What follows belongs to an exercise in optimizing a design on an open flow for small area; a production flow would make more cautious choices. The RTL was checked by simulation tests, not by an equivalence proof against the original design. The series may have gaps, and a smaller design here may also do less where the tests do not look.

$ cat design.v
`timescale 1ns/100ps
module rst_synch(clk, erst, rst, ena);
    parameter RSTSIZE = 4;
    parameter ENASIZE = 2;
    input clk;
    input erst;
    output rst;
    output ena;
    reg [RSTSIZE+ENASIZE-1:0] buff;
    assign rst = buff[RSTSIZE-1];
    assign ena = ~buff[RSTSIZE+ENASIZE-1];
    always @ (posedge clk or negedge erst) begin
        if (!erst)
            buff <= {(RSTSIZE+ENASIZE){1'd0}};
        else begin
            buff[RSTSIZE+ENASIZE-1:1] <= buff[RSTSIZE+ENASIZE-2:0];
            buff[0] <= 1'd1;
        end
    end
endmodule
`timescale 1ns/100ps
module counter(clk, rst, ena, dout);
    parameter NDATA = 128;
    localparam NDATA_LOG = $clog2(NDATA);
    input clk;
    input rst;
    input ena;
    output reg [NDATA_LOG-1:0] dout;
    wire [NDATA_LOG-1:0] dout_next;
    assign dout_next = dout + {{(NDATA_LOG-1){1'd0}}, 1'd1};
    always @ (posedge clk or negedge rst) begin
        if (!rst)
            dout <= {NDATA_LOG{1'd0}};
        else
            if (!ena)
                dout <= dout_next;
    end
endmodule
`timescale 1ns/100ps
module shift_reg(din, clk, load, dout);
    input din;
    input clk;
    input load;
    output reg [127:0] dout;
    reg [127:0] hist;
    always @ (posedge clk) begin
        hist <= {hist[126:0], din};
        if (load)
            dout <= {hist[126:0], hist[127]};
    end
endmodule
`timescale 1ns/100ps
module serial_buff(din, clk, ph, doutA, doutB);
    input din;
    input clk;
    input ph;
    output reg [127:0] doutA;
    output reg [127:0] doutB;
    always @ (posedge clk) begin
        doutA <= {doutA[126:0], ph ? doutA[127] : din};
        doutB <= {doutB[126:0], ph ? din : doutB[127]};
    end
endmodule
`timescale 1ns/100ps
module input_buff(din, clk, rst, ena, dout);
    input [3:0] din;
    input clk;
    input rst;
    input ena;
    output [3:0] dout;
    reg [7:0] dinBuff;
    assign dout = dinBuff[7:4];
    always @ (posedge clk or negedge rst) begin
        if (!rst)
            dinBuff <= 8'd0;
        else if (!ena) begin
            dinBuff[7:4] <= dinBuff[3:0];
            dinBuff[3:0] <= din;
        end
    end
endmodule
`timescale 1ns/100ps
module bintree(din, dout);
    input [127:0] din;
    output [7:0] dout;
    wire n0;
    wire n1;
    wire n2;
    wire n3;
    wire n4;
    wire n5;
    wire n6;
    wire n7;
    wire n8;
    wire n9;
    wire n10;
    wire n11;
    wire n12;
    wire n13;
    wire n14;
    wire n15;
    wire n16;
    wire n17;
    wire n18;
    wire n19;
    wire n20;
    wire n21;
    wire n22;
    wire n23;
    wire n24;
    wire n25;
    wire n26;
    wire n27;
    wire n28;
    wire n29;
    wire n30;
    wire n31;
    wire n32;
    wire n33;
    wire n34;
    wire n35;
    wire n36;
    wire n37;
    wire n38;
    wire n39;
    wire n40;
    wire n41;
    wire n42;
    wire n43;
    wire n44;
    wire n45;
    wire n46;
    wire n47;
    wire n48;
    wire n49;
    wire n50;
    wire n51;
    wire n52;
    wire n53;
    wire n54;
    wire n55;
    wire n56;
    wire n57;
    wire n58;
    wire n59;
    wire n60;
    wire n61;
    wire n62;
    wire n63;
    wire n64;
    wire n65;
    wire n66;
    wire n67;
    wire n68;
    wire n69;
    wire n70;
    wire n71;
    wire n72;
    wire n73;
    wire n74;
    wire n75;
    wire n76;
    wire n77;
    wire n78;
    wire n79;
    wire n80;
    wire n81;
    wire n82;
    wire n83;
    wire n84;
    wire n85;
    wire n86;
    wire n87;
    wire n88;
    wire n89;
    wire n90;
    wire n91;
    wire n92;
    wire n93;
    wire n94;
    wire n95;
    wire n96;
    wire n97;
    wire n98;
    wire n99;
    wire n100;
    wire n101;
    wire n102;
    wire n103;
    wire n104;
    wire n105;
    wire n106;
    wire n107;
    wire n108;
    wire n109;
    wire n110;
    wire n111;
    wire n112;
    wire n113;
    wire n114;
    wire n115;
    wire n116;
    wire n117;
    wire n118;
    wire n119;
    wire n120;
    wire n121;
    wire n122;
    wire n123;
    wire n124;
    wire n125;
    wire n126;
    wire n127;
    wire n128;
    wire n129;
    wire n130;
    wire n131;
    wire n132;
    wire n133;
    wire n134;
    wire n135;
    wire n136;
    wire n137;
    wire n138;
    wire n139;
    wire n140;
    wire n141;
    wire n142;
    wire n143;
    wire n144;
    wire n145;
    wire n146;
    wire n147;
    wire n148;
    wire n149;
    wire n150;
    wire n151;
    wire n152;
    wire n153;
    wire n154;
    wire n155;
    wire n156;
    wire n157;
    wire n158;
    wire n159;
    wire n160;
    wire n161;
    wire n162;
    wire n163;
    wire n164;
    wire n165;
    wire n166;
    wire n167;
    wire n168;
    wire n169;
    wire n170;
    wire n171;
    wire n172;
    wire n173;
    wire n174;
    wire n175;
    wire n176;
    wire n177;
    wire n178;
    wire n179;
    wire n180;
    wire n181;
    wire n182;
    wire n183;
    wire n184;
    wire n185;
    wire n186;
    wire n187;
    wire n188;
    wire n189;
    wire n190;
    wire n191;
    wire n192;
    wire n193;
    wire n194;
    wire n195;
    wire n196;
    wire n197;
    wire n198;
    wire n199;
    wire n200;
    wire n201;
    wire n202;
    wire n203;
    wire n204;
    wire n205;
    wire n206;
    wire n207;
    wire n208;
    wire n209;
    wire n210;
    wire n211;
    wire n212;
    wire n213;
    wire n214;
    wire n215;
    wire n216;
    wire n217;
    wire n218;
    wire n219;
    wire n220;
    wire n221;
    wire n222;
    wire n223;
    wire n224;
    wire n225;
    wire n226;
    wire n227;
    wire n228;
    wire n229;
    wire n230;
    wire n231;
    wire n232;
    wire n233;
    wire n234;
    wire n235;
    wire n236;
    wire n237;
    wire n238;
    wire n239;
    wire n240;
    wire n241;
    wire n242;
    wire n243;
    wire n244;
    wire n245;
    wire n246;
    wire n247;
    wire n248;
    wire n249;
    wire n250;
    wire n251;
    wire n252;
    wire n253;
    fadd fa2 (.a(din[0]), .b(din[1]), .c(din[2]), .s(n0), .co(n1));
    fadd fa4 (.a(din[3]), .b(din[4]), .c(din[5]), .s(n2), .co(n3));
    fadd fa6 (.a(din[6]), .b(din[7]), .c(din[8]), .s(n4), .co(n5));
    fadd fa8 (.a(din[9]), .b(din[10]), .c(din[11]), .s(n6), .co(n7));
    fadd fa10 (.a(din[12]), .b(din[13]), .c(din[14]), .s(n8), .co(n9));
    fadd fa12 (.a(din[15]), .b(din[16]), .c(din[17]), .s(n10), .co(n11));
    fadd fa14 (.a(din[18]), .b(din[19]), .c(din[20]), .s(n12), .co(n13));
    fadd fa16 (.a(din[21]), .b(din[22]), .c(din[23]), .s(n14), .co(n15));
    fadd fa18 (.a(din[24]), .b(din[25]), .c(din[26]), .s(n16), .co(n17));
    fadd fa20 (.a(din[27]), .b(din[28]), .c(din[29]), .s(n18), .co(n19));
    fadd fa22 (.a(din[30]), .b(din[31]), .c(din[32]), .s(n20), .co(n21));
    fadd fa24 (.a(din[33]), .b(din[34]), .c(din[35]), .s(n22), .co(n23));
    fadd fa26 (.a(din[36]), .b(din[37]), .c(din[38]), .s(n24), .co(n25));
    fadd fa28 (.a(din[39]), .b(din[40]), .c(din[41]), .s(n26), .co(n27));
    fadd fa30 (.a(din[42]), .b(din[43]), .c(din[44]), .s(n28), .co(n29));
    fadd fa32 (.a(din[45]), .b(din[46]), .c(din[47]), .s(n30), .co(n31));
    fadd fa34 (.a(din[48]), .b(din[49]), .c(din[50]), .s(n32), .co(n33));
    fadd fa36 (.a(din[51]), .b(din[52]), .c(din[53]), .s(n34), .co(n35));
    fadd fa38 (.a(din[54]), .b(din[55]), .c(din[56]), .s(n36), .co(n37));
    fadd fa40 (.a(din[57]), .b(din[58]), .c(din[59]), .s(n38), .co(n39));
    fadd fa42 (.a(din[60]), .b(din[61]), .c(din[62]), .s(n40), .co(n41));
    fadd fa44 (.a(din[63]), .b(din[64]), .c(din[65]), .s(n42), .co(n43));
    fadd fa46 (.a(din[66]), .b(din[67]), .c(din[68]), .s(n44), .co(n45));
    fadd fa48 (.a(din[69]), .b(din[70]), .c(din[71]), .s(n46), .co(n47));
    fadd fa50 (.a(din[72]), .b(din[73]), .c(din[74]), .s(n48), .co(n49));
    fadd fa52 (.a(din[75]), .b(din[76]), .c(din[77]), .s(n50), .co(n51));
    fadd fa54 (.a(din[78]), .b(din[79]), .c(din[80]), .s(n52), .co(n53));
    fadd fa56 (.a(din[81]), .b(din[82]), .c(din[83]), .s(n54), .co(n55));
    fadd fa58 (.a(din[84]), .b(din[85]), .c(din[86]), .s(n56), .co(n57));
    fadd fa60 (.a(din[87]), .b(din[88]), .c(din[89]), .s(n58), .co(n59));
    fadd fa62 (.a(din[90]), .b(din[91]), .c(din[92]), .s(n60), .co(n61));
    fadd fa64 (.a(din[93]), .b(din[94]), .c(din[95]), .s(n62), .co(n63));
    fadd fa66 (.a(din[96]), .b(din[97]), .c(din[98]), .s(n64), .co(n65));
    fadd fa68 (.a(din[99]), .b(din[100]), .c(din[101]), .s(n66), .co(n67));
    fadd fa70 (.a(din[102]), .b(din[103]), .c(din[104]), .s(n68), .co(n69));
    fadd fa72 (.a(din[105]), .b(din[106]), .c(din[107]), .s(n70), .co(n71));
    fadd fa74 (.a(din[108]), .b(din[109]), .c(din[110]), .s(n72), .co(n73));
    fadd fa76 (.a(din[111]), .b(din[112]), .c(din[113]), .s(n74), .co(n75));
    fadd fa78 (.a(din[114]), .b(din[115]), .c(din[116]), .s(n76), .co(n77));
    fadd fa80 (.a(din[117]), .b(din[118]), .c(din[119]), .s(n78), .co(n79));
    fadd fa82 (.a(din[120]), .b(din[121]), .c(din[122]), .s(n80), .co(n81));
    fadd fa84 (.a(din[123]), .b(din[124]), .c(din[125]), .s(n82), .co(n83));
    fadd fa86 (.a(n0), .b(n2), .c(n4), .s(n84), .co(n85));
    fadd fa88 (.a(n6), .b(n8), .c(n10), .s(n86), .co(n87));
    fadd fa90 (.a(n12), .b(n14), .c(n16), .s(n88), .co(n89));
    fadd fa92 (.a(n18), .b(n20), .c(n22), .s(n90), .co(n91));
    fadd fa94 (.a(n24), .b(n26), .c(n28), .s(n92), .co(n93));
    fadd fa96 (.a(n30), .b(n32), .c(n34), .s(n94), .co(n95));
    fadd fa98 (.a(n36), .b(n38), .c(n40), .s(n96), .co(n97));
    fadd fa100 (.a(n42), .b(n44), .c(n46), .s(n98), .co(n99));
    fadd fa102 (.a(n48), .b(n50), .c(n52), .s(n100), .co(n101));
    fadd fa104 (.a(n54), .b(n56), .c(n58), .s(n102), .co(n103));
    fadd fa106 (.a(n60), .b(n62), .c(n64), .s(n104), .co(n105));
    fadd fa108 (.a(n66), .b(n68), .c(n70), .s(n106), .co(n107));
    fadd fa110 (.a(n72), .b(n74), .c(n76), .s(n108), .co(n109));
    fadd fa112 (.a(n78), .b(n80), .c(n82), .s(n110), .co(n111));
    fadd fa114 (.a(n1), .b(n3), .c(n5), .s(n112), .co(n113));
    fadd fa116 (.a(n7), .b(n9), .c(n11), .s(n114), .co(n115));
    fadd fa118 (.a(n13), .b(n15), .c(n17), .s(n116), .co(n117));
    fadd fa120 (.a(n19), .b(n21), .c(n23), .s(n118), .co(n119));
    fadd fa122 (.a(n25), .b(n27), .c(n29), .s(n120), .co(n121));
    fadd fa124 (.a(n31), .b(n33), .c(n35), .s(n122), .co(n123));
    fadd fa126 (.a(n37), .b(n39), .c(n41), .s(n124), .co(n125));
    fadd fa128 (.a(n43), .b(n45), .c(n47), .s(n126), .co(n127));
    fadd fa130 (.a(n49), .b(n51), .c(n53), .s(n128), .co(n129));
    fadd fa132 (.a(n55), .b(n57), .c(n59), .s(n130), .co(n131));
    fadd fa134 (.a(n61), .b(n63), .c(n65), .s(n132), .co(n133));
    fadd fa136 (.a(n67), .b(n69), .c(n71), .s(n134), .co(n135));
    fadd fa138 (.a(n73), .b(n75), .c(n77), .s(n136), .co(n137));
    fadd fa140 (.a(n79), .b(n81), .c(n83), .s(n138), .co(n139));
    fadd fa142 (.a(n84), .b(n86), .c(n88), .s(n140), .co(n141));
    fadd fa144 (.a(n90), .b(n92), .c(n94), .s(n142), .co(n143));
    fadd fa146 (.a(n96), .b(n98), .c(n100), .s(n144), .co(n145));
    fadd fa148 (.a(n102), .b(n104), .c(n106), .s(n146), .co(n147));
    fadd fa150 (.a(n108), .b(n110), .c(din[126]), .s(n148), .co(n149));
    fadd fa152 (.a(n85), .b(n87), .c(n89), .s(n150), .co(n151));
    fadd fa154 (.a(n91), .b(n93), .c(n95), .s(n152), .co(n153));
    fadd fa156 (.a(n97), .b(n99), .c(n101), .s(n154), .co(n155));
    fadd fa158 (.a(n103), .b(n105), .c(n107), .s(n156), .co(n157));
    fadd fa160 (.a(n109), .b(n111), .c(n112), .s(n158), .co(n159));
    fadd fa162 (.a(n114), .b(n116), .c(n118), .s(n160), .co(n161));
    fadd fa164 (.a(n120), .b(n122), .c(n124), .s(n162), .co(n163));
    fadd fa166 (.a(n126), .b(n128), .c(n130), .s(n164), .co(n165));
    fadd fa168 (.a(n132), .b(n134), .c(n136), .s(n166), .co(n167));
    fadd fa170 (.a(n113), .b(n115), .c(n117), .s(n168), .co(n169));
    fadd fa172 (.a(n119), .b(n121), .c(n123), .s(n170), .co(n171));
    fadd fa174 (.a(n125), .b(n127), .c(n129), .s(n172), .co(n173));
    fadd fa176 (.a(n131), .b(n133), .c(n135), .s(n174), .co(n175));
    fadd fa178 (.a(n140), .b(n142), .c(n144), .s(n176), .co(n177));
    fadd fa180 (.a(n146), .b(n148), .c(din[127]), .s(n178), .co(n179));
    fadd fa182 (.a(n141), .b(n143), .c(n145), .s(n180), .co(n181));
    fadd fa184 (.a(n147), .b(n149), .c(n150), .s(n182), .co(n183));
    fadd fa186 (.a(n152), .b(n154), .c(n156), .s(n184), .co(n185));
    fadd fa188 (.a(n158), .b(n160), .c(n162), .s(n186), .co(n187));
    fadd fa190 (.a(n164), .b(n166), .c(n138), .s(n188), .co(n189));
    fadd fa192 (.a(n151), .b(n153), .c(n155), .s(n190), .co(n191));
    fadd fa194 (.a(n157), .b(n159), .c(n161), .s(n192), .co(n193));
    fadd fa196 (.a(n163), .b(n165), .c(n167), .s(n194), .co(n195));
    fadd fa198 (.a(n168), .b(n170), .c(n172), .s(n196), .co(n197));
    fadd fa200 (.a(n174), .b(n137), .c(n139), .s(n198), .co(n199));
    fadd fa202 (.a(n169), .b(n171), .c(n173), .s(n200), .co(n201));
    fadd fa204 (.a(n177), .b(n179), .c(n180), .s(n202), .co(n203));
    fadd fa206 (.a(n182), .b(n184), .c(n186), .s(n204), .co(n205));
    fadd fa208 (.a(n181), .b(n183), .c(n185), .s(n206), .co(n207));
    fadd fa210 (.a(n187), .b(n189), .c(n190), .s(n208), .co(n209));
    fadd fa212 (.a(n192), .b(n194), .c(n196), .s(n210), .co(n211));
    fadd fa214 (.a(n191), .b(n193), .c(n195), .s(n212), .co(n213));
    fadd fa216 (.a(n197), .b(n199), .c(n200), .s(n214), .co(n215));
    fadd fa218 (.a(n202), .b(n204), .c(n188), .s(n216), .co(n217));
    fadd fa220 (.a(n203), .b(n205), .c(n206), .s(n218), .co(n219));
    fadd fa222 (.a(n208), .b(n210), .c(n198), .s(n220), .co(n221));
    fadd fa224 (.a(n207), .b(n209), .c(n211), .s(n222), .co(n223));
    fadd fa226 (.a(n212), .b(n214), .c(n175), .s(n224), .co(n225));
    fadd fa228 (.a(n213), .b(n215), .c(n201), .s(n226), .co(n227));
    fadd fa230 (.a(n217), .b(n218), .c(n220), .s(n228), .co(n229));
    fadd fa232 (.a(n219), .b(n221), .c(n222), .s(n230), .co(n231));
    fadd fa234 (.a(n223), .b(n225), .c(n226), .s(n232), .co(n233));
    fadd fa236 (.a(n229), .b(n230), .c(n224), .s(n234), .co(n235));
    fadd fa238 (.a(n235), .b(n231), .c(n232), .s(n236), .co(n237));
    fadd fa240 (.a(n237), .b(n233), .c(n227), .s(n238), .co(n239));
    hadd ha242 (.a(n176), .b(n178), .s(n240), .co(n241));
    hadd ha244 (.a(n216), .b(n241), .s(n242), .co(n243));
    hadd ha246 (.a(n228), .b(n243), .s(n244), .co(n245));
    hadd ha248 (.a(n234), .b(n245), .s(n246), .co(n247));
    hadd ha250 (.a(n236), .b(n247), .s(n248), .co(n249));
    hadd ha252 (.a(n238), .b(n249), .s(n250), .co(n251));
    hadd ha254 (.a(n239), .b(n251), .s(n252), .co(n253));
    assign dout = {n253, n252, n250, n248, n246, n244, n242, n240};
endmodule
module fadd(a, b, c, s, co);
    input a, b, c;
    output s, co;
    assign s = a ^ b ^ c;
    assign co = (a & b) | (a & c) | (b & c);
endmodule
module hadd(a, b, s, co);
    input a, b;
    output s, co;
    assign s = a ^ b;
    assign co = a & b;
endmodule
`timescale 1ns/100ps
module xcorr_proc(dinA, dinB0, dinB1, sel, seln, dout);
    input [127:0] dinA;
    input [127:0] dinB0;
    input [127:0] dinB1;
    input sel;
    input seln;
    output [7:0] dout;
    wire [127:0] nprod;
    genvar i;
    generate
        for (i = 0; i < 128; i = i + 1) begin: gbit
            xcorr_bit xcorrBitInst (
                .a (dinA[i]),
                .b0 (dinB0[i]),
                .b1 (dinB1[i]),
                .s (sel),
                .sn (seln),
                .y (nprod[i])
            );
        end
    endgenerate
    bintree bintreeInst (
        .din (nprod),
        .dout (dout)
    );
endmodule
module xcorr_bit(a, b0, b1, s, sn, y);
    input a, b0, b1, s, sn;
    output y;
    assign y = ~(a & (b1 | sn) & (b0 | s));
endmodule
`timescale 1ns/100ps
module proc_comp(clk, cntin, din, dout);
    input clk;
    input [6:0] cntin;
    input [7:0] din;
    output reg [6:0] dout;
    reg [7:0] best;
    wire first = (cntin == 7'd1);
    wire inwin = (cntin != 7'd0) && (cntin < 7'd125);
    wire upd = first | (inwin & (din < best));
    always @ (posedge clk) begin
        if (upd) begin
            best <= din;
            dout <= cntin - 7'd1;
        end
    end
endmodule
`timescale 1ns/100ps
module proc_array(dinRef, din, clk, rst, ph, phn, valid, cntin, dout);
    input [127:0] dinRef;
    input din;
    input clk;
    input rst;
    input ph;
    input phn;
    input valid;
    input [6:0] cntin;
    output reg [6:0] dout;
    wire [127:0] dinSigA;
    wire [127:0] dinSigB;
    wire [7:0] score;
    wire [6:0] bestId;
    serial_buff serialBuffInst (
        .din (din),
        .clk (clk),
        .ph (ph),
        .doutA (dinSigA),
        .doutB (dinSigB)
    );
    xcorr_proc xcorrProcInst (
        .dinA (dinRef),
        .dinB0 (dinSigB),
        .dinB1 (dinSigA),
        .sel (ph),
        .seln (phn),
        .dout (score)
    );
    proc_comp procCompInst (
        .clk (clk),
        .cntin (cntin),
        .din (score),
        .dout (bestId)
    );
    always @ (posedge clk or negedge rst) begin
        if (!rst)
            dout <= 7'd0;
        else if (cntin == 7'd0)
            dout <= valid ? bestId : 7'd0;
    end
endmodule
module output_lut(din, dout);
    input [6:0] din;
    output reg [8:0] dout;
    always @ (*)
                case (din)
                    0: dout = 9'd90;
                    1: dout = 9'd89;
                    2: dout = 9'd88;
                    3: dout = 9'd87;
                    4: dout = 9'd86;
                    5: dout = 9'd85;
                    6: dout = 9'd85;
                    7: dout = 9'd84;
                    8: dout = 9'd83;
                    9: dout = 9'd82;
                    10: dout = 9'd81;
                    11: dout = 9'd80;
                    12: dout = 9'd79;
                    13: dout = 9'd78;
                    14: dout = 9'd77;
                    15: dout = 9'd76;
                    16: dout = 9'd75;
                    17: dout = 9'd74;
                    18: dout = 9'd73;
                    19: dout = 9'd72;
                    20: dout = 9'd71;
                    21: dout = 9'd71;
                    22: dout = 9'd70;
                    23: dout = 9'd69;
                    24: dout = 9'd68;
                    25: dout = 9'd67;
                    26: dout = 9'd66;
                    27: dout = 9'd65;
                    28: dout = 9'd64;
                    29: dout = 9'd63;
                    30: dout = 9'd62;
                    31: dout = 9'd61;
                    32: dout = 9'd59;
                    33: dout = 9'd58;
                    34: dout = 9'd57;
                    35: dout = 9'd56;
                    36: dout = 9'd55;
                    37: dout = 9'd54;
                    38: dout = 9'd53;
                    39: dout = 9'd52;
                    40: dout = 9'd51;
                    41: dout = 9'd49;
                    42: dout = 9'd48;
                    43: dout = 9'd47;
                    44: dout = 9'd46;
                    45: dout = 9'd44;
                    46: dout = 9'd43;
                    47: dout = 9'd42;
                    48: dout = 9'd40;
                    49: dout = 9'd39;
                    50: dout = 9'd37;
                    51: dout = 9'd36;
                    52: dout = 9'd34;
                    53: dout = 9'd33;
                    54: dout = 9'd31;
                    55: dout = 9'd29;
                    56: dout = 9'd27;
                    57: dout = 9'd25;
                    58: dout = 9'd23;
                    59: dout = 9'd21;
                    60: dout = 9'd18;
                    61: dout = 9'd14;
                    62: dout = 9'd10;
                    63: dout = 9'd0;
                    64: dout = 9'd0;
                    65: dout = 9'd180;
                    66: dout = 9'd170;
                    67: dout = 9'd166;
                    68: dout = 9'd162;
                    69: dout = 9'd159;
                    70: dout = 9'd157;
                    71: dout = 9'd155;
                    72: dout = 9'd153;
                    73: dout = 9'd151;
                    74: dout = 9'd149;
                    75: dout = 9'd147;
                    76: dout = 9'd146;
                    77: dout = 9'd144;
                    78: dout = 9'd143;
                    79: dout = 9'd141;
                    80: dout = 9'd140;
                    81: dout = 9'd138;
                    82: dout = 9'd137;
                    83: dout = 9'd136;
                    84: dout = 9'd134;
                    85: dout = 9'd133;
                    86: dout = 9'd132;
                    87: dout = 9'd131;
                    88: dout = 9'd129;
                    89: dout = 9'd128;
                    90: dout = 9'd127;
                    91: dout = 9'd126;
                    92: dout = 9'd125;
                    93: dout = 9'd124;
                    94: dout = 9'd123;
                    95: dout = 9'd122;
                    96: dout = 9'd121;
                    97: dout = 9'd119;
                    98: dout = 9'd118;
                    99: dout = 9'd117;
                    100: dout = 9'd116;
                    101: dout = 9'd115;
                    102: dout = 9'd114;
                    103: dout = 9'd113;
                    104: dout = 9'd112;
                    105: dout = 9'd111;
                    106: dout = 9'd110;
                    107: dout = 9'd109;
                    108: dout = 9'd109;
                    109: dout = 9'd108;
                    110: dout = 9'd107;
                    111: dout = 9'd106;
                    112: dout = 9'd105;
                    113: dout = 9'd104;
                    114: dout = 9'd103;
                    115: dout = 9'd102;
                    116: dout = 9'd101;
                    117: dout = 9'd100;
                    118: dout = 9'd99;
                    119: dout = 9'd98;
                    120: dout = 9'd97;
                    121: dout = 9'd96;
                    122: dout = 9'd95;
                    123: dout = 9'd95;
                    124: dout = 9'd94;
                    125: dout = 9'd93;
                    126: dout = 9'd92;
                    127: dout = 9'd91;
                endcase
endmodule
`timescale 1ns/100ps
module addthree(din, dout);
    input [3:0] din;
    output reg [3:0] dout;
    always @ (*) begin
        case (din)
            4'd0: dout = 4'd0;
            4'd1: dout = 4'd1;
            4'd2: dout = 4'd2;
            4'd3: dout = 4'd3;
            4'd4: dout = 4'd4;
            4'd5: dout = 4'd8;
            4'd6: dout = 4'd9;
            4'd7: dout = 4'd10;
            4'd8: dout = 4'd11;
            4'd9: dout = 4'd12;
            default: dout = 4'd0;
        endcase
    end
endmodule
`timescale 1ns/100ps
module bcd(din, dout);
    input [8:0] din;
    output [11:0] dout;
    wire [3:0] dat [0:8];
    addthree at0 ({1'd0, din[8:6]}, dat[0]);
    addthree at1 ({dat[0][2:0], din[5]}, dat[1]);
    addthree at2 ({dat[1][2:0], din[4]}, dat[2]);
    addthree at3 ({dat[2][2:0], din[3]}, dat[3]);
    addthree at4 ({dat[3][2:0], din[2]}, dat[4]);
    addthree at5 ({dat[4][2:0], din[1]}, dat[5]);
    addthree at6 ({1'd0, dat[0][3], dat[1][3], dat[2][3]}, dat[6]);
    addthree at7 ({dat[6][2:0], dat[3][3]}, dat[7]);
    addthree at8 ({dat[7][2:0], dat[4][3]}, dat[8]);
    assign dout = {1'd0, dat[6][3], dat[7][3], dat[8], dat[5], din[0]};
endmodule
`timescale 1ns/100ps
module sevenseg(din, dout);
    input [3:0] din;
    output reg [6:0] dout;
    always @ (*) begin
        case (din)
            0: dout = 7'b1000000;
            1: dout = 7'b1111001;
            2: dout = 7'b0100100;
            3: dout = 7'b0110000;
            4: dout = 7'b0011001;
            5: dout = 7'b0010010;
            6: dout = 7'b0000010;
            7: dout = 7'b1111000;
            8: dout = 7'b0000000;
            9: dout = 7'b0010000;
            default: dout = 7'b1111111;
        endcase
    end
endmodule
`timescale 1ns/100ps
module output_proc(din, clk, rst, cntin, dout);
    input [6:0] din;
    input clk;
    input rst;
    input [6:0] cntin;
    output reg [20:0] dout;
    wire [8:0] lutout;
    wire [11:0] bcdout;
    wire [20:0] dout_next;
    output_lut outputLutInst(din, lutout);
    bcd bcdInst(lutout, bcdout);
    sevenseg sevensegInstA(bcdout[3:0], dout_next[6:0]);
    sevenseg sevensegInstB(bcdout[7:4], dout_next[13:7]);
    sevenseg sevensegInstC(bcdout[11:8], dout_next[20:14]);
    always @ (posedge clk or negedge rst) begin
        if (!rst)
            dout <= 21'd1;
        else if (cntin == 7'd4)
            dout <= dout_next;
    end
endmodule
`timescale 1ns/100ps
module ssl(clk, erst, din, dIdA, dIdB, dIdC, dSsA);
    input clk;
    input erst;
    input [3:0] din;
    output [6:0] dIdA;
    output [6:0] dIdB;
    output [6:0] dIdC;
    output [20:0] dSsA;
    wire rst;
    wire ena;
    wire [6:0] cntin;
    wire [3:0] dline;
    wire [127:0] dinRef;
    reg ph;
    reg valid0, valid1;
    rst_synch #(4, 2) rstSynchInst (
        .clk (clk),
        .erst (erst),
        .rst (rst),
        .ena (ena)
    );
    counter #(128) counterInst (
        .clk (clk),
        .rst (rst),
        .ena (ena),
        .dout (cntin)
    );
    input_buff inputBuffInst (
        .din (din),
        .clk (clk),
        .rst (rst),
        .ena (ena),
        .dout (dline)
    );
    always @ (posedge clk or negedge rst) begin
        if (!rst) begin
            ph <= 1'b0;
            valid0 <= 1'b0;
            valid1 <= 1'b0;
        end
        else if (cntin == 7'd127) begin
            ph <= ~ph;
            valid0 <= 1'b1;
            valid1 <= valid0;
        end
    end
    shift_reg refInst (
        .din (dline[0]),
        .clk (clk),
        .load (cntin == 7'd0),
        .dout (dinRef)
    );
    proc_array procArrayA (
        .dinRef (dinRef), .din (dline[1]), .clk (clk), .rst (rst),
        .ph (ph), .phn (~ph), .valid (valid1), .cntin (cntin), .dout (dIdA)
    );
    proc_array procArrayB (
        .dinRef (dinRef), .din (dline[2]), .clk (clk), .rst (rst),
        .ph (ph), .phn (~ph), .valid (valid1), .cntin (cntin), .dout (dIdB)
    );
    proc_array procArrayC (
        .dinRef (dinRef), .din (dline[3]), .clk (clk), .rst (rst),
        .ph (ph), .phn (~ph), .valid (valid1), .cntin (cntin), .dout (dIdC)
    );
    output_proc outputProcA (
        .din (dIdA),
        .clk (clk),
        .rst (rst),
        .cntin (cntin),
        .dout (dSsA)
    );
endmodule
$ cat run.sh
#!/bin/bash
# synth_recipe.tcl (not shown) runs the flow's synth.tcl, then flattens the netlist and writes it again
# the make line also repeats each setting of config.mk as NAME=value (left out here)
make -C /OpenROAD-flow-scripts/flow DESIGN_CONFIG=/design/flow/config.mk WORK_HOME=/design/flow/orfs CLKGATE_MAP_FILE= SYNTH_SCRIPT=/design/flow/synth_recipe.tcl finish
$ cat config.mk
export PLATFORM = sky130hd
export DESIGN_NAME = ssl
export DESIGN_NICKNAME = ssl
export VERILOG_FILES = /design/flow/design.v
export SDC_FILE = /design/flow/constraint.sdc
export NUM_CORES = 4
export LEC_CHECK = 0
export CAP_MARGIN = 20
export CORE_MARGIN = 2
export CORE_UTILIZATION = 40
export SLEW_MARGIN = 20
export SYNTH_HIERARCHICAL = 1
export SYNTH_MINIMUM_KEEP_SIZE = 0
$ cat constraint.sdc
create_clock -name core_clock -period 15.0 [get_ports {clk}]
set_input_delay 3.0000 -clock core_clock [delete_from_list [all_inputs] [get_ports {clk}]]
set_output_delay 3.0000 -clock core_clock [all_outputs]
set_load 0.01 [all_outputs]
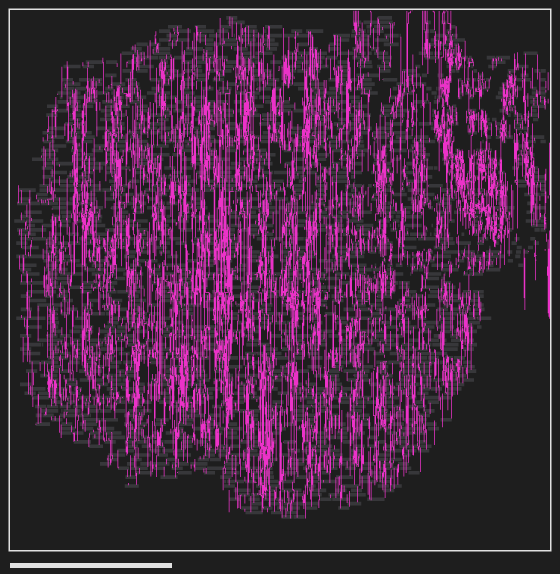
Fig. 1. The metal 2 layer (run 1).
Bar = 100 µm. Cells faint in the background.
- wire length on this layer: 44.3 mm
- nets with wire on the layer: 2911
met2 Use GR: 27.7%
final wirelength: 90500 µm

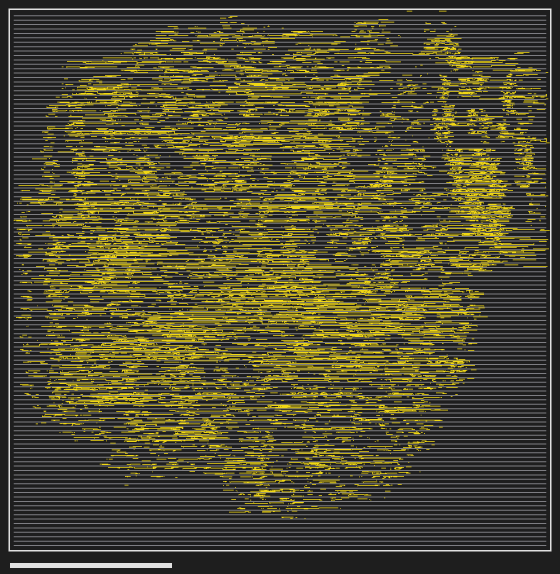
Fig. 2. The metal 1 layer (run 1).
Bar = 100 µm. Supply wires on this layer in gray.
- longest straight run: 91.1 µm
- wire length on this layer: 40.3 mm
- main direction: horizontal
- nets with wire on the layer: 2963
met1 Use GR: 21.8%
via count: 21800

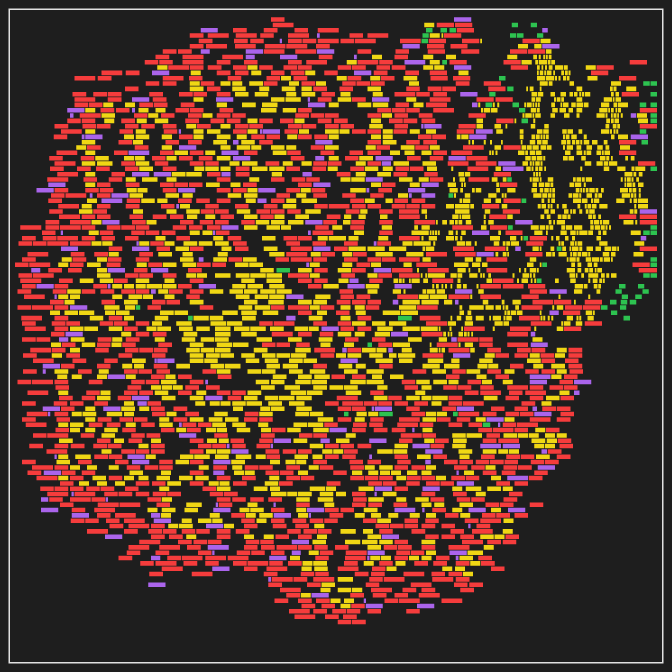
Fig. 3. Cell classes on the final placement (run 1).
- clock drivers and dummy loads: purple (cells 211)
- remaining logic cells: yellow (cells 1429)
- remaining buffers and delay cells: green (cells 65)
- registers: red (cells 1135)
post-layout util: 46.3%
Final Instance Area: 49600 µm²
sequential cell area share: 50.0%

==> out/metrics.cfg, run 1 <==
[synth]
async_reset_ff_share_pct = 5.81
synth.distinct_cells = 74
synth_mux_area_share_pct = 1.79
synth_area_um2 = 43200
synthCells = 2612
synth_edf_count = 173
synth_most_common_cell = dfxtp_1
avgSynthCellArea_um2 = 16.5
synth.top_cells.by_area = dfxtp_1, fa_1, o221ai_2, edfxtp_1, dfrtp_1
synthSimpleGateAreaFrac_pct = 3.72
synth_top_family_by_area = adder cells
yosysTopAreaCellShare_pct = 41.5
ys.flop_type = dfxtp_1
synth-compound-area-share_pct = 15.9
synth_top_cell_by_area = dfxtp_1
seq_area_frac_synth_pct = 57.4
ys.warnings.count = 19

[final_layout]
num-clock-buffers = 152
n_all_inverters = 75
nFillCells = 9030
antenna_cells = 0
multi_input_area_share_pct = 36.9
comb.multi_input.count = 1354
seq_cell_count = 1135
area_growth_pct = 14.8
dominant_cells = registers
fin_cells = 4243
regArea_um2 = 24800
buffer_area_share_pct = 1.30
final-clk-cell-share_pct = 7.68
layout.nets = 3189

[global_route]
grt_usage_pct = 16.6
grt_start_max_net_pins = 140
antenna_found_initial = 0
grt_pass1_vias = 24000
overflow = 0
grt_pass1_wl_um = 142000
grt_use_met3_pct = 3.05
top_usage_layer = met2

[cts]
clk_pin_slew_ns = 0.06
post_cts_resized = 0
cts_tree = yes
post_cts_buffers = 0
cts-root-buf = clkbuf_16
clkLatencyLatePin_ns = 0.69
hold_buffers = 0
cts_buffers = 112
clk_path_buf_depth = 3

[sta]
hold_viol = 0
finalSetupTns_ns = 0
setup_violations = 0
tightest_slew_ns = 1.25
skew_ns = 0.0495
slew_viol_final = 0
slew-limit-headroom_pct = 16.7
finalWorstSetupSlack_ns = 4.71
min_period_ns = 10.29
rsz0062_at_grt = false

[worst_setup_path]
startpoint_type = register
r2r_start = ph$_DFFE_PN0N_
reg2regPathDepth = 21
r2r-end = procArrayC.procCompInst.dout[2]$_DFFE_PP_
cp_data_required_time_ns = 15.33
end_kind = register
r2r_slack_ns = 4.71
cp-startpoint = ph$_DFFE_PN0N_
worstSetupPathType = register to register
critPathCapture = procArrayC.procCompInst.dout[2]$_DFFE_PP_
arrival_ns = 10.62

[die]
nWellTaps = 1403
die_area_um2 = 111000
start_util_pct = 40.4
boundaryPins = 48
rows = 120
coreArea_um2 = 107000

[drt]
wl_met3_um = 3480
drc = 0
wl_met2_um = 44300
drt-wirelength-per-cell_um = 21.3
ant_nets = 0
met1_length_um = 40300
top_layer = met4
routed_via_density = 5.13
drt_first_pass_iters = 5

[placement]
dpl.hpwl_um = 65600
post-place-ws_ns = 4.43
placed_area_um2 = 45800
place_congestion = 0.852
port-buffer-count = 47
dp.cells = 4032

[outcome]
status = no timing/DRC/antenna violations

[min_path]
hp-class = register to async pin

[run]
max_cap_viol_count = 0

[run 1: layout by cell type, fill, tap and decap left out, drive strengths merged, types with 15 or more instances in the layout]
cell type / netlist / routed
nor2: 57 / 57
conb: 3 / 17
mux2i: 25 / 25
buf: 56 / 18
o221ai: 385 / 385
a21oi: 34 / 34
mux2: 37 / 37
nand2: 50 / 50
inv: 75 / 86
dfrtp: 65 / 65
fa: 360 / 360
ha: 80 / 80
o21ai: 38 / 38
nand2b: 30 / 30
xor2: 15 / 15
clkdlybuf4s50: 0 / 47
clkinv: 0 / 35
clkbuf: 6 / 152
edfxtp: 173 / 173
dfxtp: 896 / 896
or3b: 20 / 20
[run 1: cell families after synthesis]
group           Yosys count
simple gates            260
other cells               3
flops                  1135
compound gates          551
buf+inv                 137
xor+xnor                 24
mux                      62
fa+ha+maj               440
[run 1: modules after synthesis, one instance, submodules excluded, a selection]
module / area (µm²) / copies in the design / flops+latches
addthree: 92.6 / 9 / 0
bcd: 18.8 / 1 / 0
bintree: 60.1 / 3 / 0
fadd: 20.0 / 360 / 0
hadd: 12.5 / 21 / 0
input_buff: 362 / 1 / 8
output_lut: 1230 / 1 / 0
output_proc: 887 / 1 / 21
proc_array: 322 / 3 / 7
proc_comp: 806 / 3 / 15
serial_buff: 5150 / 3 / 256
sevenseg: 210 / 3 / 0
shift_reg: 6410 / 1 / 256
ssl: 144 / 1 / 3
xcorr_bit: 15.0 / 384 / 0
[run 1: registers in the layout, summed over array words and instances, names as in the netlist, 8 cells and up]
signal                           count
procArrayC.serialBuffInst.doutA    128
procArrayB.serialBuffInst.doutA    128
procArrayA.serialBuffInst.doutA    128
procArrayB.serialBuffInst.doutB    128
procArrayC.procCompInst.best         8
procArrayA.serialBuffInst.doutB    128
procArrayA.procCompInst.best         8
inputBuffInst.dinBuff                8
refInst.hist                       128
procArrayC.serialBuffInst.doutB    128
refInst.dout                       128
outputProcA.dout                    21
procArrayB.procCompInst.best         8
[run 1: worst max-delay path: stages (launching register included)]
cell and delay [ns]:
dfrtp_4 0.84, buf_4 0.69, buf_6 0.70, buf_4 0.85
o221ai_2 0.25, fa_1 0.52, fa_1 0.54, fa_1 0.58
fa_1 0.49, fa_1 0.55, fa_1 0.45, fa_2 0.42
fa_2 0.40, fa_2 0.35, fa_1 0.57, ha_2 0.23
ha_4 0.21, ha_4 0.21, o21ai_1 0.15, nor2_1 0.07
a211oi_1 0.21, a22o_2 0.42
## Run 2: files that changed since run 1, shown whole
removed: run.sh
==> design.v <==
`timescale 1ns/100ps
module rst_synch(clk, erst, rst, ena);
    parameter RSTSIZE = 4;
    parameter ENASIZE = 2;
    input clk;
    input erst;
    output rst;
    output ena;
    reg [RSTSIZE+ENASIZE-1:0] buff;
    assign rst = buff[RSTSIZE-1];
    assign ena = ~buff[RSTSIZE+ENASIZE-1];
    always @ (posedge clk or negedge erst) begin
        if (!erst)
            buff <= {(RSTSIZE+ENASIZE){1'd0}};
        else begin
            buff[RSTSIZE+ENASIZE-1:1] <= buff[RSTSIZE+ENASIZE-2:0];
            buff[0] <= 1'd1;
        end
    end
endmodule
`timescale 1ns/100ps
module counter(clk, rst, ena, dout);
    parameter NDATA = 128;
    localparam NDATA_LOG = $clog2(NDATA);
    input clk;
    input rst;
    input ena;
    output reg [NDATA_LOG-1:0] dout;
    wire [NDATA_LOG-1:0] dout_next;
    assign dout_next = dout + {{(NDATA_LOG-1){1'd0}}, 1'd1};
    always @ (posedge clk or negedge rst) begin
        if (!rst)
            dout <= {NDATA_LOG{1'd0}};
        else
            if (!ena)
                dout <= dout_next;
    end
endmodule
`timescale 1ns/100ps
module shift_reg(din, clk, load, dout);
    input din;
    input clk;
    input load;
    output reg [127:0] dout;
    reg [127:0] hist;
    always @ (posedge clk) begin
        hist <= {hist[126:0], din};
        if (load)
            dout <= {hist[126:0], hist[127]};
    end
endmodule
`timescale 1ns/100ps
module serial_buff(din, clk, ph, doutA, doutB);
    input din;
    input clk;
    input ph;
    output reg [127:0] doutA;
    output reg [127:0] doutB;
    always @ (posedge clk) begin
        doutA <= {doutA[126:0], ph ? doutA[127] : din};
        doutB <= {doutB[126:0], ph ? din : doutB[127]};
    end
endmodule
`timescale 1ns/100ps
module input_buff(din, clk, rst, ena, dout);
    input [3:0] din;
    input clk;
    input rst;
    input ena;
    output [3:0] dout;
    reg [7:0] dinBuff;
    assign dout = dinBuff[7:4];
    always @ (posedge clk or negedge rst) begin
        if (!rst)
            dinBuff <= 8'd0;
        else if (!ena) begin
            dinBuff[7:4] <= dinBuff[3:0];
            dinBuff[3:0] <= din;
        end
    end
endmodule
`timescale 1ns/100ps
module bintree(din, dout);
    input [127:0] din;
    output [7:0] dout;
    wire n0;
    wire n1;
    wire n2;
    wire n3;
    wire n4;
    wire n5;
    wire n6;
    wire n7;
    wire n8;
    wire n9;
    wire n10;
    wire n11;
    wire n12;
    wire n13;
    wire n14;
    wire n15;
    wire n16;
    wire n17;
    wire n18;
    wire n19;
    wire n20;
    wire n21;
    wire n22;
    wire n23;
    wire n24;
    wire n25;
    wire n26;
    wire n27;
    wire n28;
    wire n29;
    wire n30;
    wire n31;
    wire n32;
    wire n33;
    wire n34;
    wire n35;
    wire n36;
    wire n37;
    wire n38;
    wire n39;
    wire n40;
    wire n41;
    wire n42;
    wire n43;
    wire n44;
    wire n45;
    wire n46;
    wire n47;
    wire n48;
    wire n49;
    wire n50;
    wire n51;
    wire n52;
    wire n53;
    wire n54;
    wire n55;
    wire n56;
    wire n57;
    wire n58;
    wire n59;
    wire n60;
    wire n61;
    wire n62;
    wire n63;
    wire n64;
    wire n65;
    wire n66;
    wire n67;
    wire n68;
    wire n69;
    wire n70;
    wire n71;
    wire n72;
    wire n73;
    wire n74;
    wire n75;
    wire n76;
    wire n77;
    wire n78;
    wire n79;
    wire n80;
    wire n81;
    wire n82;
    wire n83;
    wire n84;
    wire n85;
    wire n86;
    wire n87;
    wire n88;
    wire n89;
    wire n90;
    wire n91;
    wire n92;
    wire n93;
    wire n94;
    wire n95;
    wire n96;
    wire n97;
    wire n98;
    wire n99;
    wire n100;
    wire n101;
    wire n102;
    wire n103;
    wire n104;
    wire n105;
    wire n106;
    wire n107;
    wire n108;
    wire n109;
    wire n110;
    wire n111;
    wire n112;
    wire n113;
    wire n114;
    wire n115;
    wire n116;
    wire n117;
    wire n118;
    wire n119;
    wire n120;
    wire n121;
    wire n122;
    wire n123;
    wire n124;
    wire n125;
    wire n126;
    wire n127;
    wire n128;
    wire n129;
    wire n130;
    wire n131;
    wire n132;
    wire n133;
    wire n134;
    wire n135;
    wire n136;
    wire n137;
    wire n138;
    wire n139;
    wire n140;
    wire n141;
    wire n142;
    wire n143;
    wire n144;
    wire n145;
    wire n146;
    wire n147;
    wire n148;
    wire n149;
    wire n150;
    wire n151;
    wire n152;
    wire n153;
    wire n154;
    wire n155;
    wire n156;
    wire n157;
    wire n158;
    wire n159;
    wire n160;
    wire n161;
    wire n162;
    wire n163;
    wire n164;
    wire n165;
    wire n166;
    wire n167;
    wire n168;
    wire n169;
    wire n170;
    wire n171;
    wire n172;
    wire n173;
    wire n174;
    wire n175;
    wire n176;
    wire n177;
    wire n178;
    wire n179;
    wire n180;
    wire n181;
    wire n182;
    wire n183;
    wire n184;
    wire n185;
    wire n186;
    wire n187;
    wire n188;
    wire n189;
    wire n190;
    wire n191;
    wire n192;
    wire n193;
    wire n194;
    wire n195;
    wire n196;
    wire n197;
    wire n198;
    wire n199;
    wire n200;
    wire n201;
    wire n202;
    wire n203;
    wire n204;
    wire n205;
    wire n206;
    wire n207;
    wire n208;
    wire n209;
    wire n210;
    wire n211;
    wire n212;
    wire n213;
    wire n214;
    wire n215;
    wire n216;
    wire n217;
    wire n218;
    wire n219;
    wire n220;
    wire n221;
    wire n222;
    wire n223;
    wire n224;
    wire n225;
    wire n226;
    wire n227;
    wire n228;
    wire n229;
    wire n230;
    wire n231;
    wire n232;
    wire n233;
    wire n234;
    wire n235;
    wire n236;
    wire n237;
    wire n238;
    wire n239;
    wire n240;
    wire n241;
    wire n242;
    wire n243;
    wire n244;
    wire n245;
    wire n246;
    wire n247;
    wire n248;
    wire n249;
    wire n250;
    wire n251;
    wire n252;
    wire n253;
    fadd fa2 (.a(din[0]), .b(din[1]), .c(din[2]), .s(n0), .co(n1));
    fadd fa4 (.a(din[3]), .b(din[4]), .c(din[5]), .s(n2), .co(n3));
    fadd fa6 (.a(din[6]), .b(din[7]), .c(din[8]), .s(n4), .co(n5));
    fadd fa8 (.a(din[9]), .b(din[10]), .c(din[11]), .s(n6), .co(n7));
    fadd fa10 (.a(din[12]), .b(din[13]), .c(din[14]), .s(n8), .co(n9));
    fadd fa12 (.a(din[15]), .b(din[16]), .c(din[17]), .s(n10), .co(n11));
    fadd fa14 (.a(din[18]), .b(din[19]), .c(din[20]), .s(n12), .co(n13));
    fadd fa16 (.a(din[21]), .b(din[22]), .c(din[23]), .s(n14), .co(n15));
    fadd fa18 (.a(din[24]), .b(din[25]), .c(din[26]), .s(n16), .co(n17));
    fadd fa20 (.a(din[27]), .b(din[28]), .c(din[29]), .s(n18), .co(n19));
    fadd fa22 (.a(din[30]), .b(din[31]), .c(din[32]), .s(n20), .co(n21));
    fadd fa24 (.a(din[33]), .b(din[34]), .c(din[35]), .s(n22), .co(n23));
    fadd fa26 (.a(din[36]), .b(din[37]), .c(din[38]), .s(n24), .co(n25));
    fadd fa28 (.a(din[39]), .b(din[40]), .c(din[41]), .s(n26), .co(n27));
    fadd fa30 (.a(din[42]), .b(din[43]), .c(din[44]), .s(n28), .co(n29));
    fadd fa32 (.a(din[45]), .b(din[46]), .c(din[47]), .s(n30), .co(n31));
    fadd fa34 (.a(din[48]), .b(din[49]), .c(din[50]), .s(n32), .co(n33));
    fadd fa36 (.a(din[51]), .b(din[52]), .c(din[53]), .s(n34), .co(n35));
    fadd fa38 (.a(din[54]), .b(din[55]), .c(din[56]), .s(n36), .co(n37));
    fadd fa40 (.a(din[57]), .b(din[58]), .c(din[59]), .s(n38), .co(n39));
    fadd fa42 (.a(din[60]), .b(din[61]), .c(din[62]), .s(n40), .co(n41));
    fadd fa44 (.a(din[63]), .b(din[64]), .c(din[65]), .s(n42), .co(n43));
    fadd fa46 (.a(din[66]), .b(din[67]), .c(din[68]), .s(n44), .co(n45));
    fadd fa48 (.a(din[69]), .b(din[70]), .c(din[71]), .s(n46), .co(n47));
    fadd fa50 (.a(din[72]), .b(din[73]), .c(din[74]), .s(n48), .co(n49));
    fadd fa52 (.a(din[75]), .b(din[76]), .c(din[77]), .s(n50), .co(n51));
    fadd fa54 (.a(din[78]), .b(din[79]), .c(din[80]), .s(n52), .co(n53));
    fadd fa56 (.a(din[81]), .b(din[82]), .c(din[83]), .s(n54), .co(n55));
    fadd fa58 (.a(din[84]), .b(din[85]), .c(din[86]), .s(n56), .co(n57));
    fadd fa60 (.a(din[87]), .b(din[88]), .c(din[89]), .s(n58), .co(n59));
    fadd fa62 (.a(din[90]), .b(din[91]), .c(din[92]), .s(n60), .co(n61));
    fadd fa64 (.a(din[93]), .b(din[94]), .c(din[95]), .s(n62), .co(n63));
    fadd fa66 (.a(din[96]), .b(din[97]), .c(din[98]), .s(n64), .co(n65));
    fadd fa68 (.a(din[99]), .b(din[100]), .c(din[101]), .s(n66), .co(n67));
    fadd fa70 (.a(din[102]), .b(din[103]), .c(din[104]), .s(n68), .co(n69));
    fadd fa72 (.a(din[105]), .b(din[106]), .c(din[107]), .s(n70), .co(n71));
    fadd fa74 (.a(din[108]), .b(din[109]), .c(din[110]), .s(n72), .co(n73));
    fadd fa76 (.a(din[111]), .b(din[112]), .c(din[113]), .s(n74), .co(n75));
    fadd fa78 (.a(din[114]), .b(din[115]), .c(din[116]), .s(n76), .co(n77));
    fadd fa80 (.a(din[117]), .b(din[118]), .c(din[119]), .s(n78), .co(n79));
    fadd fa82 (.a(din[120]), .b(din[121]), .c(din[122]), .s(n80), .co(n81));
    fadd fa84 (.a(din[123]), .b(din[124]), .c(din[125]), .s(n82), .co(n83));
    fadd fa86 (.a(n0), .b(n2), .c(n4), .s(n84), .co(n85));
    fadd fa88 (.a(n6), .b(n8), .c(n10), .s(n86), .co(n87));
    fadd fa90 (.a(n12), .b(n14), .c(n16), .s(n88), .co(n89));
    fadd fa92 (.a(n18), .b(n20), .c(n22), .s(n90), .co(n91));
    fadd fa94 (.a(n24), .b(n26), .c(n28), .s(n92), .co(n93));
    fadd fa96 (.a(n30), .b(n32), .c(n34), .s(n94), .co(n95));
    fadd fa98 (.a(n36), .b(n38), .c(n40), .s(n96), .co(n97));
    fadd fa100 (.a(n42), .b(n44), .c(n46), .s(n98), .co(n99));
    fadd fa102 (.a(n48), .b(n50), .c(n52), .s(n100), .co(n101));
    fadd fa104 (.a(n54), .b(n56), .c(n58), .s(n102), .co(n103));
    fadd fa106 (.a(n60), .b(n62), .c(n64), .s(n104), .co(n105));
    fadd fa108 (.a(n66), .b(n68), .c(n70), .s(n106), .co(n107));
    fadd fa110 (.a(n72), .b(n74), .c(n76), .s(n108), .co(n109));
    fadd fa112 (.a(n78), .b(n80), .c(n82), .s(n110), .co(n111));
    fadd fa114 (.a(n1), .b(n3), .c(n5), .s(n112), .co(n113));
    fadd fa116 (.a(n7), .b(n9), .c(n11), .s(n114), .co(n115));
    fadd fa118 (.a(n13), .b(n15), .c(n17), .s(n116), .co(n117));
    fadd fa120 (.a(n19), .b(n21), .c(n23), .s(n118), .co(n119));
    fadd fa122 (.a(n25), .b(n27), .c(n29), .s(n120), .co(n121));
    fadd fa124 (.a(n31), .b(n33), .c(n35), .s(n122), .co(n123));
    fadd fa126 (.a(n37), .b(n39), .c(n41), .s(n124), .co(n125));
    fadd fa128 (.a(n43), .b(n45), .c(n47), .s(n126), .co(n127));
    fadd fa130 (.a(n49), .b(n51), .c(n53), .s(n128), .co(n129));
    fadd fa132 (.a(n55), .b(n57), .c(n59), .s(n130), .co(n131));
    fadd fa134 (.a(n61), .b(n63), .c(n65), .s(n132), .co(n133));
    fadd fa136 (.a(n67), .b(n69), .c(n71), .s(n134), .co(n135));
    fadd fa138 (.a(n73), .b(n75), .c(n77), .s(n136), .co(n137));
    fadd fa140 (.a(n79), .b(n81), .c(n83), .s(n138), .co(n139));
    fadd fa142 (.a(n84), .b(n86), .c(n88), .s(n140), .co(n141));
    fadd fa144 (.a(n90), .b(n92), .c(n94), .s(n142), .co(n143));
    fadd fa146 (.a(n96), .b(n98), .c(n100), .s(n144), .co(n145));
    fadd fa148 (.a(n102), .b(n104), .c(n106), .s(n146), .co(n147));
    fadd fa150 (.a(n108), .b(n110), .c(din[126]), .s(n148), .co(n149));
    fadd fa152 (.a(n85), .b(n87), .c(n89), .s(n150), .co(n151));
    fadd fa154 (.a(n91), .b(n93), .c(n95), .s(n152), .co(n153));
    fadd fa156 (.a(n97), .b(n99), .c(n101), .s(n154), .co(n155));
    fadd fa158 (.a(n103), .b(n105), .c(n107), .s(n156), .co(n157));
    fadd fa160 (.a(n109), .b(n111), .c(n112), .s(n158), .co(n159));
    fadd fa162 (.a(n114), .b(n116), .c(n118), .s(n160), .co(n161));
    fadd fa164 (.a(n120), .b(n122), .c(n124), .s(n162), .co(n163));
    fadd fa166 (.a(n126), .b(n128), .c(n130), .s(n164), .co(n165));
    fadd fa168 (.a(n132), .b(n134), .c(n136), .s(n166), .co(n167));
    fadd fa170 (.a(n113), .b(n115), .c(n117), .s(n168), .co(n169));
    fadd fa172 (.a(n119), .b(n121), .c(n123), .s(n170), .co(n171));
    fadd fa174 (.a(n125), .b(n127), .c(n129), .s(n172), .co(n173));
    fadd fa176 (.a(n131), .b(n133), .c(n135), .s(n174), .co(n175));
    fadd fa178 (.a(n140), .b(n142), .c(n144), .s(n176), .co(n177));
    fadd fa180 (.a(n146), .b(n148), .c(din[127]), .s(n178), .co(n179));
    fadd fa182 (.a(n141), .b(n143), .c(n145), .s(n180), .co(n181));
    fadd fa184 (.a(n147), .b(n149), .c(n150), .s(n182), .co(n183));
    fadd fa186 (.a(n152), .b(n154), .c(n156), .s(n184), .co(n185));
    fadd fa188 (.a(n158), .b(n160), .c(n162), .s(n186), .co(n187));
    fadd fa190 (.a(n164), .b(n166), .c(n138), .s(n188), .co(n189));
    fadd fa192 (.a(n151), .b(n153), .c(n155), .s(n190), .co(n191));
    fadd fa194 (.a(n157), .b(n159), .c(n161), .s(n192), .co(n193));
    fadd fa196 (.a(n163), .b(n165), .c(n167), .s(n194), .co(n195));
    fadd fa198 (.a(n168), .b(n170), .c(n172), .s(n196), .co(n197));
    fadd fa200 (.a(n174), .b(n137), .c(n139), .s(n198), .co(n199));
    fadd fa202 (.a(n169), .b(n171), .c(n173), .s(n200), .co(n201));
    fadd fa204 (.a(n177), .b(n179), .c(n180), .s(n202), .co(n203));
    fadd fa206 (.a(n182), .b(n184), .c(n186), .s(n204), .co(n205));
    fadd fa208 (.a(n181), .b(n183), .c(n185), .s(n206), .co(n207));
    fadd fa210 (.a(n187), .b(n189), .c(n190), .s(n208), .co(n209));
    fadd fa212 (.a(n192), .b(n194), .c(n196), .s(n210), .co(n211));
    fadd fa214 (.a(n191), .b(n193), .c(n195), .s(n212), .co(n213));
    fadd fa216 (.a(n197), .b(n199), .c(n200), .s(n214), .co(n215));
    fadd fa218 (.a(n202), .b(n204), .c(n188), .s(n216), .co(n217));
    fadd fa220 (.a(n203), .b(n205), .c(n206), .s(n218), .co(n219));
    fadd fa222 (.a(n208), .b(n210), .c(n198), .s(n220), .co(n221));
    fadd fa224 (.a(n207), .b(n209), .c(n211), .s(n222), .co(n223));
    fadd fa226 (.a(n212), .b(n214), .c(n175), .s(n224), .co(n225));
    fadd fa228 (.a(n213), .b(n215), .c(n201), .s(n226), .co(n227));
    fadd fa230 (.a(n217), .b(n218), .c(n220), .s(n228), .co(n229));
    fadd fa232 (.a(n219), .b(n221), .c(n222), .s(n230), .co(n231));
    fadd fa234 (.a(n223), .b(n225), .c(n226), .s(n232), .co(n233));
    fadd fa236 (.a(n229), .b(n230), .c(n224), .s(n234), .co(n235));
    fadd fa238 (.a(n235), .b(n231), .c(n232), .s(n236), .co(n237));
    fadd fa240 (.a(n237), .b(n233), .c(n227), .s(n238), .co(n239));
    hadd ha242 (.a(n176), .b(n178), .s(n240), .co(n241));
    hadd ha244 (.a(n216), .b(n241), .s(n242), .co(n243));
    hadd ha246 (.a(n228), .b(n243), .s(n244), .co(n245));
    hadd ha248 (.a(n234), .b(n245), .s(n246), .co(n247));
    hadd ha250 (.a(n236), .b(n247), .s(n248), .co(n249));
    hadd ha252 (.a(n238), .b(n249), .s(n250), .co(n251));
    hadd ha254 (.a(n239), .b(n251), .s(n252), .co(n253));
    assign dout = {n253, n252, n250, n248, n246, n244, n242, n240};
endmodule
module fadd(a, b, c, s, co);
    input a, b, c;
    output s, co;
    assign s = a ^ b ^ c;
    assign co = (a & b) | (a & c) | (b & c);
endmodule
module hadd(a, b, s, co);
    input a, b;
    output s, co;
    assign s = a ^ b;
    assign co = a & b;
endmodule
`timescale 1ns/100ps
module xcorr_proc(dinA, dinB0, dinB1, sel, seln, dout);
    input [127:0] dinA;
    input [127:0] dinB0;
    input [127:0] dinB1;
    input sel;
    input seln;
    output [7:0] dout;
    wire [127:0] nprod;
    genvar i;
    generate
        for (i = 0; i < 128; i = i + 1) begin: gbit
            xcorr_bit xcorrBitInst (
                .a (dinA[i]),
                .b0 (dinB0[i]),
                .b1 (dinB1[i]),
                .s (sel),
                .sn (seln),
                .y (nprod[i])
            );
        end
    endgenerate
    bintree bintreeInst (
        .din (nprod),
        .dout (dout)
    );
endmodule
module xcorr_bit(a, b0, b1, s, sn, y);
    input a, b0, b1, s, sn;
    output y;
    assign y = ~(a & (b1 | sn) & (b0 | s));
endmodule
`timescale 1ns/100ps
module proc_array(dinRef, din, clk, rst, ph, phn, first, inwin, lag, cnt0,
                  valid, dout);
    input [127:0] dinRef;
    input din;
    input clk;
    input rst;
    input ph;
    input phn;
    input first;         
    input inwin;         
    input [6:0] lag;     
    input cnt0;          
    input valid;         
    output reg [6:0] dout;
    wire [127:0] dinSigA;
    wire [127:0] dinSigB;
    wire [7:0] score;
    reg [7:0] best;
    reg [6:0] bestId;
    serial_buff serialBuffInst (
        .din (din),
        .clk (clk),
        .ph (ph),
        .doutA (dinSigA),
        .doutB (dinSigB)
    );
    xcorr_proc xcorrProcInst (
        .dinA (dinRef),
        .dinB0 (dinSigB),
        .dinB1 (dinSigA),
        .sel (ph),
        .seln (phn),
        .dout (score)
    );
    always @ (posedge clk) begin
        if (first | (inwin & (score < best))) begin
            best <= score;
            bestId <= lag;
        end
    end
    always @ (posedge clk or negedge rst) begin
        if (!rst)
            dout <= 7'd0;
        else if (cnt0)
            dout <= valid ? bestId : 7'd0;
    end
endmodule
`timescale 1ns/100ps
module output_lut(din, dout);
    input [6:0] din;
    output reg [20:0] dout;
    always @ (*) begin
        case (din)
            7'd0: dout = 21'b100000000100001000000;
            7'd1: dout = 21'b100000000000000010000;
            7'd2: dout = 21'b100000000000000000000;
            7'd3: dout = 21'b100000000000001111000;
            7'd4: dout = 21'b100000000000000000010;
            7'd5: dout = 21'b100000000000000010010;
            7'd6: dout = 21'b100000000000000010010;
            7'd7: dout = 21'b100000000000000011001;
            7'd8: dout = 21'b100000000000000110000;
            7'd9: dout = 21'b100000000000000100100;
            7'd10: dout = 21'b100000000000001111001;
            7'd11: dout = 21'b100000000000001000000;
            7'd12: dout = 21'b100000011110000010000;
            7'd13: dout = 21'b100000011110000000000;
            7'd14: dout = 21'b100000011110001111000;
            7'd15: dout = 21'b100000011110000000010;
            7'd16: dout = 21'b100000011110000010010;
            7'd17: dout = 21'b100000011110000011001;
            7'd18: dout = 21'b100000011110000110000;
            7'd19: dout = 21'b100000011110000100100;
            7'd20: dout = 21'b100000011110001111001;
            7'd21: dout = 21'b100000011110001111001;
            7'd22: dout = 21'b100000011110001000000;
            7'd23: dout = 21'b100000000000100010000;
            7'd24: dout = 21'b100000000000100000000;
            7'd25: dout = 21'b100000000000101111000;
            7'd26: dout = 21'b100000000000100000010;
            7'd27: dout = 21'b100000000000100010010;
            7'd28: dout = 21'b100000000000100011001;
            7'd29: dout = 21'b100000000000100110000;
            7'd30: dout = 21'b100000000000100100100;
            7'd31: dout = 21'b100000000000101111001;
            7'd32: dout = 21'b100000000100100010000;
            7'd33: dout = 21'b100000000100100000000;
            7'd34: dout = 21'b100000000100101111000;
            7'd35: dout = 21'b100000000100100000010;
            7'd36: dout = 21'b100000000100100010010;
            7'd37: dout = 21'b100000000100100011001;
            7'd38: dout = 21'b100000000100100110000;
            7'd39: dout = 21'b100000000100100100100;
            7'd40: dout = 21'b100000000100101111001;
            7'd41: dout = 21'b100000000110010010000;
            7'd42: dout = 21'b100000000110010000000;
            7'd43: dout = 21'b100000000110011111000;
            7'd44: dout = 21'b100000000110010000010;
            7'd45: dout = 21'b100000000110010011001;
            7'd46: dout = 21'b100000000110010110000;
            7'd47: dout = 21'b100000000110010100100;
            7'd48: dout = 21'b100000000110011000000;
            7'd49: dout = 21'b100000001100000010000;
            7'd50: dout = 21'b100000001100001111000;
            7'd51: dout = 21'b100000001100000000010;
            7'd52: dout = 21'b100000001100000011001;
            7'd53: dout = 21'b100000001100000110000;
            7'd54: dout = 21'b100000001100001111001;
            7'd55: dout = 21'b100000001001000010000;
            7'd56: dout = 21'b100000001001001111000;
            7'd57: dout = 21'b100000001001000010010;
            7'd58: dout = 21'b100000001001000110000;
            7'd59: dout = 21'b100000001001001111001;
            7'd60: dout = 21'b100000011110010000000;
            7'd61: dout = 21'b100000011110010011001;
            7'd62: dout = 21'b100000011110011000000;
            7'd63: dout = 21'b100000010000001000000;
            7'd64: dout = 21'b100000010000001000000;
            7'd65: dout = 21'b111100100000001000000;
            7'd66: dout = 21'b111100111110001000000;
            7'd67: dout = 21'b111100100000100000010;
            7'd68: dout = 21'b111100100000100100100;
            7'd69: dout = 21'b111100100100100010000;
            7'd70: dout = 21'b111100100100101111000;
            7'd71: dout = 21'b111100100100100010010;
            7'd72: dout = 21'b111100100100100110000;
            7'd73: dout = 21'b111100100100101111001;
            7'd74: dout = 21'b111100100110010010000;
            7'd75: dout = 21'b111100100110011111000;
            7'd76: dout = 21'b111100100110010000010;
            7'd77: dout = 21'b111100100110010011001;
            7'd78: dout = 21'b111100100110010110000;
            7'd79: dout = 21'b111100100110011111001;
            7'd80: dout = 21'b111100100110011000000;
            7'd81: dout = 21'b111100101100000000000;
            7'd82: dout = 21'b111100101100001111000;
            7'd83: dout = 21'b111100101100000000010;
            7'd84: dout = 21'b111100101100000011001;
            7'd85: dout = 21'b111100101100000110000;
            7'd86: dout = 21'b111100101100000100100;
            7'd87: dout = 21'b111100101100001111001;
            7'd88: dout = 21'b111100101001000010000;
            7'd89: dout = 21'b111100101001000000000;
            7'd90: dout = 21'b111100101001001111000;
            7'd91: dout = 21'b111100101001000000010;
            7'd92: dout = 21'b111100101001000010010;
            7'd93: dout = 21'b111100101001000011001;
            7'd94: dout = 21'b111100101001000110000;
            7'd95: dout = 21'b111100101001000100100;
            7'd96: dout = 21'b111100101001001111001;
            7'd97: dout = 21'b111100111110010010000;
            7'd98: dout = 21'b111100111110010000000;
            7'd99: dout = 21'b111100111110011111000;
            7'd100: dout = 21'b111100111110010000010;
            7'd101: dout = 21'b111100111110010010010;
            7'd102: dout = 21'b111100111110010011001;
            7'd103: dout = 21'b111100111110010110000;
            7'd104: dout = 21'b111100111110010100100;
            7'd105: dout = 21'b111100111110011111001;
            7'd106: dout = 21'b111100111110011000000;
            7'd107: dout = 21'b111100110000000010000;
            7'd108: dout = 21'b111100110000000010000;
            7'd109: dout = 21'b111100110000000000000;
            7'd110: dout = 21'b111100110000001111000;
            7'd111: dout = 21'b111100110000000000010;
            7'd112: dout = 21'b111100110000000010010;
            7'd113: dout = 21'b111100110000000011001;
            7'd114: dout = 21'b111100110000000110000;
            7'd115: dout = 21'b111100110000000100100;
            7'd116: dout = 21'b111100110000001111001;
            7'd117: dout = 21'b111100110000001000000;
            7'd118: dout = 21'b100000000100000010000;
            7'd119: dout = 21'b100000000100000000000;
            7'd120: dout = 21'b100000000100001111000;
            7'd121: dout = 21'b100000000100000000010;
            7'd122: dout = 21'b100000000100000010010;
            7'd123: dout = 21'b100000000100000010010;
            7'd124: dout = 21'b100000000100000011001;
            7'd125: dout = 21'b100000000100000110000;
            7'd126: dout = 21'b100000000100000100100;
            7'd127: dout = 21'b100000000100001111001;
            default: dout = 21'd0;
        endcase
    end
endmodule
`timescale 1ns/100ps
module output_proc(din, clk, rst, load, dout);
    input [6:0] din;
    input clk;
    input rst;
    input load;
    output [20:0] dout;
    reg [6:0] idx;
    reg loaded;
    wire [20:0] seg;
    output_lut outputLutInst (
        .din (idx),
        .dout (seg)
    );
    assign dout = loaded ? seg : 21'd1;
    always @ (posedge clk or negedge rst) begin
        if (!rst)
            loaded <= 1'b0;
        else if (load)
            loaded <= 1'b1;
    end
    always @ (posedge clk) begin
        if (load)
            idx <= din;
    end
endmodule
`timescale 1ns/100ps
module ssl(clk, erst, din, dIdA, dIdB, dIdC, dSsA);
    input clk;
    input erst;
    input [3:0] din;
    output [6:0] dIdA;
    output [6:0] dIdB;
    output [6:0] dIdC;
    output [20:0] dSsA;
    wire rst;
    wire ena;
    wire [6:0] cntin;
    wire [3:0] dline;
    wire [127:0] dinRef;
    reg ph;
    reg valid0, valid1;
    rst_synch #(4, 2) rstSynchInst (
        .clk (clk),
        .erst (erst),
        .rst (rst),
        .ena (ena)
    );
    counter #(128) counterInst (
        .clk (clk),
        .rst (rst),
        .ena (ena),
        .dout (cntin)
    );
    input_buff inputBuffInst (
        .din (din),
        .clk (clk),
        .rst (rst),
        .ena (ena),
        .dout (dline)
    );
    always @ (posedge clk or negedge rst) begin
        if (!rst) begin
            ph <= 1'b0;
            valid0 <= 1'b0;
            valid1 <= 1'b0;
        end
        else if (cntin == 7'd127) begin
            ph <= ~ph;
            valid0 <= 1'b1;
            valid1 <= valid0;
        end
    end
    wire cnt0 = (cntin == 7'd0);
    wire first = (cntin == 7'd1);
    wire inwin = (cntin != 7'd0) && (cntin < 7'd125);
    wire [6:0] lag = cntin - 7'd1;
    shift_reg refInst (
        .din (dline[0]),
        .clk (clk),
        .load (cnt0),
        .dout (dinRef)
    );
    proc_array procArrayA (
        .dinRef (dinRef), .din (dline[1]), .clk (clk), .rst (rst),
        .ph (ph), .phn (~ph), .first (first), .inwin (inwin), .lag (lag),
        .cnt0 (cnt0), .valid (valid1), .dout (dIdA)
    );
    proc_array procArrayB (
        .dinRef (dinRef), .din (dline[2]), .clk (clk), .rst (rst),
        .ph (ph), .phn (~ph), .first (first), .inwin (inwin), .lag (lag),
        .cnt0 (cnt0), .valid (valid1), .dout (dIdB)
    );
    proc_array procArrayC (
        .dinRef (dinRef), .din (dline[3]), .clk (clk), .rst (rst),
        .ph (ph), .phn (~ph), .first (first), .inwin (inwin), .lag (lag),
        .cnt0 (cnt0), .valid (valid1), .dout (dIdC)
    );
    output_proc outputProcA (
        .din (dIdA),
        .clk (clk),
        .rst (rst),
        .load (cntin == 7'd4),
        .dout (dSsA)
    );
endmodule
==> flow/run.sh <==
#!/bin/bash
# Own layout flow: the standard synthesis, then the standard ORFS layout
# with three changes:
#  * combinational cells in the synthesized netlist start at their smallest
#    drive strength (downsize.py); repair_design and repair_timing size up
#    whatever needs it;
#  * floorplan removes synthesis buffers instead of sizing on wire-load
#    estimates (REMOVE_ABC_BUFFERS);
#  * CTS uses small clock buffers and no dummy loads.
set -euo pipefail
R=orfs/results/${FLOW_PLATFORM}/ssl/base

bash standard.sh synth > synth.log 2>&1
cp $R/1_2_yosys.v synth_netlist.v
python3 flow/downsize.py $R/1_2_yosys.v > downsize.log 2>&1

CTS="-sink_clustering_enable -repair_clock_nets -dont_use_dummy_load"
CTS="$CTS -buf_list ${CTS_BUF:-sky130_fd_sc_hd__clkbuf_4}"
bash standard.sh REMOVE_ABC_BUFFERS=1 "CTS_ARGS=$CTS" finish > layout.log 2>&1
==> flow/downsize.py <==
#!/usr/bin/env python3
"""Rewrite a sky130hd gate-level netlist so that every combinational cell is
the smallest drive strength of its function (same cell family, same pins).
Flip-flops, tie cells and clock cells are left alone."""
import re
import sys

LIB = '/OpenROAD-flow-scripts/flow/platforms/sky130hd/lib/sky130_fd_sc_hd__tt_025C_1v80.lib'
DONT = ('probe', 'lpflow', 'df', 'sdf', 'edf', 'dl', 'conb', 'clk', 'tap',
        'fill', 'decap', 'diode', 'mux4')


def areas():
    t = open(LIB).read()
    res = {}
    for m in re.finditer(r'\n\s*cell\s*\(\s*"?(\w+)"?\s*\)', t):
        a = re.search(r'area\s*:\s*([\d.]+)', t[m.end():m.end() + 5000])
        if a:
            res[m.group(1)] = float(a.group(1))
    return res


def main(path):
    area = areas()
    fam = {}
    for c in area:
        m = re.match(r'(sky130_fd_sc_hd__\w+?)_(\d+)$', c)
        if m:
            fam.setdefault(m.group(1), []).append(c)
    best = {}
    for base, cells in fam.items():
        if any(k in base[len('sky130_fd_sc_hd__'):] for k in DONT):
            continue
        small = min(cells, key=lambda c: (area[c], int(c.rsplit('_', 1)[1])))
        for c in cells:
            if c != small and area[c] > area[small]:
                best[c] = small
    text = open(path).read()
    count = {}

    def sub(m):
        c = m.group(1)
        if c in best:
            count[c] = count.get(c, 0) + 1
            return best[c] + m.group(2)
        return m.group(0)

    text = re.sub(r'\b(sky130_fd_sc_hd__\w+)(\s+\S+\s*\()', sub, text)
    open(path, 'w').write(text)
    for c, n in sorted(count.items()):
        print('%5d %s -> %s' % (n, c, best[c]))


if __name__ == '__main__':
    main(sys.argv[1])
==> standard.sh <==
#!/bin/bash
# synth_recipe.tcl (not shown) runs the flow's synth.tcl, then flattens the netlist and writes it again
# the make line also repeats each setting of config.mk as NAME=value (left out here)
make -C /OpenROAD-flow-scripts/flow DESIGN_CONFIG=/design/flow/config.mk WORK_HOME=/design/flow/orfs CLKGATE_MAP_FILE= SYNTH_SCRIPT=/design/flow/synth_recipe.tcl "${@:-finish}"
==> config.mk <==
export PLATFORM = sky130hd
export DESIGN_NAME = ssl
export DESIGN_NICKNAME = ssl
export VERILOG_FILES = /design/flow/design.v
export SDC_FILE = /design/flow/constraint.sdc
export NUM_CORES = 4
export LEC_CHECK = 0
export CAP_MARGIN = 20
export CORE_MARGIN = 2
export CORE_UTILIZATION = 50
export SLEW_MARGIN = 20
export SYNTH_HIERARCHICAL = 1
export SYNTH_MINIMUM_KEEP_SIZE = 0
==> out/metrics.cfg, run 2 <==
[outcome]
status = no timing/DRC/antenna violations

[placement]
post-place-ws_ns = 3.88
port-buffer-count = 45
placed_area_um2 = 40300
dpl.hpwl_um = 58300
place_congestion = 0.878

[sta]
slew_viol_final = 0
slew-limit-headroom_pct = 28.6
rsz0062_at_grt = false
tightest_slew_ns = 1.07
fmaxAchievable_ghz = 0.0938
finalSetupTns_ns = 0
hold_viol = 0
fin_crit_sh_pct = 71.1
setup_violations = 0
min_period_ns = 10.66
skew_ns = 0.0897
finalWorstSetupSlack_ns = 4.34

[die]
coreArea_um2 = 76300
die_height_um = 282
start_util_pct = 50.7
die_area_um2 = 79600
boundaryPins = 48
rows = 101
die_x_um = 282

[worst_setup_path]
worstPathMaxFanout = 99
r2r_slack_ns = 4.34
worstSetupPathType = register to register
cp_data_required_time_ns = 15.73
r2r-end = procArrayB.bestId[0]$_DFFE_PP_
end_kind = register
r2r_start = ph$_DFFE_PN0N_
startpoint_type = register
arrival_ns = 11.40
reg2regPathDepth = 20

[cts]
clk_path_buf_depth = 4
clkLatencyLatePin_ns = 1.07
clk_pin_slew_ns = 0.06
cts_sinks = 1122
post_cts_resized = 0
cts-root-buf = clkbuf_4
cts_buffers = 296
cts_tree = yes
hold_buffers = 0
post_cts_buffers = 0

[drt]
routed_via_density = 5.63
ant_nets = 0
drc = 0
drt-wirelength-per-cell_um = 22.2
drt_first_pass_iters = 5

[synth]
synthCells = 2434
ys.warnings.count = 15
avgSynthCellArea_um2 = 15.9
synth_area_um2 = 38700

[final_layout]
area_growth_pct = 9.99
final_cell_mix = dfxtp_1, o221ai_1, fa_1, clkbuf_4, edfxtp_1
nFillCells = 6245
regArea_um2 = 24500
final_common_cell = dfxtp_1
layout.nets = 3145
multi_input_area_um2 = 13700

[min_path]
whs_endpoint = procArrayC.serialBuffInst.doutA[38]$_DFF_P_
hp-class = register to register
min-delay-start = procArrayC.serialBuffInst.doutA[37]$_DFF_P_
hold_path_depth = 0

[global_route]
overflow = 0
grt_start_max_net_pins = 211
grt_pass1_vias = 23400
grt_pass1_wl_um = 132000
grt_usage_pct = 21.8
antenna_found_initial = 2

[run]
max_cap_viol_count = 0

[run 2: worst max-delay path by stage]
| stage | from | endpoint | slack (ns) | depth (start not counted) |
|---|---|---|---|---|
| finish | ph$_DFFE_PN0N_ | procArrayB.bestId[0]$_DFFE_PP_ | 4.34 | 20 |
| global route | ph$_DFFE_PN0N_ | procArrayB.best[7]$_DFFE_PP_ | 3.80 | 20 |
| CTS | ph$_DFFE_PN0N_ | procArrayB.best[7]$_DFFE_PP_ | 3.87 | 20 |
| detailed placement | ph$_DFFE_PN0N_ | procArrayB.bestId[0]$_DFFE_PP_ | 3.88 | 20 |
| global placement | ph$_DFFE_PN0N_ | procArrayB.bestId[0]$_DFFE_PP_ | 4.07 | 20 |
| floorplan | ph$_DFFE_PN0N_ | procArrayA.bestId[0]$_DFFE_PP_ | -9.96 | 18 |
[run 2: layer usage]
metal | track usage (%) | up-vias | routed length (µm)
met5 | 0 | - | 0
met4 | 9.80 | 0 | 2530
met3 | 5.13 | 153 | 3530
met2 | 34.4 | 497 | 40000
met1 | 29.0 | 10900 | 37200
li1 | - | 9639 | -
[run 2: critical path: stages, from the launching register on]
cell and delay (ns):
dfrtp_4 1.01, buf_6 0.66, buf_4 0.87, o221ai_1 0.36, fa_1 0.63, fa_1 0.46
fa_1 0.56, fa_1 0.49, fa_1 0.52, fa_1 0.47, fa_1 0.46, fa_1 0.49
fa_1 0.47, fa_1 0.49, ha_1 0.21, ha_1 0.29, ha_1 0.33, a21o_1 0.17
a211oi_1 0.28, a2bb2oi_1 0.71, buf_4 0.33
[run 2: cell type report]
| cell class | count | area share (%) |
|---|---|---|
| Tap cell | 1030 | 3.03 |
| Timing Repair Buffer | 59 | 1.40 |
| Sequential cell | 1122 | 57.6 |
| Multi-Input combinational cell | 1183 | 32.2 |
| Antenna cell | 5 | 0.0294 |
| Inverter | 58 | 0.529 |
| Clock buffer | 296 | 5.22 |
[run 2: metrics by stage]
stage / cells / hold WS [ns] / util (%)
detailed placement: 3451 / 0.333 / 52.8
CTS: 3747 / 0.250 / 55.7
floorplan: 2363 / 0.327 / -
global route: 3753 / 0.272 / 55.7
global placement: 3451 / 0.329 / 52.8
finish: 3753 / 0.271 / 55.7
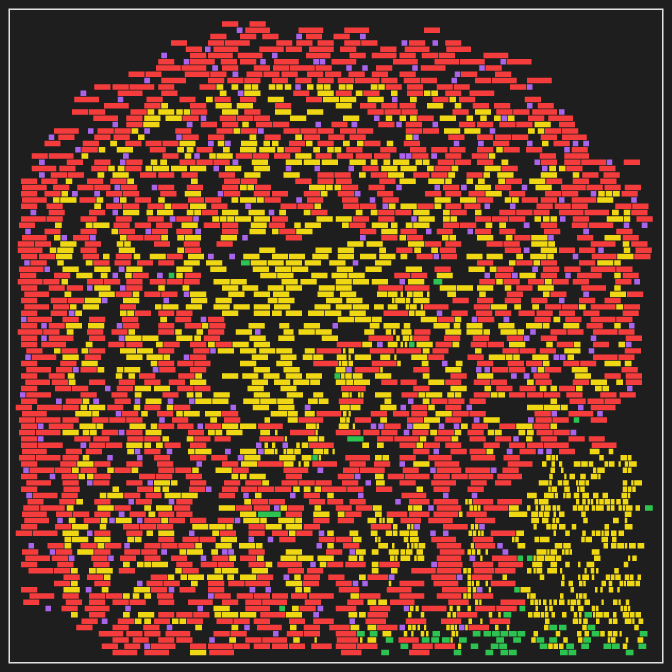
Fig. 4. Cell classes on the final placement (run 2).
- registers: red (cells 1122)
- remaining logic cells: yellow (cells 1241)
- remaining buffers and delay cells: green (cells 59)
- clock-net drivers: purple (cells 296)
post-layout util: 55.7%
sequential cell area share: 57.6%
Final Instance Area: 42600 µm²

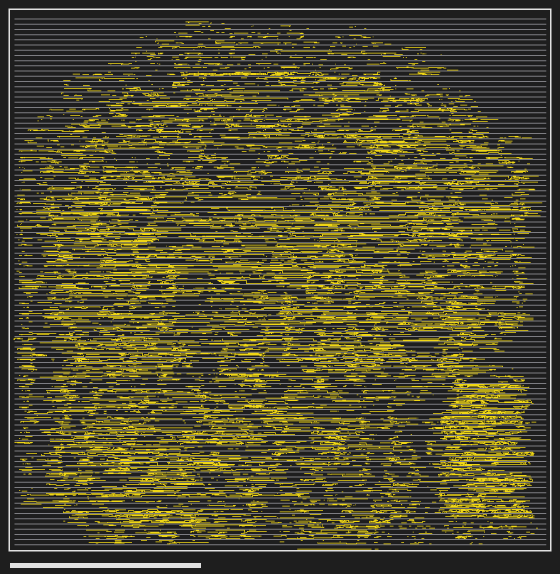
Fig. 5. The metal 1 layer (run 2).
Bar = 100 µm. Supply wires on this layer in gray.
- share of all routed wire: 45%
- main direction: horizontal
- nets with wire on the layer: 2994
- wire length on this layer: 37.2 mm
final wirelength: 83300 µm
via count: 21100
met1 Use GR: 29.0%

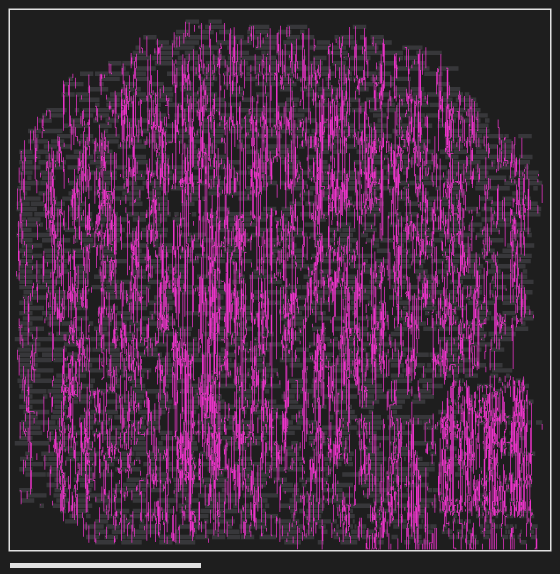
Fig. 6. The metal 2 layer (run 2).
Bar = 100 µm. Cells faint in the background.
- main direction: vertical
- share of all routed wire: 48%
met2 Use GR: 34.4%

==> run 3, diff against run 2 <==
==> flow/run.sh (replaced) <==
#!/bin/bash
# Own layout flow: the standard synthesis, then the standard ORFS layout
# with these changes (settings in flow/knobs.sh):
#  * combinational cells in the synthesized netlist start at their smallest
#    drive strength (downsize.py); repair_design and repair_timing size up
#    whatever needs it;
#  * floorplan removes synthesis buffers instead of sizing on wire-load
#    estimates (REMOVE_ABC_BUFFERS);
#  * the port buffers are the smallest buffer cell;
#  * CTS uses the clock buffer and clustering in knobs.sh and no dummy loads.
set -euo pipefail
R=orfs/results/${FLOW_PLATFORM}/ssl/base
source flow/knobs.sh

bash standard.sh synth > synth.log 2>&1
cp $R/1_2_yosys.v synth_netlist.v
python3 flow/downsize.py $R/1_2_yosys.v > downsize.log 2>&1

CTS="-sink_clustering_enable -repair_clock_nets -dont_use_dummy_load"
CTS="$CTS -buf_list $CTS_BUF $CTS_EXTRA"
bash standard.sh REMOVE_ABC_BUFFERS=1 "CTS_ARGS=$CTS" \
    "BUFFER_PORTS_ARGS=-buffer_cell sky130_fd_sc_hd__buf_1" \
    $EXTRA_VARS finish > layout.log 2>&1
==> flow/knobs.sh (new file) <==
CTS_BUF=sky130_fd_sc_hd__clkbuf_8
CTS_EXTRA="-sink_clustering_size 18 -sink_clustering_max_diameter 50"
EXTRA_VARS=""
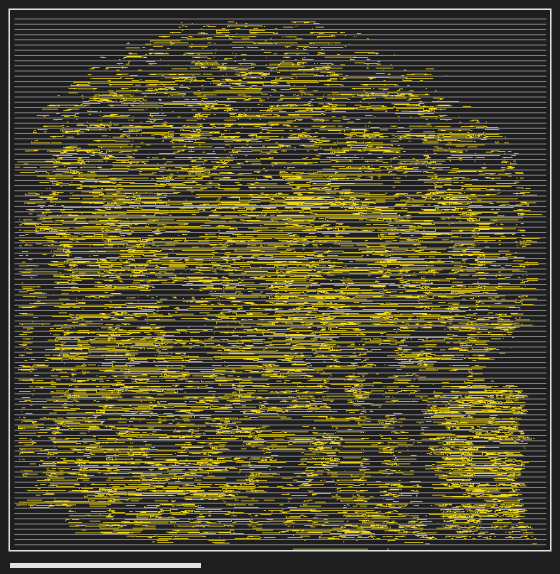
Fig. 7. The metal 1 layer (run 3).
Bar = 100 µm. Supply wires on this layer in gray.
- share of all routed wire: 46%
- wire length on this layer: 37.5 mm
- longest straight run: 64.4 µm
- nets with wire on the layer: 2811
- main direction: horizontal
final wirelength: 82300 µm
met1 Use GR: 30.0%
via count: 20300

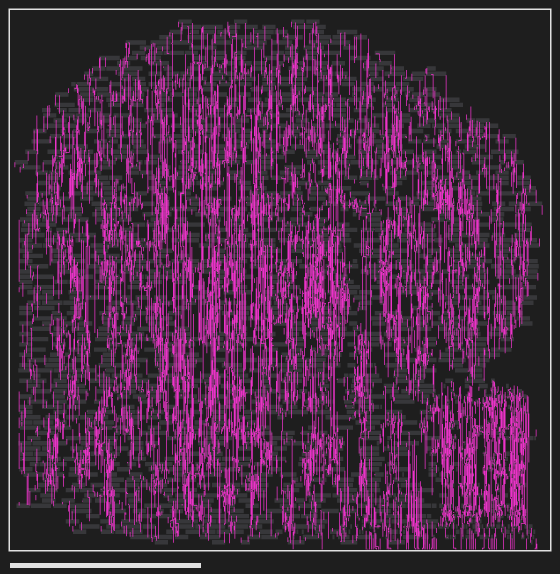
Fig. 8. The metal 2 layer (run 3).
Bar = 100 µm. Cells faint in the background.
- share of all routed wire: 49%
- nets with wire on the layer: 2696
- wire length on this layer: 40.1 mm
- main direction: vertical
- longest straight run: 114 µm
met2 Use GR: 35.1%

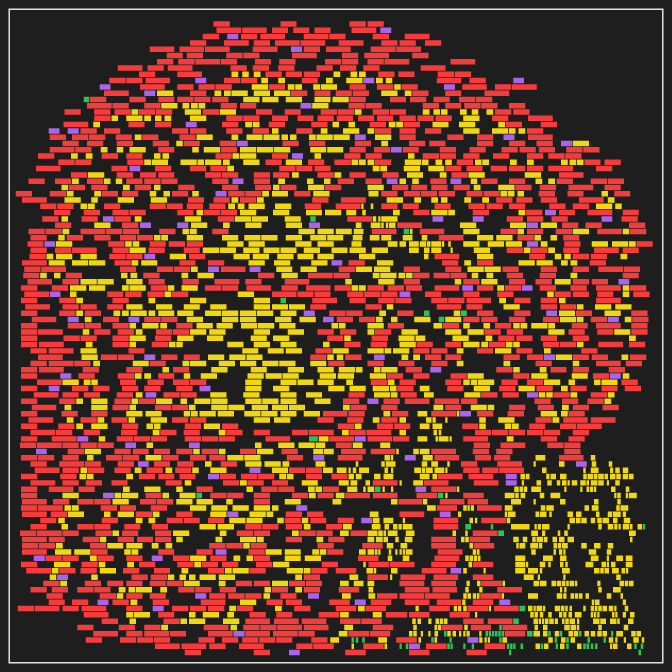
Fig. 9. Cell classes on the final placement (run 3).
- remaining logic cells: yellow (cells 1241)
- registers: red (cells 1122)
- clock-net drivers: purple (cells 96)
- remaining buffers and delay cells: green (cells 61)
core area: 76300 µm²
sequential cell area share: 59.3%
post-layout util: 54.2%
Final Instance Area: 41300 µm²
# rows: 101

==> out/metrics.cfg, run 3 <==
[drt]
drt-wirelength-per-cell_um = 23.2
ant_nets = 0
drc = 0
routed_via_density = 5.72
drt_first_pass_iters = 7

[cts]
post_cts_resized = 0
hold_buffers = 0
clk_pin_slew_ns = 0.10
post_cts_buffers = 0
cts_buffers = 96
cts-root-buf = clkbuf_8
cts_tree = yes
clk_path_buf_depth = 3
clkLatencyLatePin_ns = 0.72
cts_sinks = 1122

[synth]
synthCells = 2434
synth_area_um2 = 38700
ys.warnings.count = 15
avgSynthCellArea_um2 = 15.9

[sta]
setup_violations = 0
whs_ns = 0.284
rsz0062_at_grt = false
tightest_slew_ns = 1.05
fmaxAchievable_ghz = 0.0958
hold_viol = 0
skew_ns = 0.0871
slew-limit-headroom_pct = 30.1
min_period_ns = 10.44
slew_viol_final = 0
fin_crit_sh_pct = 69.6

[final_layout]
final_cell_mix = dfxtp_1, o221ai_1, fa_1, edfxtp_1, clkbuf_8
layout.nets = 2947
area_growth_pct = 6.86
final_common_cell = dfxtp_1

[placement]
port-buffer-count = 45
place_congestion = 0.887
dpl.hpwl_um = 59600

[global_route]
top_usage_layer = met2
grt_pass1_vias = 21600
grt_start_max_net_pins = 152
antenna_found_initial = 1
overflow = 0
grt_pass1_wl_um = 129000
grt_use_met3_pct = 3.10

[run]
max_cap_viol_count = 0

[die]
die_x_um = 282
start_util_pct = 50.7
die_height_um = 282
die_area_um2 = 79600
boundaryPins = 48

[worst_setup_path]
end_kind = register
worstSetupPathType = register to register
startpoint_type = register
r2r_slack_ns = 4.56
arrival_ns = 10.81
worstPathMaxFanout = 103

[outcome]
status = no timing/DRC/antenna violations

[min_path]
hp-class = register to register

==> run 3: final timing paths <==
check / from / depth (start not counted) / to
min in group asynchronous: rstSynchInst.buff[3]$_DFF_PN0_ / 0 / inputBuffInst.dinBuff[4]$_DFFE_PN0N_
max reg2reg: ph$_DFFE_PN0N_ / 20 / procArrayC.bestId[2]$_DFFE_PP_
max in group asynchronous: erst / 1 / rstSynchInst.buff[3]$_DFF_PN0_
min: refInst.hist[56]$_DFF_P_ / 0 / refInst.hist[57]$_DFF_P_
max: ph$_DFFE_PN0N_ / 20 / procArrayC.bestId[2]$_DFFE_PP_
min reg2reg: refInst.hist[56]$_DFF_P_ / 0 / refInst.hist[57]$_DFF_P_
==> run 3: worst max-delay path, cell delays in order, from the launching register on <==
cell,delay (ns)
dfrtp_4,0.80
buf_4,0.68
buf_4,0.91
o221ai_1,0.32
fa_1,0.56
fa_1,0.57
fa_1,0.54
fa_1,0.51
fa_1,0.51
fa_1,0.46
fa_1,0.46
fa_1,0.46
fa_1,0.46
fa_1,0.61
ha_1,0.25
ha_1,0.29
ha_1,0.33
a21o_1,0.17
a211oi_1,0.23
a2bb2oi_1,0.55
buf_4,0.30
==> run 3: metrics by stage <==
stage	cells	setup TNS, ns	util [%]	worst slack [ns]
after floorplan	2363	-624.09	-	-9.96
after global placement	3454	0	52.4	4.65
after detailed placement	3454	0	52.4	4.58
after CTS	3550	0	54.2	4.49
after global routing	3551	0	54.2	4.01
final	3551	0	54.2	4.56
==> run 3: layout make-up <==
class | instances | area [µm²]
Fill cell | 6295 | 35000
Timing Repair Buffer | 61 | 293
Inverter | 58 | 225
Clock buffer | 96 | 1320
Tap cell | 1030 | 1290
Multi-Input combinational cell | 1183 | 13700
Sequential cell | 1122 | 24500
Antenna cell | 1 | 2.50
==> run 3: routing by layer <==
metal / vias up / wire, µm
li1: 9163 / -
met1: 10700 / 37500
met2: 401 / 40100
met3: 110 / 3120
met4: 0 / 1600
met5: - / 0
==> run 4, diff against run 3 <==
==> flow/knobs.sh (replaced) <==
CTS_BUF=sky130_fd_sc_hd__clkbuf_4
CTS_EXTRA="-sink_clustering_size 11 -sink_clustering_max_diameter 40"
EXTRA_VARS=""
==> out/metrics.cfg, run 4 <==
[outcome]
status = no timing/DRC/antenna violations

[sta]
slew-limit-headroom_pct = 29.0
fin_crit_sh_pct = 69.7
slew_viol_final = 0
fmaxAchievable_ghz = 0.0957
finalWorstSetupSlack_ns = 4.55
min_period_ns = 10.45
skew_ns = 0.105
hold_viol = 0
rsz0062_at_grt = false
setup_violations = 0
tightest_slew_ns = 1.06

[final_layout]
nFillCells = 6353
area_growth_pct = 6.20
final_cell_mix = dfxtp_1, o221ai_1, fa_1, edfxtp_1, clkbuf_4
regArea_um2 = 24500
final_common_cell = dfxtp_1
multi_input_area_um2 = 13700
layout-drive-gt1-share_pct = 6.82
layout.nets = 2992

[worst_setup_path]
cp_data_required_time_ns = 15.68
r2r_slack_ns = 4.55
worstPathMaxFanout = 103
arrival_ns = 11.13
startpoint_type = register
r2r-end = procArrayB.best[7]$_DFFE_PP_
end_kind = register
r2r_start = ph$_DFFE_PN0N_
worstSetupPathType = register to register
reg2regPathDepth = 20

[global_route]
overflow = 0
grt_start_max_net_pins = 152
grt_pass1_wl_um = 130000
grt_pass1_vias = 21900
antenna_found_initial = 2
grt_usage_pct = 21.6

[drt]
ant_nets = 0
drc = 0
routed_via_density = 5.72
drt-initial-drc-count = 1628
drt_first_pass_iters = 5
drt-wirelength-per-cell_um = 22.9

[min_path]
min-delay-start = procArrayB.serialBuffInst.doutB[10]$_DFF_P_
hp-class = register to register
whs_endpoint = procArrayB.serialBuffInst.doutB[11]$_DFF_P_
hold_path_depth = 0

[cts]
hold_buffers = 0
cts.htree.levels = 4
clk_path_buf_depth = 3
post_cts_buffers = 0
clk_pin_slew_ns = 0.11
cts_tree = yes
cts_sinks = 1122
clkLatencyLatePin_ns = 1.02
cts-root-buf = clkbuf_4
cts_buffers = 141
post_cts_resized = 0

[synth]
synthCells = 2434
avgSynthCellArea_um2 = 15.9
ys.warnings.count = 15
synth_area_um2 = 38700

[die]
die_area_um2 = 79600
start_util_pct = 50.7
coreArea_um2 = 76300
die_height_um = 282
rows = 101
die_x_um = 282

[placement]
placed_area_um2 = 40000
place_congestion = 0.887
post-place-ws_ns = 4.58
dpl.hpwl_um = 59600

[run]
max_cap_viol_count = 0

==> run 4: critical path, cell delays in order (launching register included) <==
cell and delay (ns):
dfrtp_4 0.80, buf_4 0.68, buf_4 0.91, o221ai_1 0.33
fa_1 0.68, fa_1 0.52, fa_1 0.48, fa_1 0.53
fa_1 0.54, fa_1 0.45, fa_1 0.46, fa_1 0.46
fa_1 0.48, fa_1 0.50, ha_1 0.22, ha_1 0.30
ha_1 0.33, a21o_1 0.16, a211oi_1 0.23, a2bb2oi_1 0.66
buf_4 0.30
==> run 4: routing by layer <==
| layer | vias up | share of wire, % | track usage (%) |
|---|---|---|---|
| li1 | 9303 | - | - |
| met1 | 10700 | 45 | 30.0 |
| met2 | 489 | 48 | 34.9 |
| met3 | 122 | 5.0 | 3.92 |
| met4 | 0 | 1.9 | 6.62 |
| met5 | - | 0 | 0 |
==> run 4: final cells by class <==
type	instances	area share, %
tap	1030	3.14
inverter	58	0.548
multi-input combinational	1183	33.4
sequential	1122	59.6
timing repair buffer	61	0.713
antenna	5	0.0305
clock buffer	141	2.58
==> run 4: metrics by stage <==
step,instances,hold WS [ns],TNS (ns),utilization (%)
6_report,3600,0.253,0,53.8
5_1_grt,3598,0.235,0,53.8
4_1_cts,3595,0.235,0,53.8
3_5_place_dp,3454,0.334,0,52.4
3_3_place_gp,3454,0.329,0,52.4
2_1_floorplan,2363,0.327,-624.09,-
==> run 4: worst max path at each step <==
stage / from / end / slack (ns) / depth (start not counted)
after CTS: ph$_DFFE_PN0N_ / procArrayB.best[7]$_DFFE_PP_ / 4.49 / 20
after detailed placement: ph$_DFFE_PN0N_ / procArrayB.bestId[4]$_DFFE_PP_ / 4.58 / 20
final: ph$_DFFE_PN0N_ / procArrayB.best[7]$_DFFE_PP_ / 4.55 / 20
after global placement: ph$_DFFE_PN0N_ / procArrayB.bestId[0]$_DFFE_PP_ / 4.65 / 20
after global routing: ph$_DFFE_PN0N_ / procArrayB.best[7]$_DFFE_PP_ / 4.03 / 20
after floorplan: ph$_DFFE_PN0N_ / procArrayA.bestId[0]$_DFFE_PP_ / -9.96 / 18
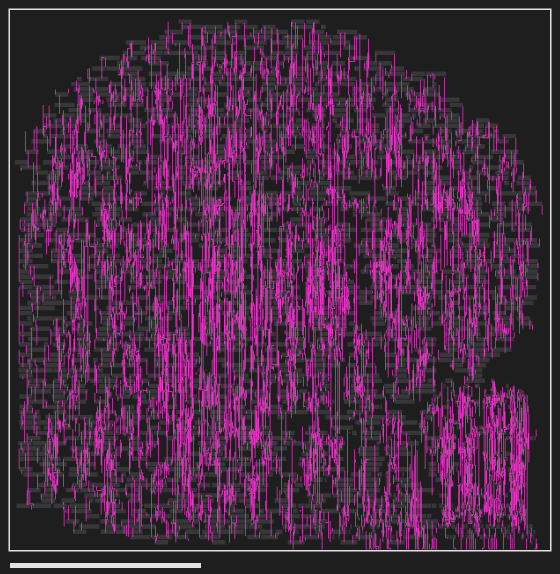
Fig. 10. The metal 2 layer (run 4).
Bar = 100 µm. Cells faint in the background.
- main direction: vertical
- nets with wire on the layer: 2739
met2 Use GR: 34.9%
via count: 20600
final wirelength: 82600 µm

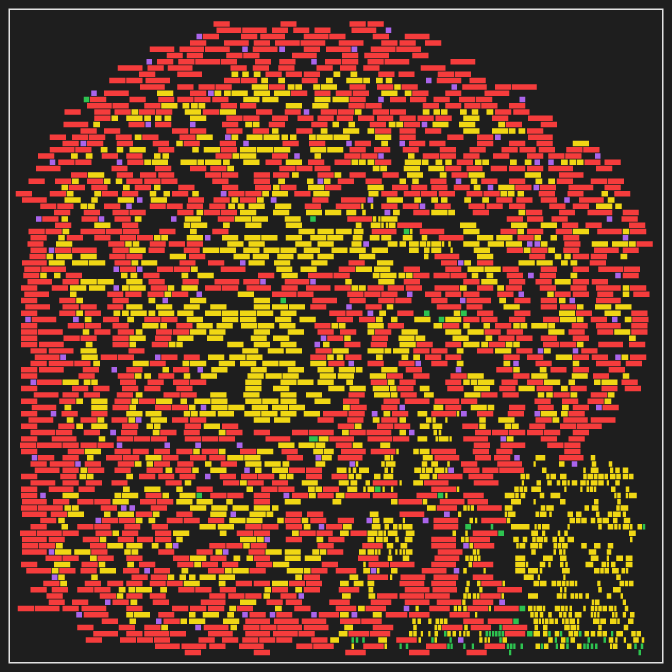
Fig. 11. Cell classes on the final placement (run 4).
- remaining buffers and delay cells: green (cells 61)
- registers: red (cells 1122)
- remaining logic cells: yellow (cells 1241)
- clock-net drivers: purple (cells 141)
sequential cell area share: 59.6%
Final Instance Area: 41100 µm²

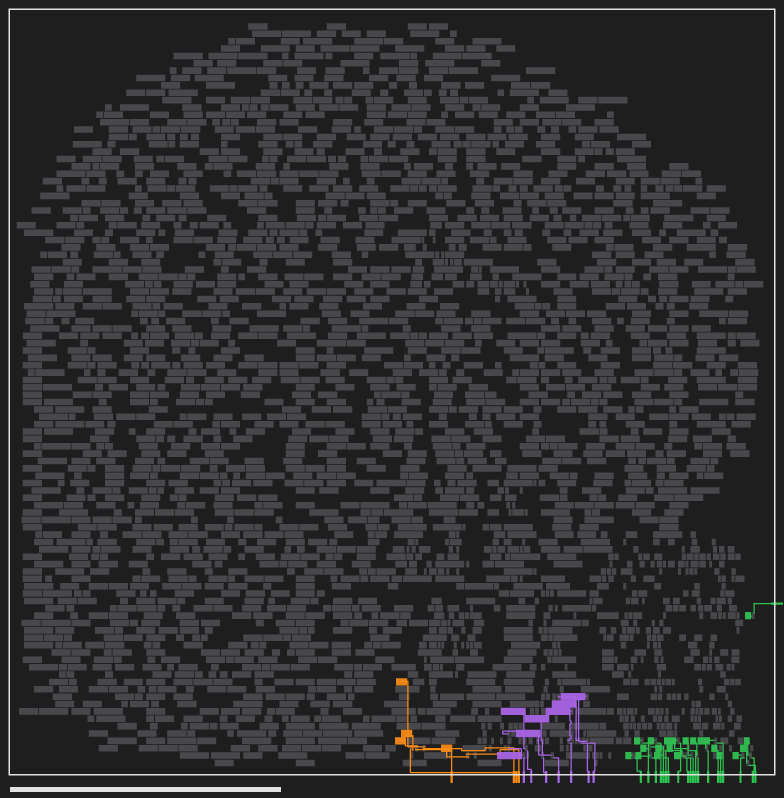
Fig. 12. I/O nets highlighted (run 4).
Bar = 100 µm.
- `din`: orange (bits 4; direction input; edge bottom; end cells 4; wire 205 µm)
- `dIdC`: purple (bits 7; direction output; edge bottom; end cells 7; wire 190 µm)
- `dSsA`: green (bits 21; direction output; edge 20 bottom, 1 right; end cells 21; wire 236 µm)
IO buf count: 45
num ports: 48

Fig. 13: run 4, the metal 1 layer
Bar = 100 µm. Supply wires on this layer in gray.
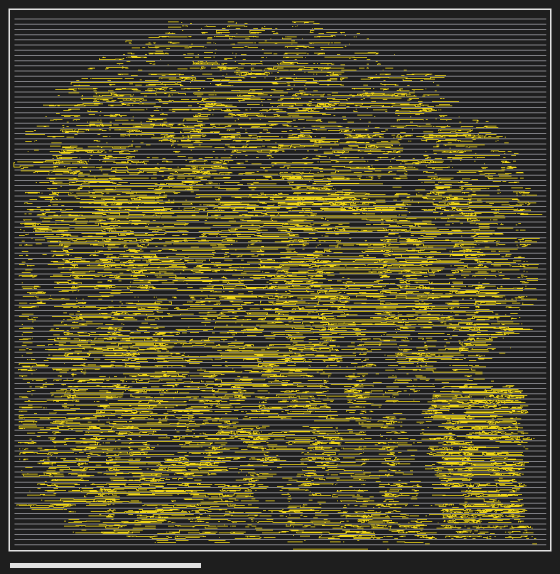

==> run 5, diff against run 4 <==
--- a/config.mk
+++ b/config.mk
@@ -8,5 +8,5 @@
 export CAP_MARGIN = 20
 export CORE_MARGIN = 2
-export CORE_UTILIZATION = 50
+export CORE_UTILIZATION = 65
 export SLEW_MARGIN = 20
 export SYNTH_HIERARCHICAL = 1
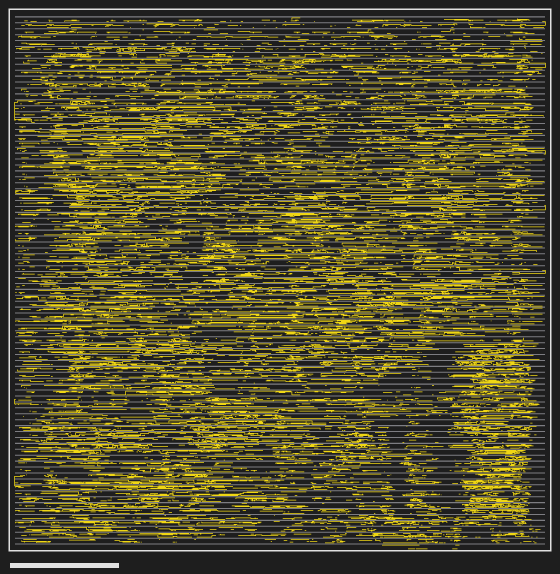
Fig. 14. The metal 1 layer (run 5).
Bar = 50 µm. Supply wires on this layer in gray.
- share of all routed wire: 45%
- longest straight run: 54.7 µm
final wirelength: 79100 µm
via count: 20500
met1 Use GR: 38.2%

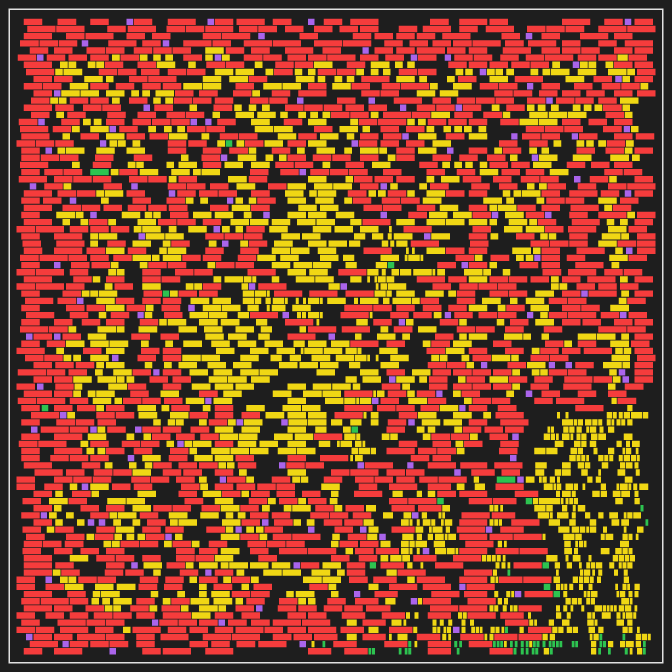
Fig. 15. Cell classes on the final placement (run 5).
- remaining buffers and delay cells: green (cells 58)
- clock-net drivers: purple (cells 134)
- registers: red (cells 1122)
- remaining logic cells: yellow (cells 1241)
sequential cell area share: 60.2%
post-layout util: 69.1%

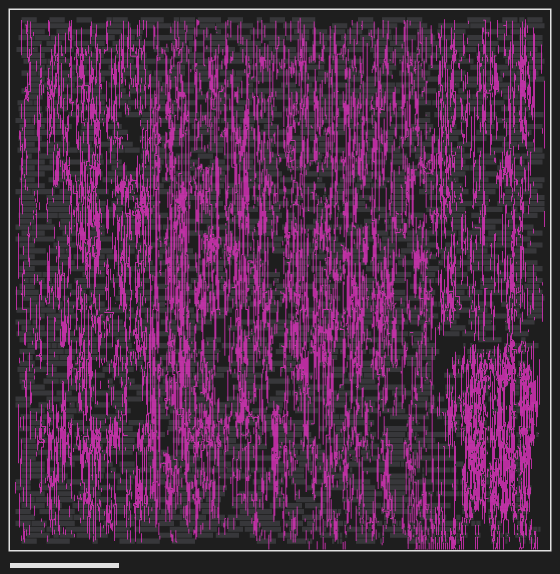
Fig. 16. The metal 2 layer (run 5).
Bar = 50 µm. Cells faint in the background.
- nets with wire on the layer: 2747
- main direction: vertical
- wire length on this layer: 37.7 mm
- longest straight run: 106 µm
- share of all routed wire: 48%
met2 Use GR: 42.3%

==> out/metrics.cfg, run 5 <==
[synth]
synthCells = 2434
ys.warnings.count = 15
avgSynthCellArea_um2 = 15.9
synth_area_um2 = 38700

[final_layout]
regArea_um2 = 24500
finalInstanceArea_um2 = 40700
multi_input_area_um2 = 13700
final_common_cell = dfxtp_1
nFillCells = 4106
fin_cells = 3335
layout-drive-gt1-share_pct = 6.50
area_growth_pct = 5.26
layout.nets = 2982
final_cell_mix = dfxtp_1, o221ai_1, fa_1, edfxtp_1, clkbuf_4

[placement]
post-place-ws_ns = 4.51
port-buffer-count = 45
dpl.hpwl_um = 56800
placed_area_um2 = 39700
place_congestion = 0.884
dp.cells = 3194

[cts]
hold_buffers = 0
cts_tree = yes
post_cts_buffers = 0
cts_buffers = 134
clkLatencyLatePin_ns = 1.01
post_cts_resized = 0
cts.htree.levels = 4
clk_pin_slew_ns = 0.10
cts-root-buf = clkbuf_4
cts_sinks = 1122
clk_path_buf_depth = 3

[worst_setup_path]
worst-path-buf-inv = 4
cpLargestDelayFamily = adder cells
end_kind = register
cpMostUsedCell = fa_1
worstPathMaxFanout = 208
crit_path_top_delay_cell = inv_8
cp_data_required_time_ns = 15.70
worstPathCellList = buf_12 > inv_8 > buf_12 > o221ai_1 > fa_1 > fa_1 > fa_1 > fa_1 > fa_1 > fa_1 > fa_1 > fa_1 > fa_1 > fa_1 > ha_1 > ha_1 > ha_1 > a21o_1 > a211oi_1 > a2bb2oi_2 > buf_4
arrival_ns = 11.41
cp_slowest_stage_delay_ns = 0.82
startpoint_type = register
worstSetupPathType = register to register

[sta]
finalWorstSetupSlack_ns = 4.30
rsz0062_at_grt = false
slew-limit-headroom_pct = 24.3
fmaxAchievable_ghz = 0.0934
hold_viol = 0
skew_ns = 0.119
slew_viol_final = 0
finalSetupTns_ns = 0
fin_crit_sh_pct = 71.4
setup_violations = 0
tightest_slew_ns = 1.14
min_period_ns = 10.70

[global_route]
grt_pass1_vias = 21500
antenna_found_initial = 2
overflow = 0
grt_pass1_wl_um = 124000
grt_usage_pct = 27.0
grt_start_max_net_pins = 209

[drt]
drt_first_pass_iters = 5
routed_via_density = 6.15
drc = 0
drt-wirelength-per-cell_um = 23.7
drt-initial-drc-count = 1294
ant_nets = 0

[outcome]
status = no timing/DRC/antenna violations

[min_path]
hp-class = register to register

[die]
die_area_um2 = 61500
start_util_pct = 65.7
boundaryPins = 48
die_x_um = 248
die_height_um = 248
coreArea_um2 = 58900
rows = 89

[run]
max_cap_viol_count = 0

-- run 5: cell types whose count changed in the layout (fill, tap and decap cells not counted), moves of 2 or more --
cell / before / now
buf_4: 15 / 11
diode_2: 5 / 7
clkbuf_4: 141 / 134
buf_12: 0 / 2
-- run 5: area by class of cell --
| class | count | share of cell area (%) |
|---|---|---|
| Timing Repair Buffer | 58 | 0.716 |
| Multi-Input combinational cell | 1183 | 33.7 |
| Antenna cell | 7 | 0.0430 |
| Inverter | 58 | 0.553 |
| Sequential cell | 1122 | 60.2 |
| Tap cell | 773 | 2.38 |
| Clock buffer | 134 | 2.47 |
-- run 5: path summary, 6_finish.rpt --
| path | from | endpoint | slack, ns | cells after the start |
|---|---|---|---|---|
| min in group asynchronous | rstSynchInst.buff[3]$_DFF_PN0_ | inputBuffInst.dinBuff[2]$_DFFE_PN0N_ | 0.41 | 0 |
| max in group asynchronous | erst | rstSynchInst.buff[2]$_DFF_PN0_ | 12.92 | 1 |
| worst max-delay path | ph$_DFFE_PN0N_ | procArrayB.bestId[5]$_DFFE_PP_ | 4.30 | 21 |
| worst max register to register | ph$_DFFE_PN0N_ | procArrayB.bestId[5]$_DFFE_PP_ | 4.30 | 21 |
| worst min-delay path | refInst.hist[119]$_DFF_P_ | refInst.hist[120]$_DFF_P_ | 0.25 | 0 |
| worst min register to register | refInst.hist[119]$_DFF_P_ | refInst.hist[120]$_DFF_P_ | 0.25 | 0 |
-- run 5: routing by layer --
metal | GRT usage [%] | wire length (µm) | vias up
met5 | 0 | 0 | -
met4 | 10.1 | 2510 | 0
met3 | 4.74 | 3430 | 150
met2 | 42.3 | 37700 | 468
met1 | 38.2 | 35500 | 10600
li1 | - | - | 9279
-- run 5: per-stage QoR --
step | utilization (%) | hold slack (ns)
finish | 69.1 | 0.251
global route | 69.1 | 0.232
CTS | 69.1 | 0.235
detailed placement | 67.4 | 0.332
global placement | 67.4 | 0.327
floorplan | - | 0.327
==> run 6, diff against run 5 <==
==> flow/knobs.sh (replaced) <==
CTS_BUF=sky130_fd_sc_hd__clkbuf_4
CTS_EXTRA="-sink_clustering_size 9 -sink_clustering_max_diameter 40"
EXTRA_VARS=""
--- a/config.mk
+++ b/config.mk
@@ -8,5 +8,5 @@
 export CAP_MARGIN = 20
 export CORE_MARGIN = 2
-export CORE_UTILIZATION = 65
+export CORE_UTILIZATION = 50
 export SLEW_MARGIN = 20
 export SYNTH_HIERARCHICAL = 1
==> out/metrics.cfg, run 6 <==
[sta]
finalSetupTns_ns = 0
skew_ns = 0.137
finalWorstSetupSlack_ns = 4.60
tightest_slew_ns = 1.06
hold_viol = 0
setup_violations = 0
fin_crit_sh_pct = 69.3
rsz0062_at_grt = false
fmaxAchievable_ghz = 0.0962
slew-limit-headroom_pct = 29.2
slew_viol_final = 0
min_period_ns = 10.40

[global_route]
grt_pass1_wl_um = 130000
grt_pass1_vias = 22200
top_usage_layer = met2
grt_start_max_net_pins = 152
overflow = 0
grt_use_met3_pct = 5.40
grt_usage_pct = 21.7
antenna_found_initial = 3

[worst_setup_path]
arrival_ns = 11.08
cpLargestDelayFamily = adder cells
cp_data_required_time_ns = 15.68
startpoint_type = register
end_kind = register
cp_slowest_stage_delay_ns = 0.90
worstSetupPathType = register to register
cpMostUsedCell = fa_1
crit_path_top_delay_cell = buf_4
worst-path-buf-inv = 3
worstPathMaxFanout = 103
worstPathCellList = buf_4 > buf_4 > o221ai_1 > fa_1 > fa_1 > fa_1 > fa_1 > fa_1 > fa_1 > fa_1 > fa_1 > fa_1 > fa_1 > ha_1 > ha_1 > ha_1 > a21o_1 > a211oi_1 > a2bb2oi_1 > buf_4

[cts]
hold_buffers = 0
cts-root-buf = clkbuf_4
clkLatencyLatePin_ns = 1.05
clk_pin_slew_ns = 0.09
cts_sinks = 1122
post_cts_buffers = 0
cts_tree = yes
post_cts_resized = 0
clk_path_buf_depth = 3
cts_buffers = 156
cts.htree.levels = 4

[drt]
drt-wirelength-per-cell_um = 22.9
drt_first_pass_iters = 5
routed_via_density = 5.71
drt-initial-drc-count = 1637
ant_nets = 0
drc = 0

[synth]
synth_area_um2 = 38700
ys.warnings.count = 15
avgSynthCellArea_um2 = 15.9
synthCells = 2434

[final_layout]
regArea_um2 = 24500
layout-drive-gt1-share_pct = 7.36
final_common_cell = dfxtp_1
final_cell_mix = dfxtp_1, o221ai_1, fa_1, edfxtp_1, clkbuf_4
area_growth_pct = 6.49
layout.nets = 3007
multi_input_area_um2 = 13700
nFillCells = 6360

[die]
start_util_pct = 50.7
coreArea_um2 = 76300
die_height_um = 282
boundaryPins = 48
die_area_um2 = 79600
rows = 101
die_x_um = 282

[placement]
post-place-ws_ns = 4.58
place_congestion = 0.887
port-buffer-count = 45
dpl.hpwl_um = 59600

[outcome]
status = no timing/DRC/antenna violations

[run]
max_cap_viol_count = 0

[min_path]
hp-class = register to register

[run 6: cell types whose count changed in the layout (fill, tap and decap cells not counted)]
cell       previous run  this run
a2bb2oi_1             3         4
buf_12                2         0
buf_6                 0         1
diode_2               7         5
buf_4                11        15
a2bb2oi_2             1         0
clkbuf_4            134       156
[run 6: path summary, 6_finish.rpt]
| check | from | end | slack, ns | cells after the start |
|---|---|---|---|---|
| worst max-delay path | ph$_DFFE_PN0N_ | procArrayA.bestId[4]$_DFFE_PP_ | 4.60 | 20 |
| worst min-delay path | procArrayB.serialBuffInst.doutA[89]$_DFF_P_ | procArrayB.serialBuffInst.doutA[90]$_DFF_P_ | 0.25 | 0 |
| worst max register to register | ph$_DFFE_PN0N_ | procArrayA.bestId[4]$_DFFE_PP_ | 4.60 | 20 |
| worst min register to register | procArrayB.serialBuffInst.doutA[89]$_DFF_P_ | procArrayB.serialBuffInst.doutA[90]$_DFF_P_ | 0.25 | 0 |
| max in group asynchronous | erst | rstSynchInst.buff[3]$_DFF_PN0_ | 12.86 | 1 |
| min in group asynchronous | rstSynchInst.buff[3]$_DFF_PN0_ | inputBuffInst.dinBuff[4]$_DFFE_PN0N_ | 0.38 | 0 |
[run 6: metrics by stage]
step | hold slack, ns | instance area, µm² | util, % | instances
CTS | 0.230 | 41200 | 54.0 | 3610
floorplan | 0.327 | 38400 | - | 2363
finish | 0.250 | 41200 | 54.0 | 3615
global placement | 0.329 | 40000 | 52.4 | 3454
detailed placement | 0.334 | 40000 | 52.4 | 3454
global route | 0.237 | 41200 | 54.0 | 3614
[run 6: cell type report]
cell class	count	share of cell area, %
clock buffers	156	2.84
multi-input cells	1183	33.3
well taps	1030	3.13
repair buffers	61	0.711
flip-flops and latches	1122	59.5
diodes	5	0.0304
inverters	58	0.547
[run 6: per-layer routing]
metal	wire length, µm	vias up
met5	9	-
met4	2630	2
met3	4840	166
met2	39500	528
met1	36000	10600
li1	-	9350
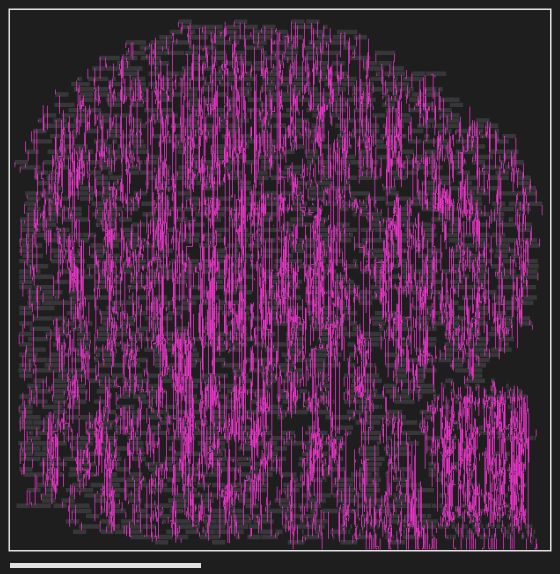
Fig. 17. The metal 2 layer (run 6).
Bar = 100 µm. Cells faint in the background.
- main direction: vertical
- wire length on this layer: 39.5 mm
- nets with wire on the layer: 2755
- share of all routed wire: 48%
- longest straight run: 129 µm
met2 Use GR: 34.1%
via count: 20700

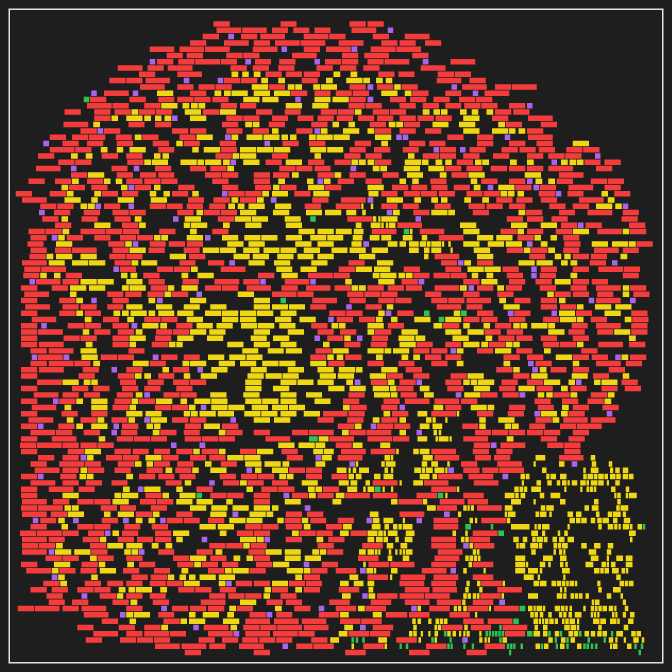
Fig. 18. Cell classes on the final placement (run 6).
- remaining buffers and delay cells: green (cells 61)
- remaining logic cells: yellow (cells 1241)
- clock-net drivers: purple (cells 156)
- registers: red (cells 1122)
sequential cell area share: 59.5%
post-layout util: 54.0%
Final Instance Area: 41200 µm²

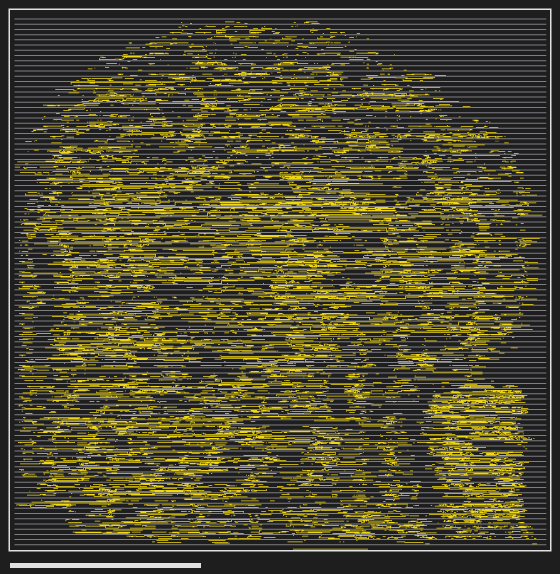
Fig. 19. The metal 1 layer (run 6).
Bar = 100 µm. Supply wires on this layer in gray.
- wire length on this layer: 36.0 mm
- share of all routed wire: 43%
- nets with wire on the layer: 2848
met1 Use GR: 28.9%
final wirelength: 82900 µm


==> screenshots <==
I/O nets highlighted.
(a)
Bar = 100 µm.
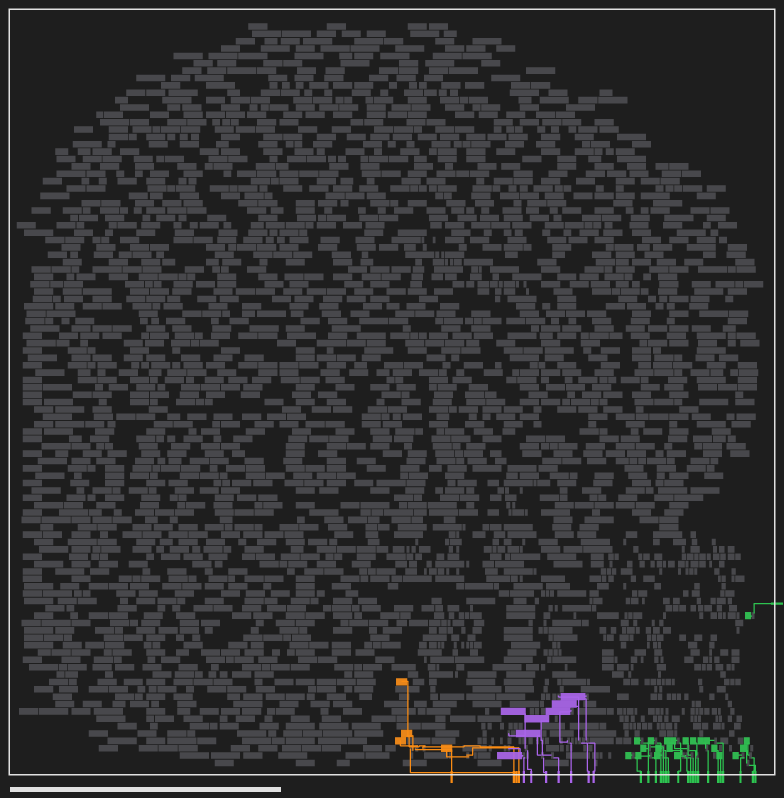
(b)
Bar = 50 µm.
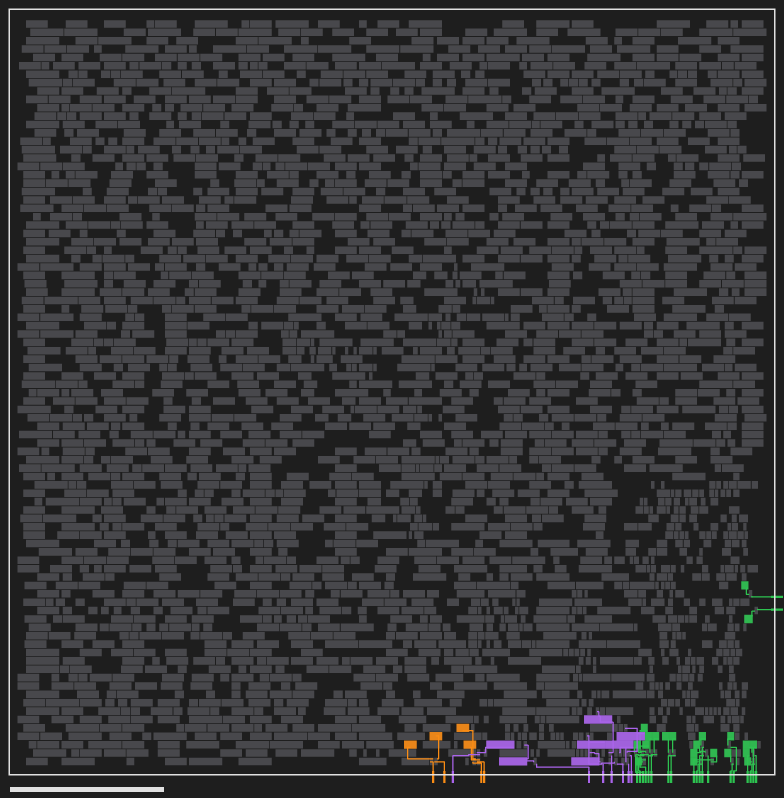
(c)
Bar = 100 µm.
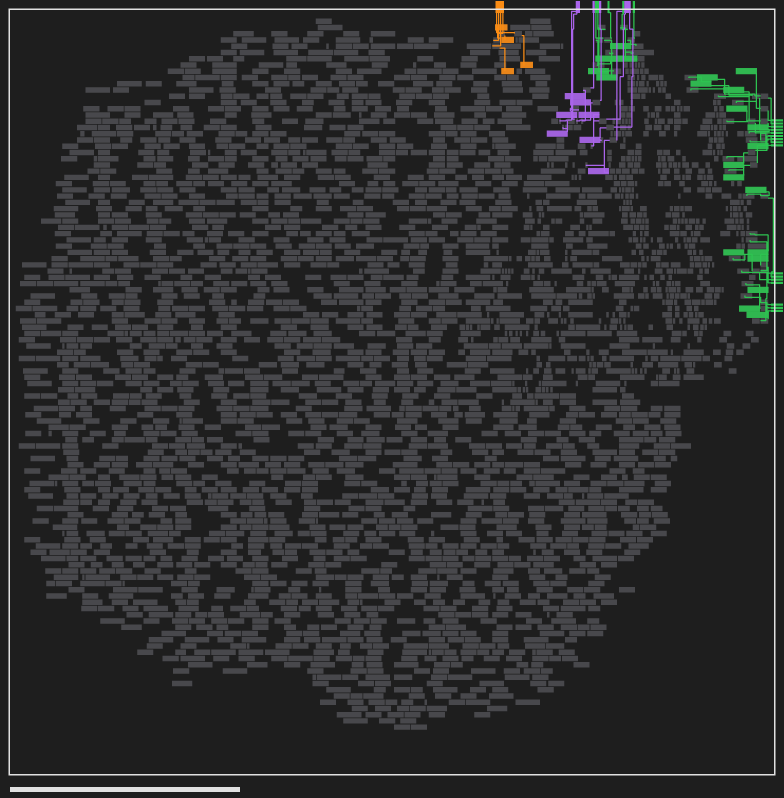
- smallest die: (b)
- most cells: (c)
Run 3 is (a).
Run 1 is (c).
Run 5 is (b).

## what the ideal ports hide
In the flow no input, the clock included, has a driving cell. The finished layouts below were timed again as built, in two steps.
Step 1, drivers: a clkbuf_16 drives clk and a buf_2 each remaining input, both assumed.
Step 2, shift: input delay + t, output delay - t, t = (earliest + latest rising clock arrival at the registers) / 2. This alone moves slack from input paths to output paths.
Slacks: ideal / step 1 / step 2; pairs: ideal / step 1.
| run | t (ns) | slack for setup (ns) | hold slack, ns | clock arrival spread, ns | pins driven straight from the clock port |
|---|---|---|---|---|---|
| run 1 | 0.732 | 4.711 / 4.711 / 4.711 | 0.109 / 0.109 / 0.109 | 0.051 / 0.051 | 1 |
| run 2 | 1.090 | 4.336 / 4.336 / 4.336 | 0.271 / 0.271 / 0.271 | 0.107 / 0.107 | 1 |
| run 3 | 0.734 | 4.563 / 4.563 / 4.563 | 0.284 / 0.284 / 0.284 | 0.101 / 0.100 | 1 |
| run 4 | 1.024 | 4.550 / 4.550 / 4.550 | 0.253 / 0.253 / 0.253 | 0.108 / 0.108 | 1 |
| run 5 | 1.016 | 4.296 / 4.296 / 4.296 | 0.251 / 0.251 / 0.251 | 0.126 / 0.126 | 1 |
| run 6 | 1.038 | 4.602 / 4.602 / 4.602 | 0.250 / 0.250 / 0.250 | 0.137 / 0.137 | 1 |
After both steps every run listed still meets setup and hold.
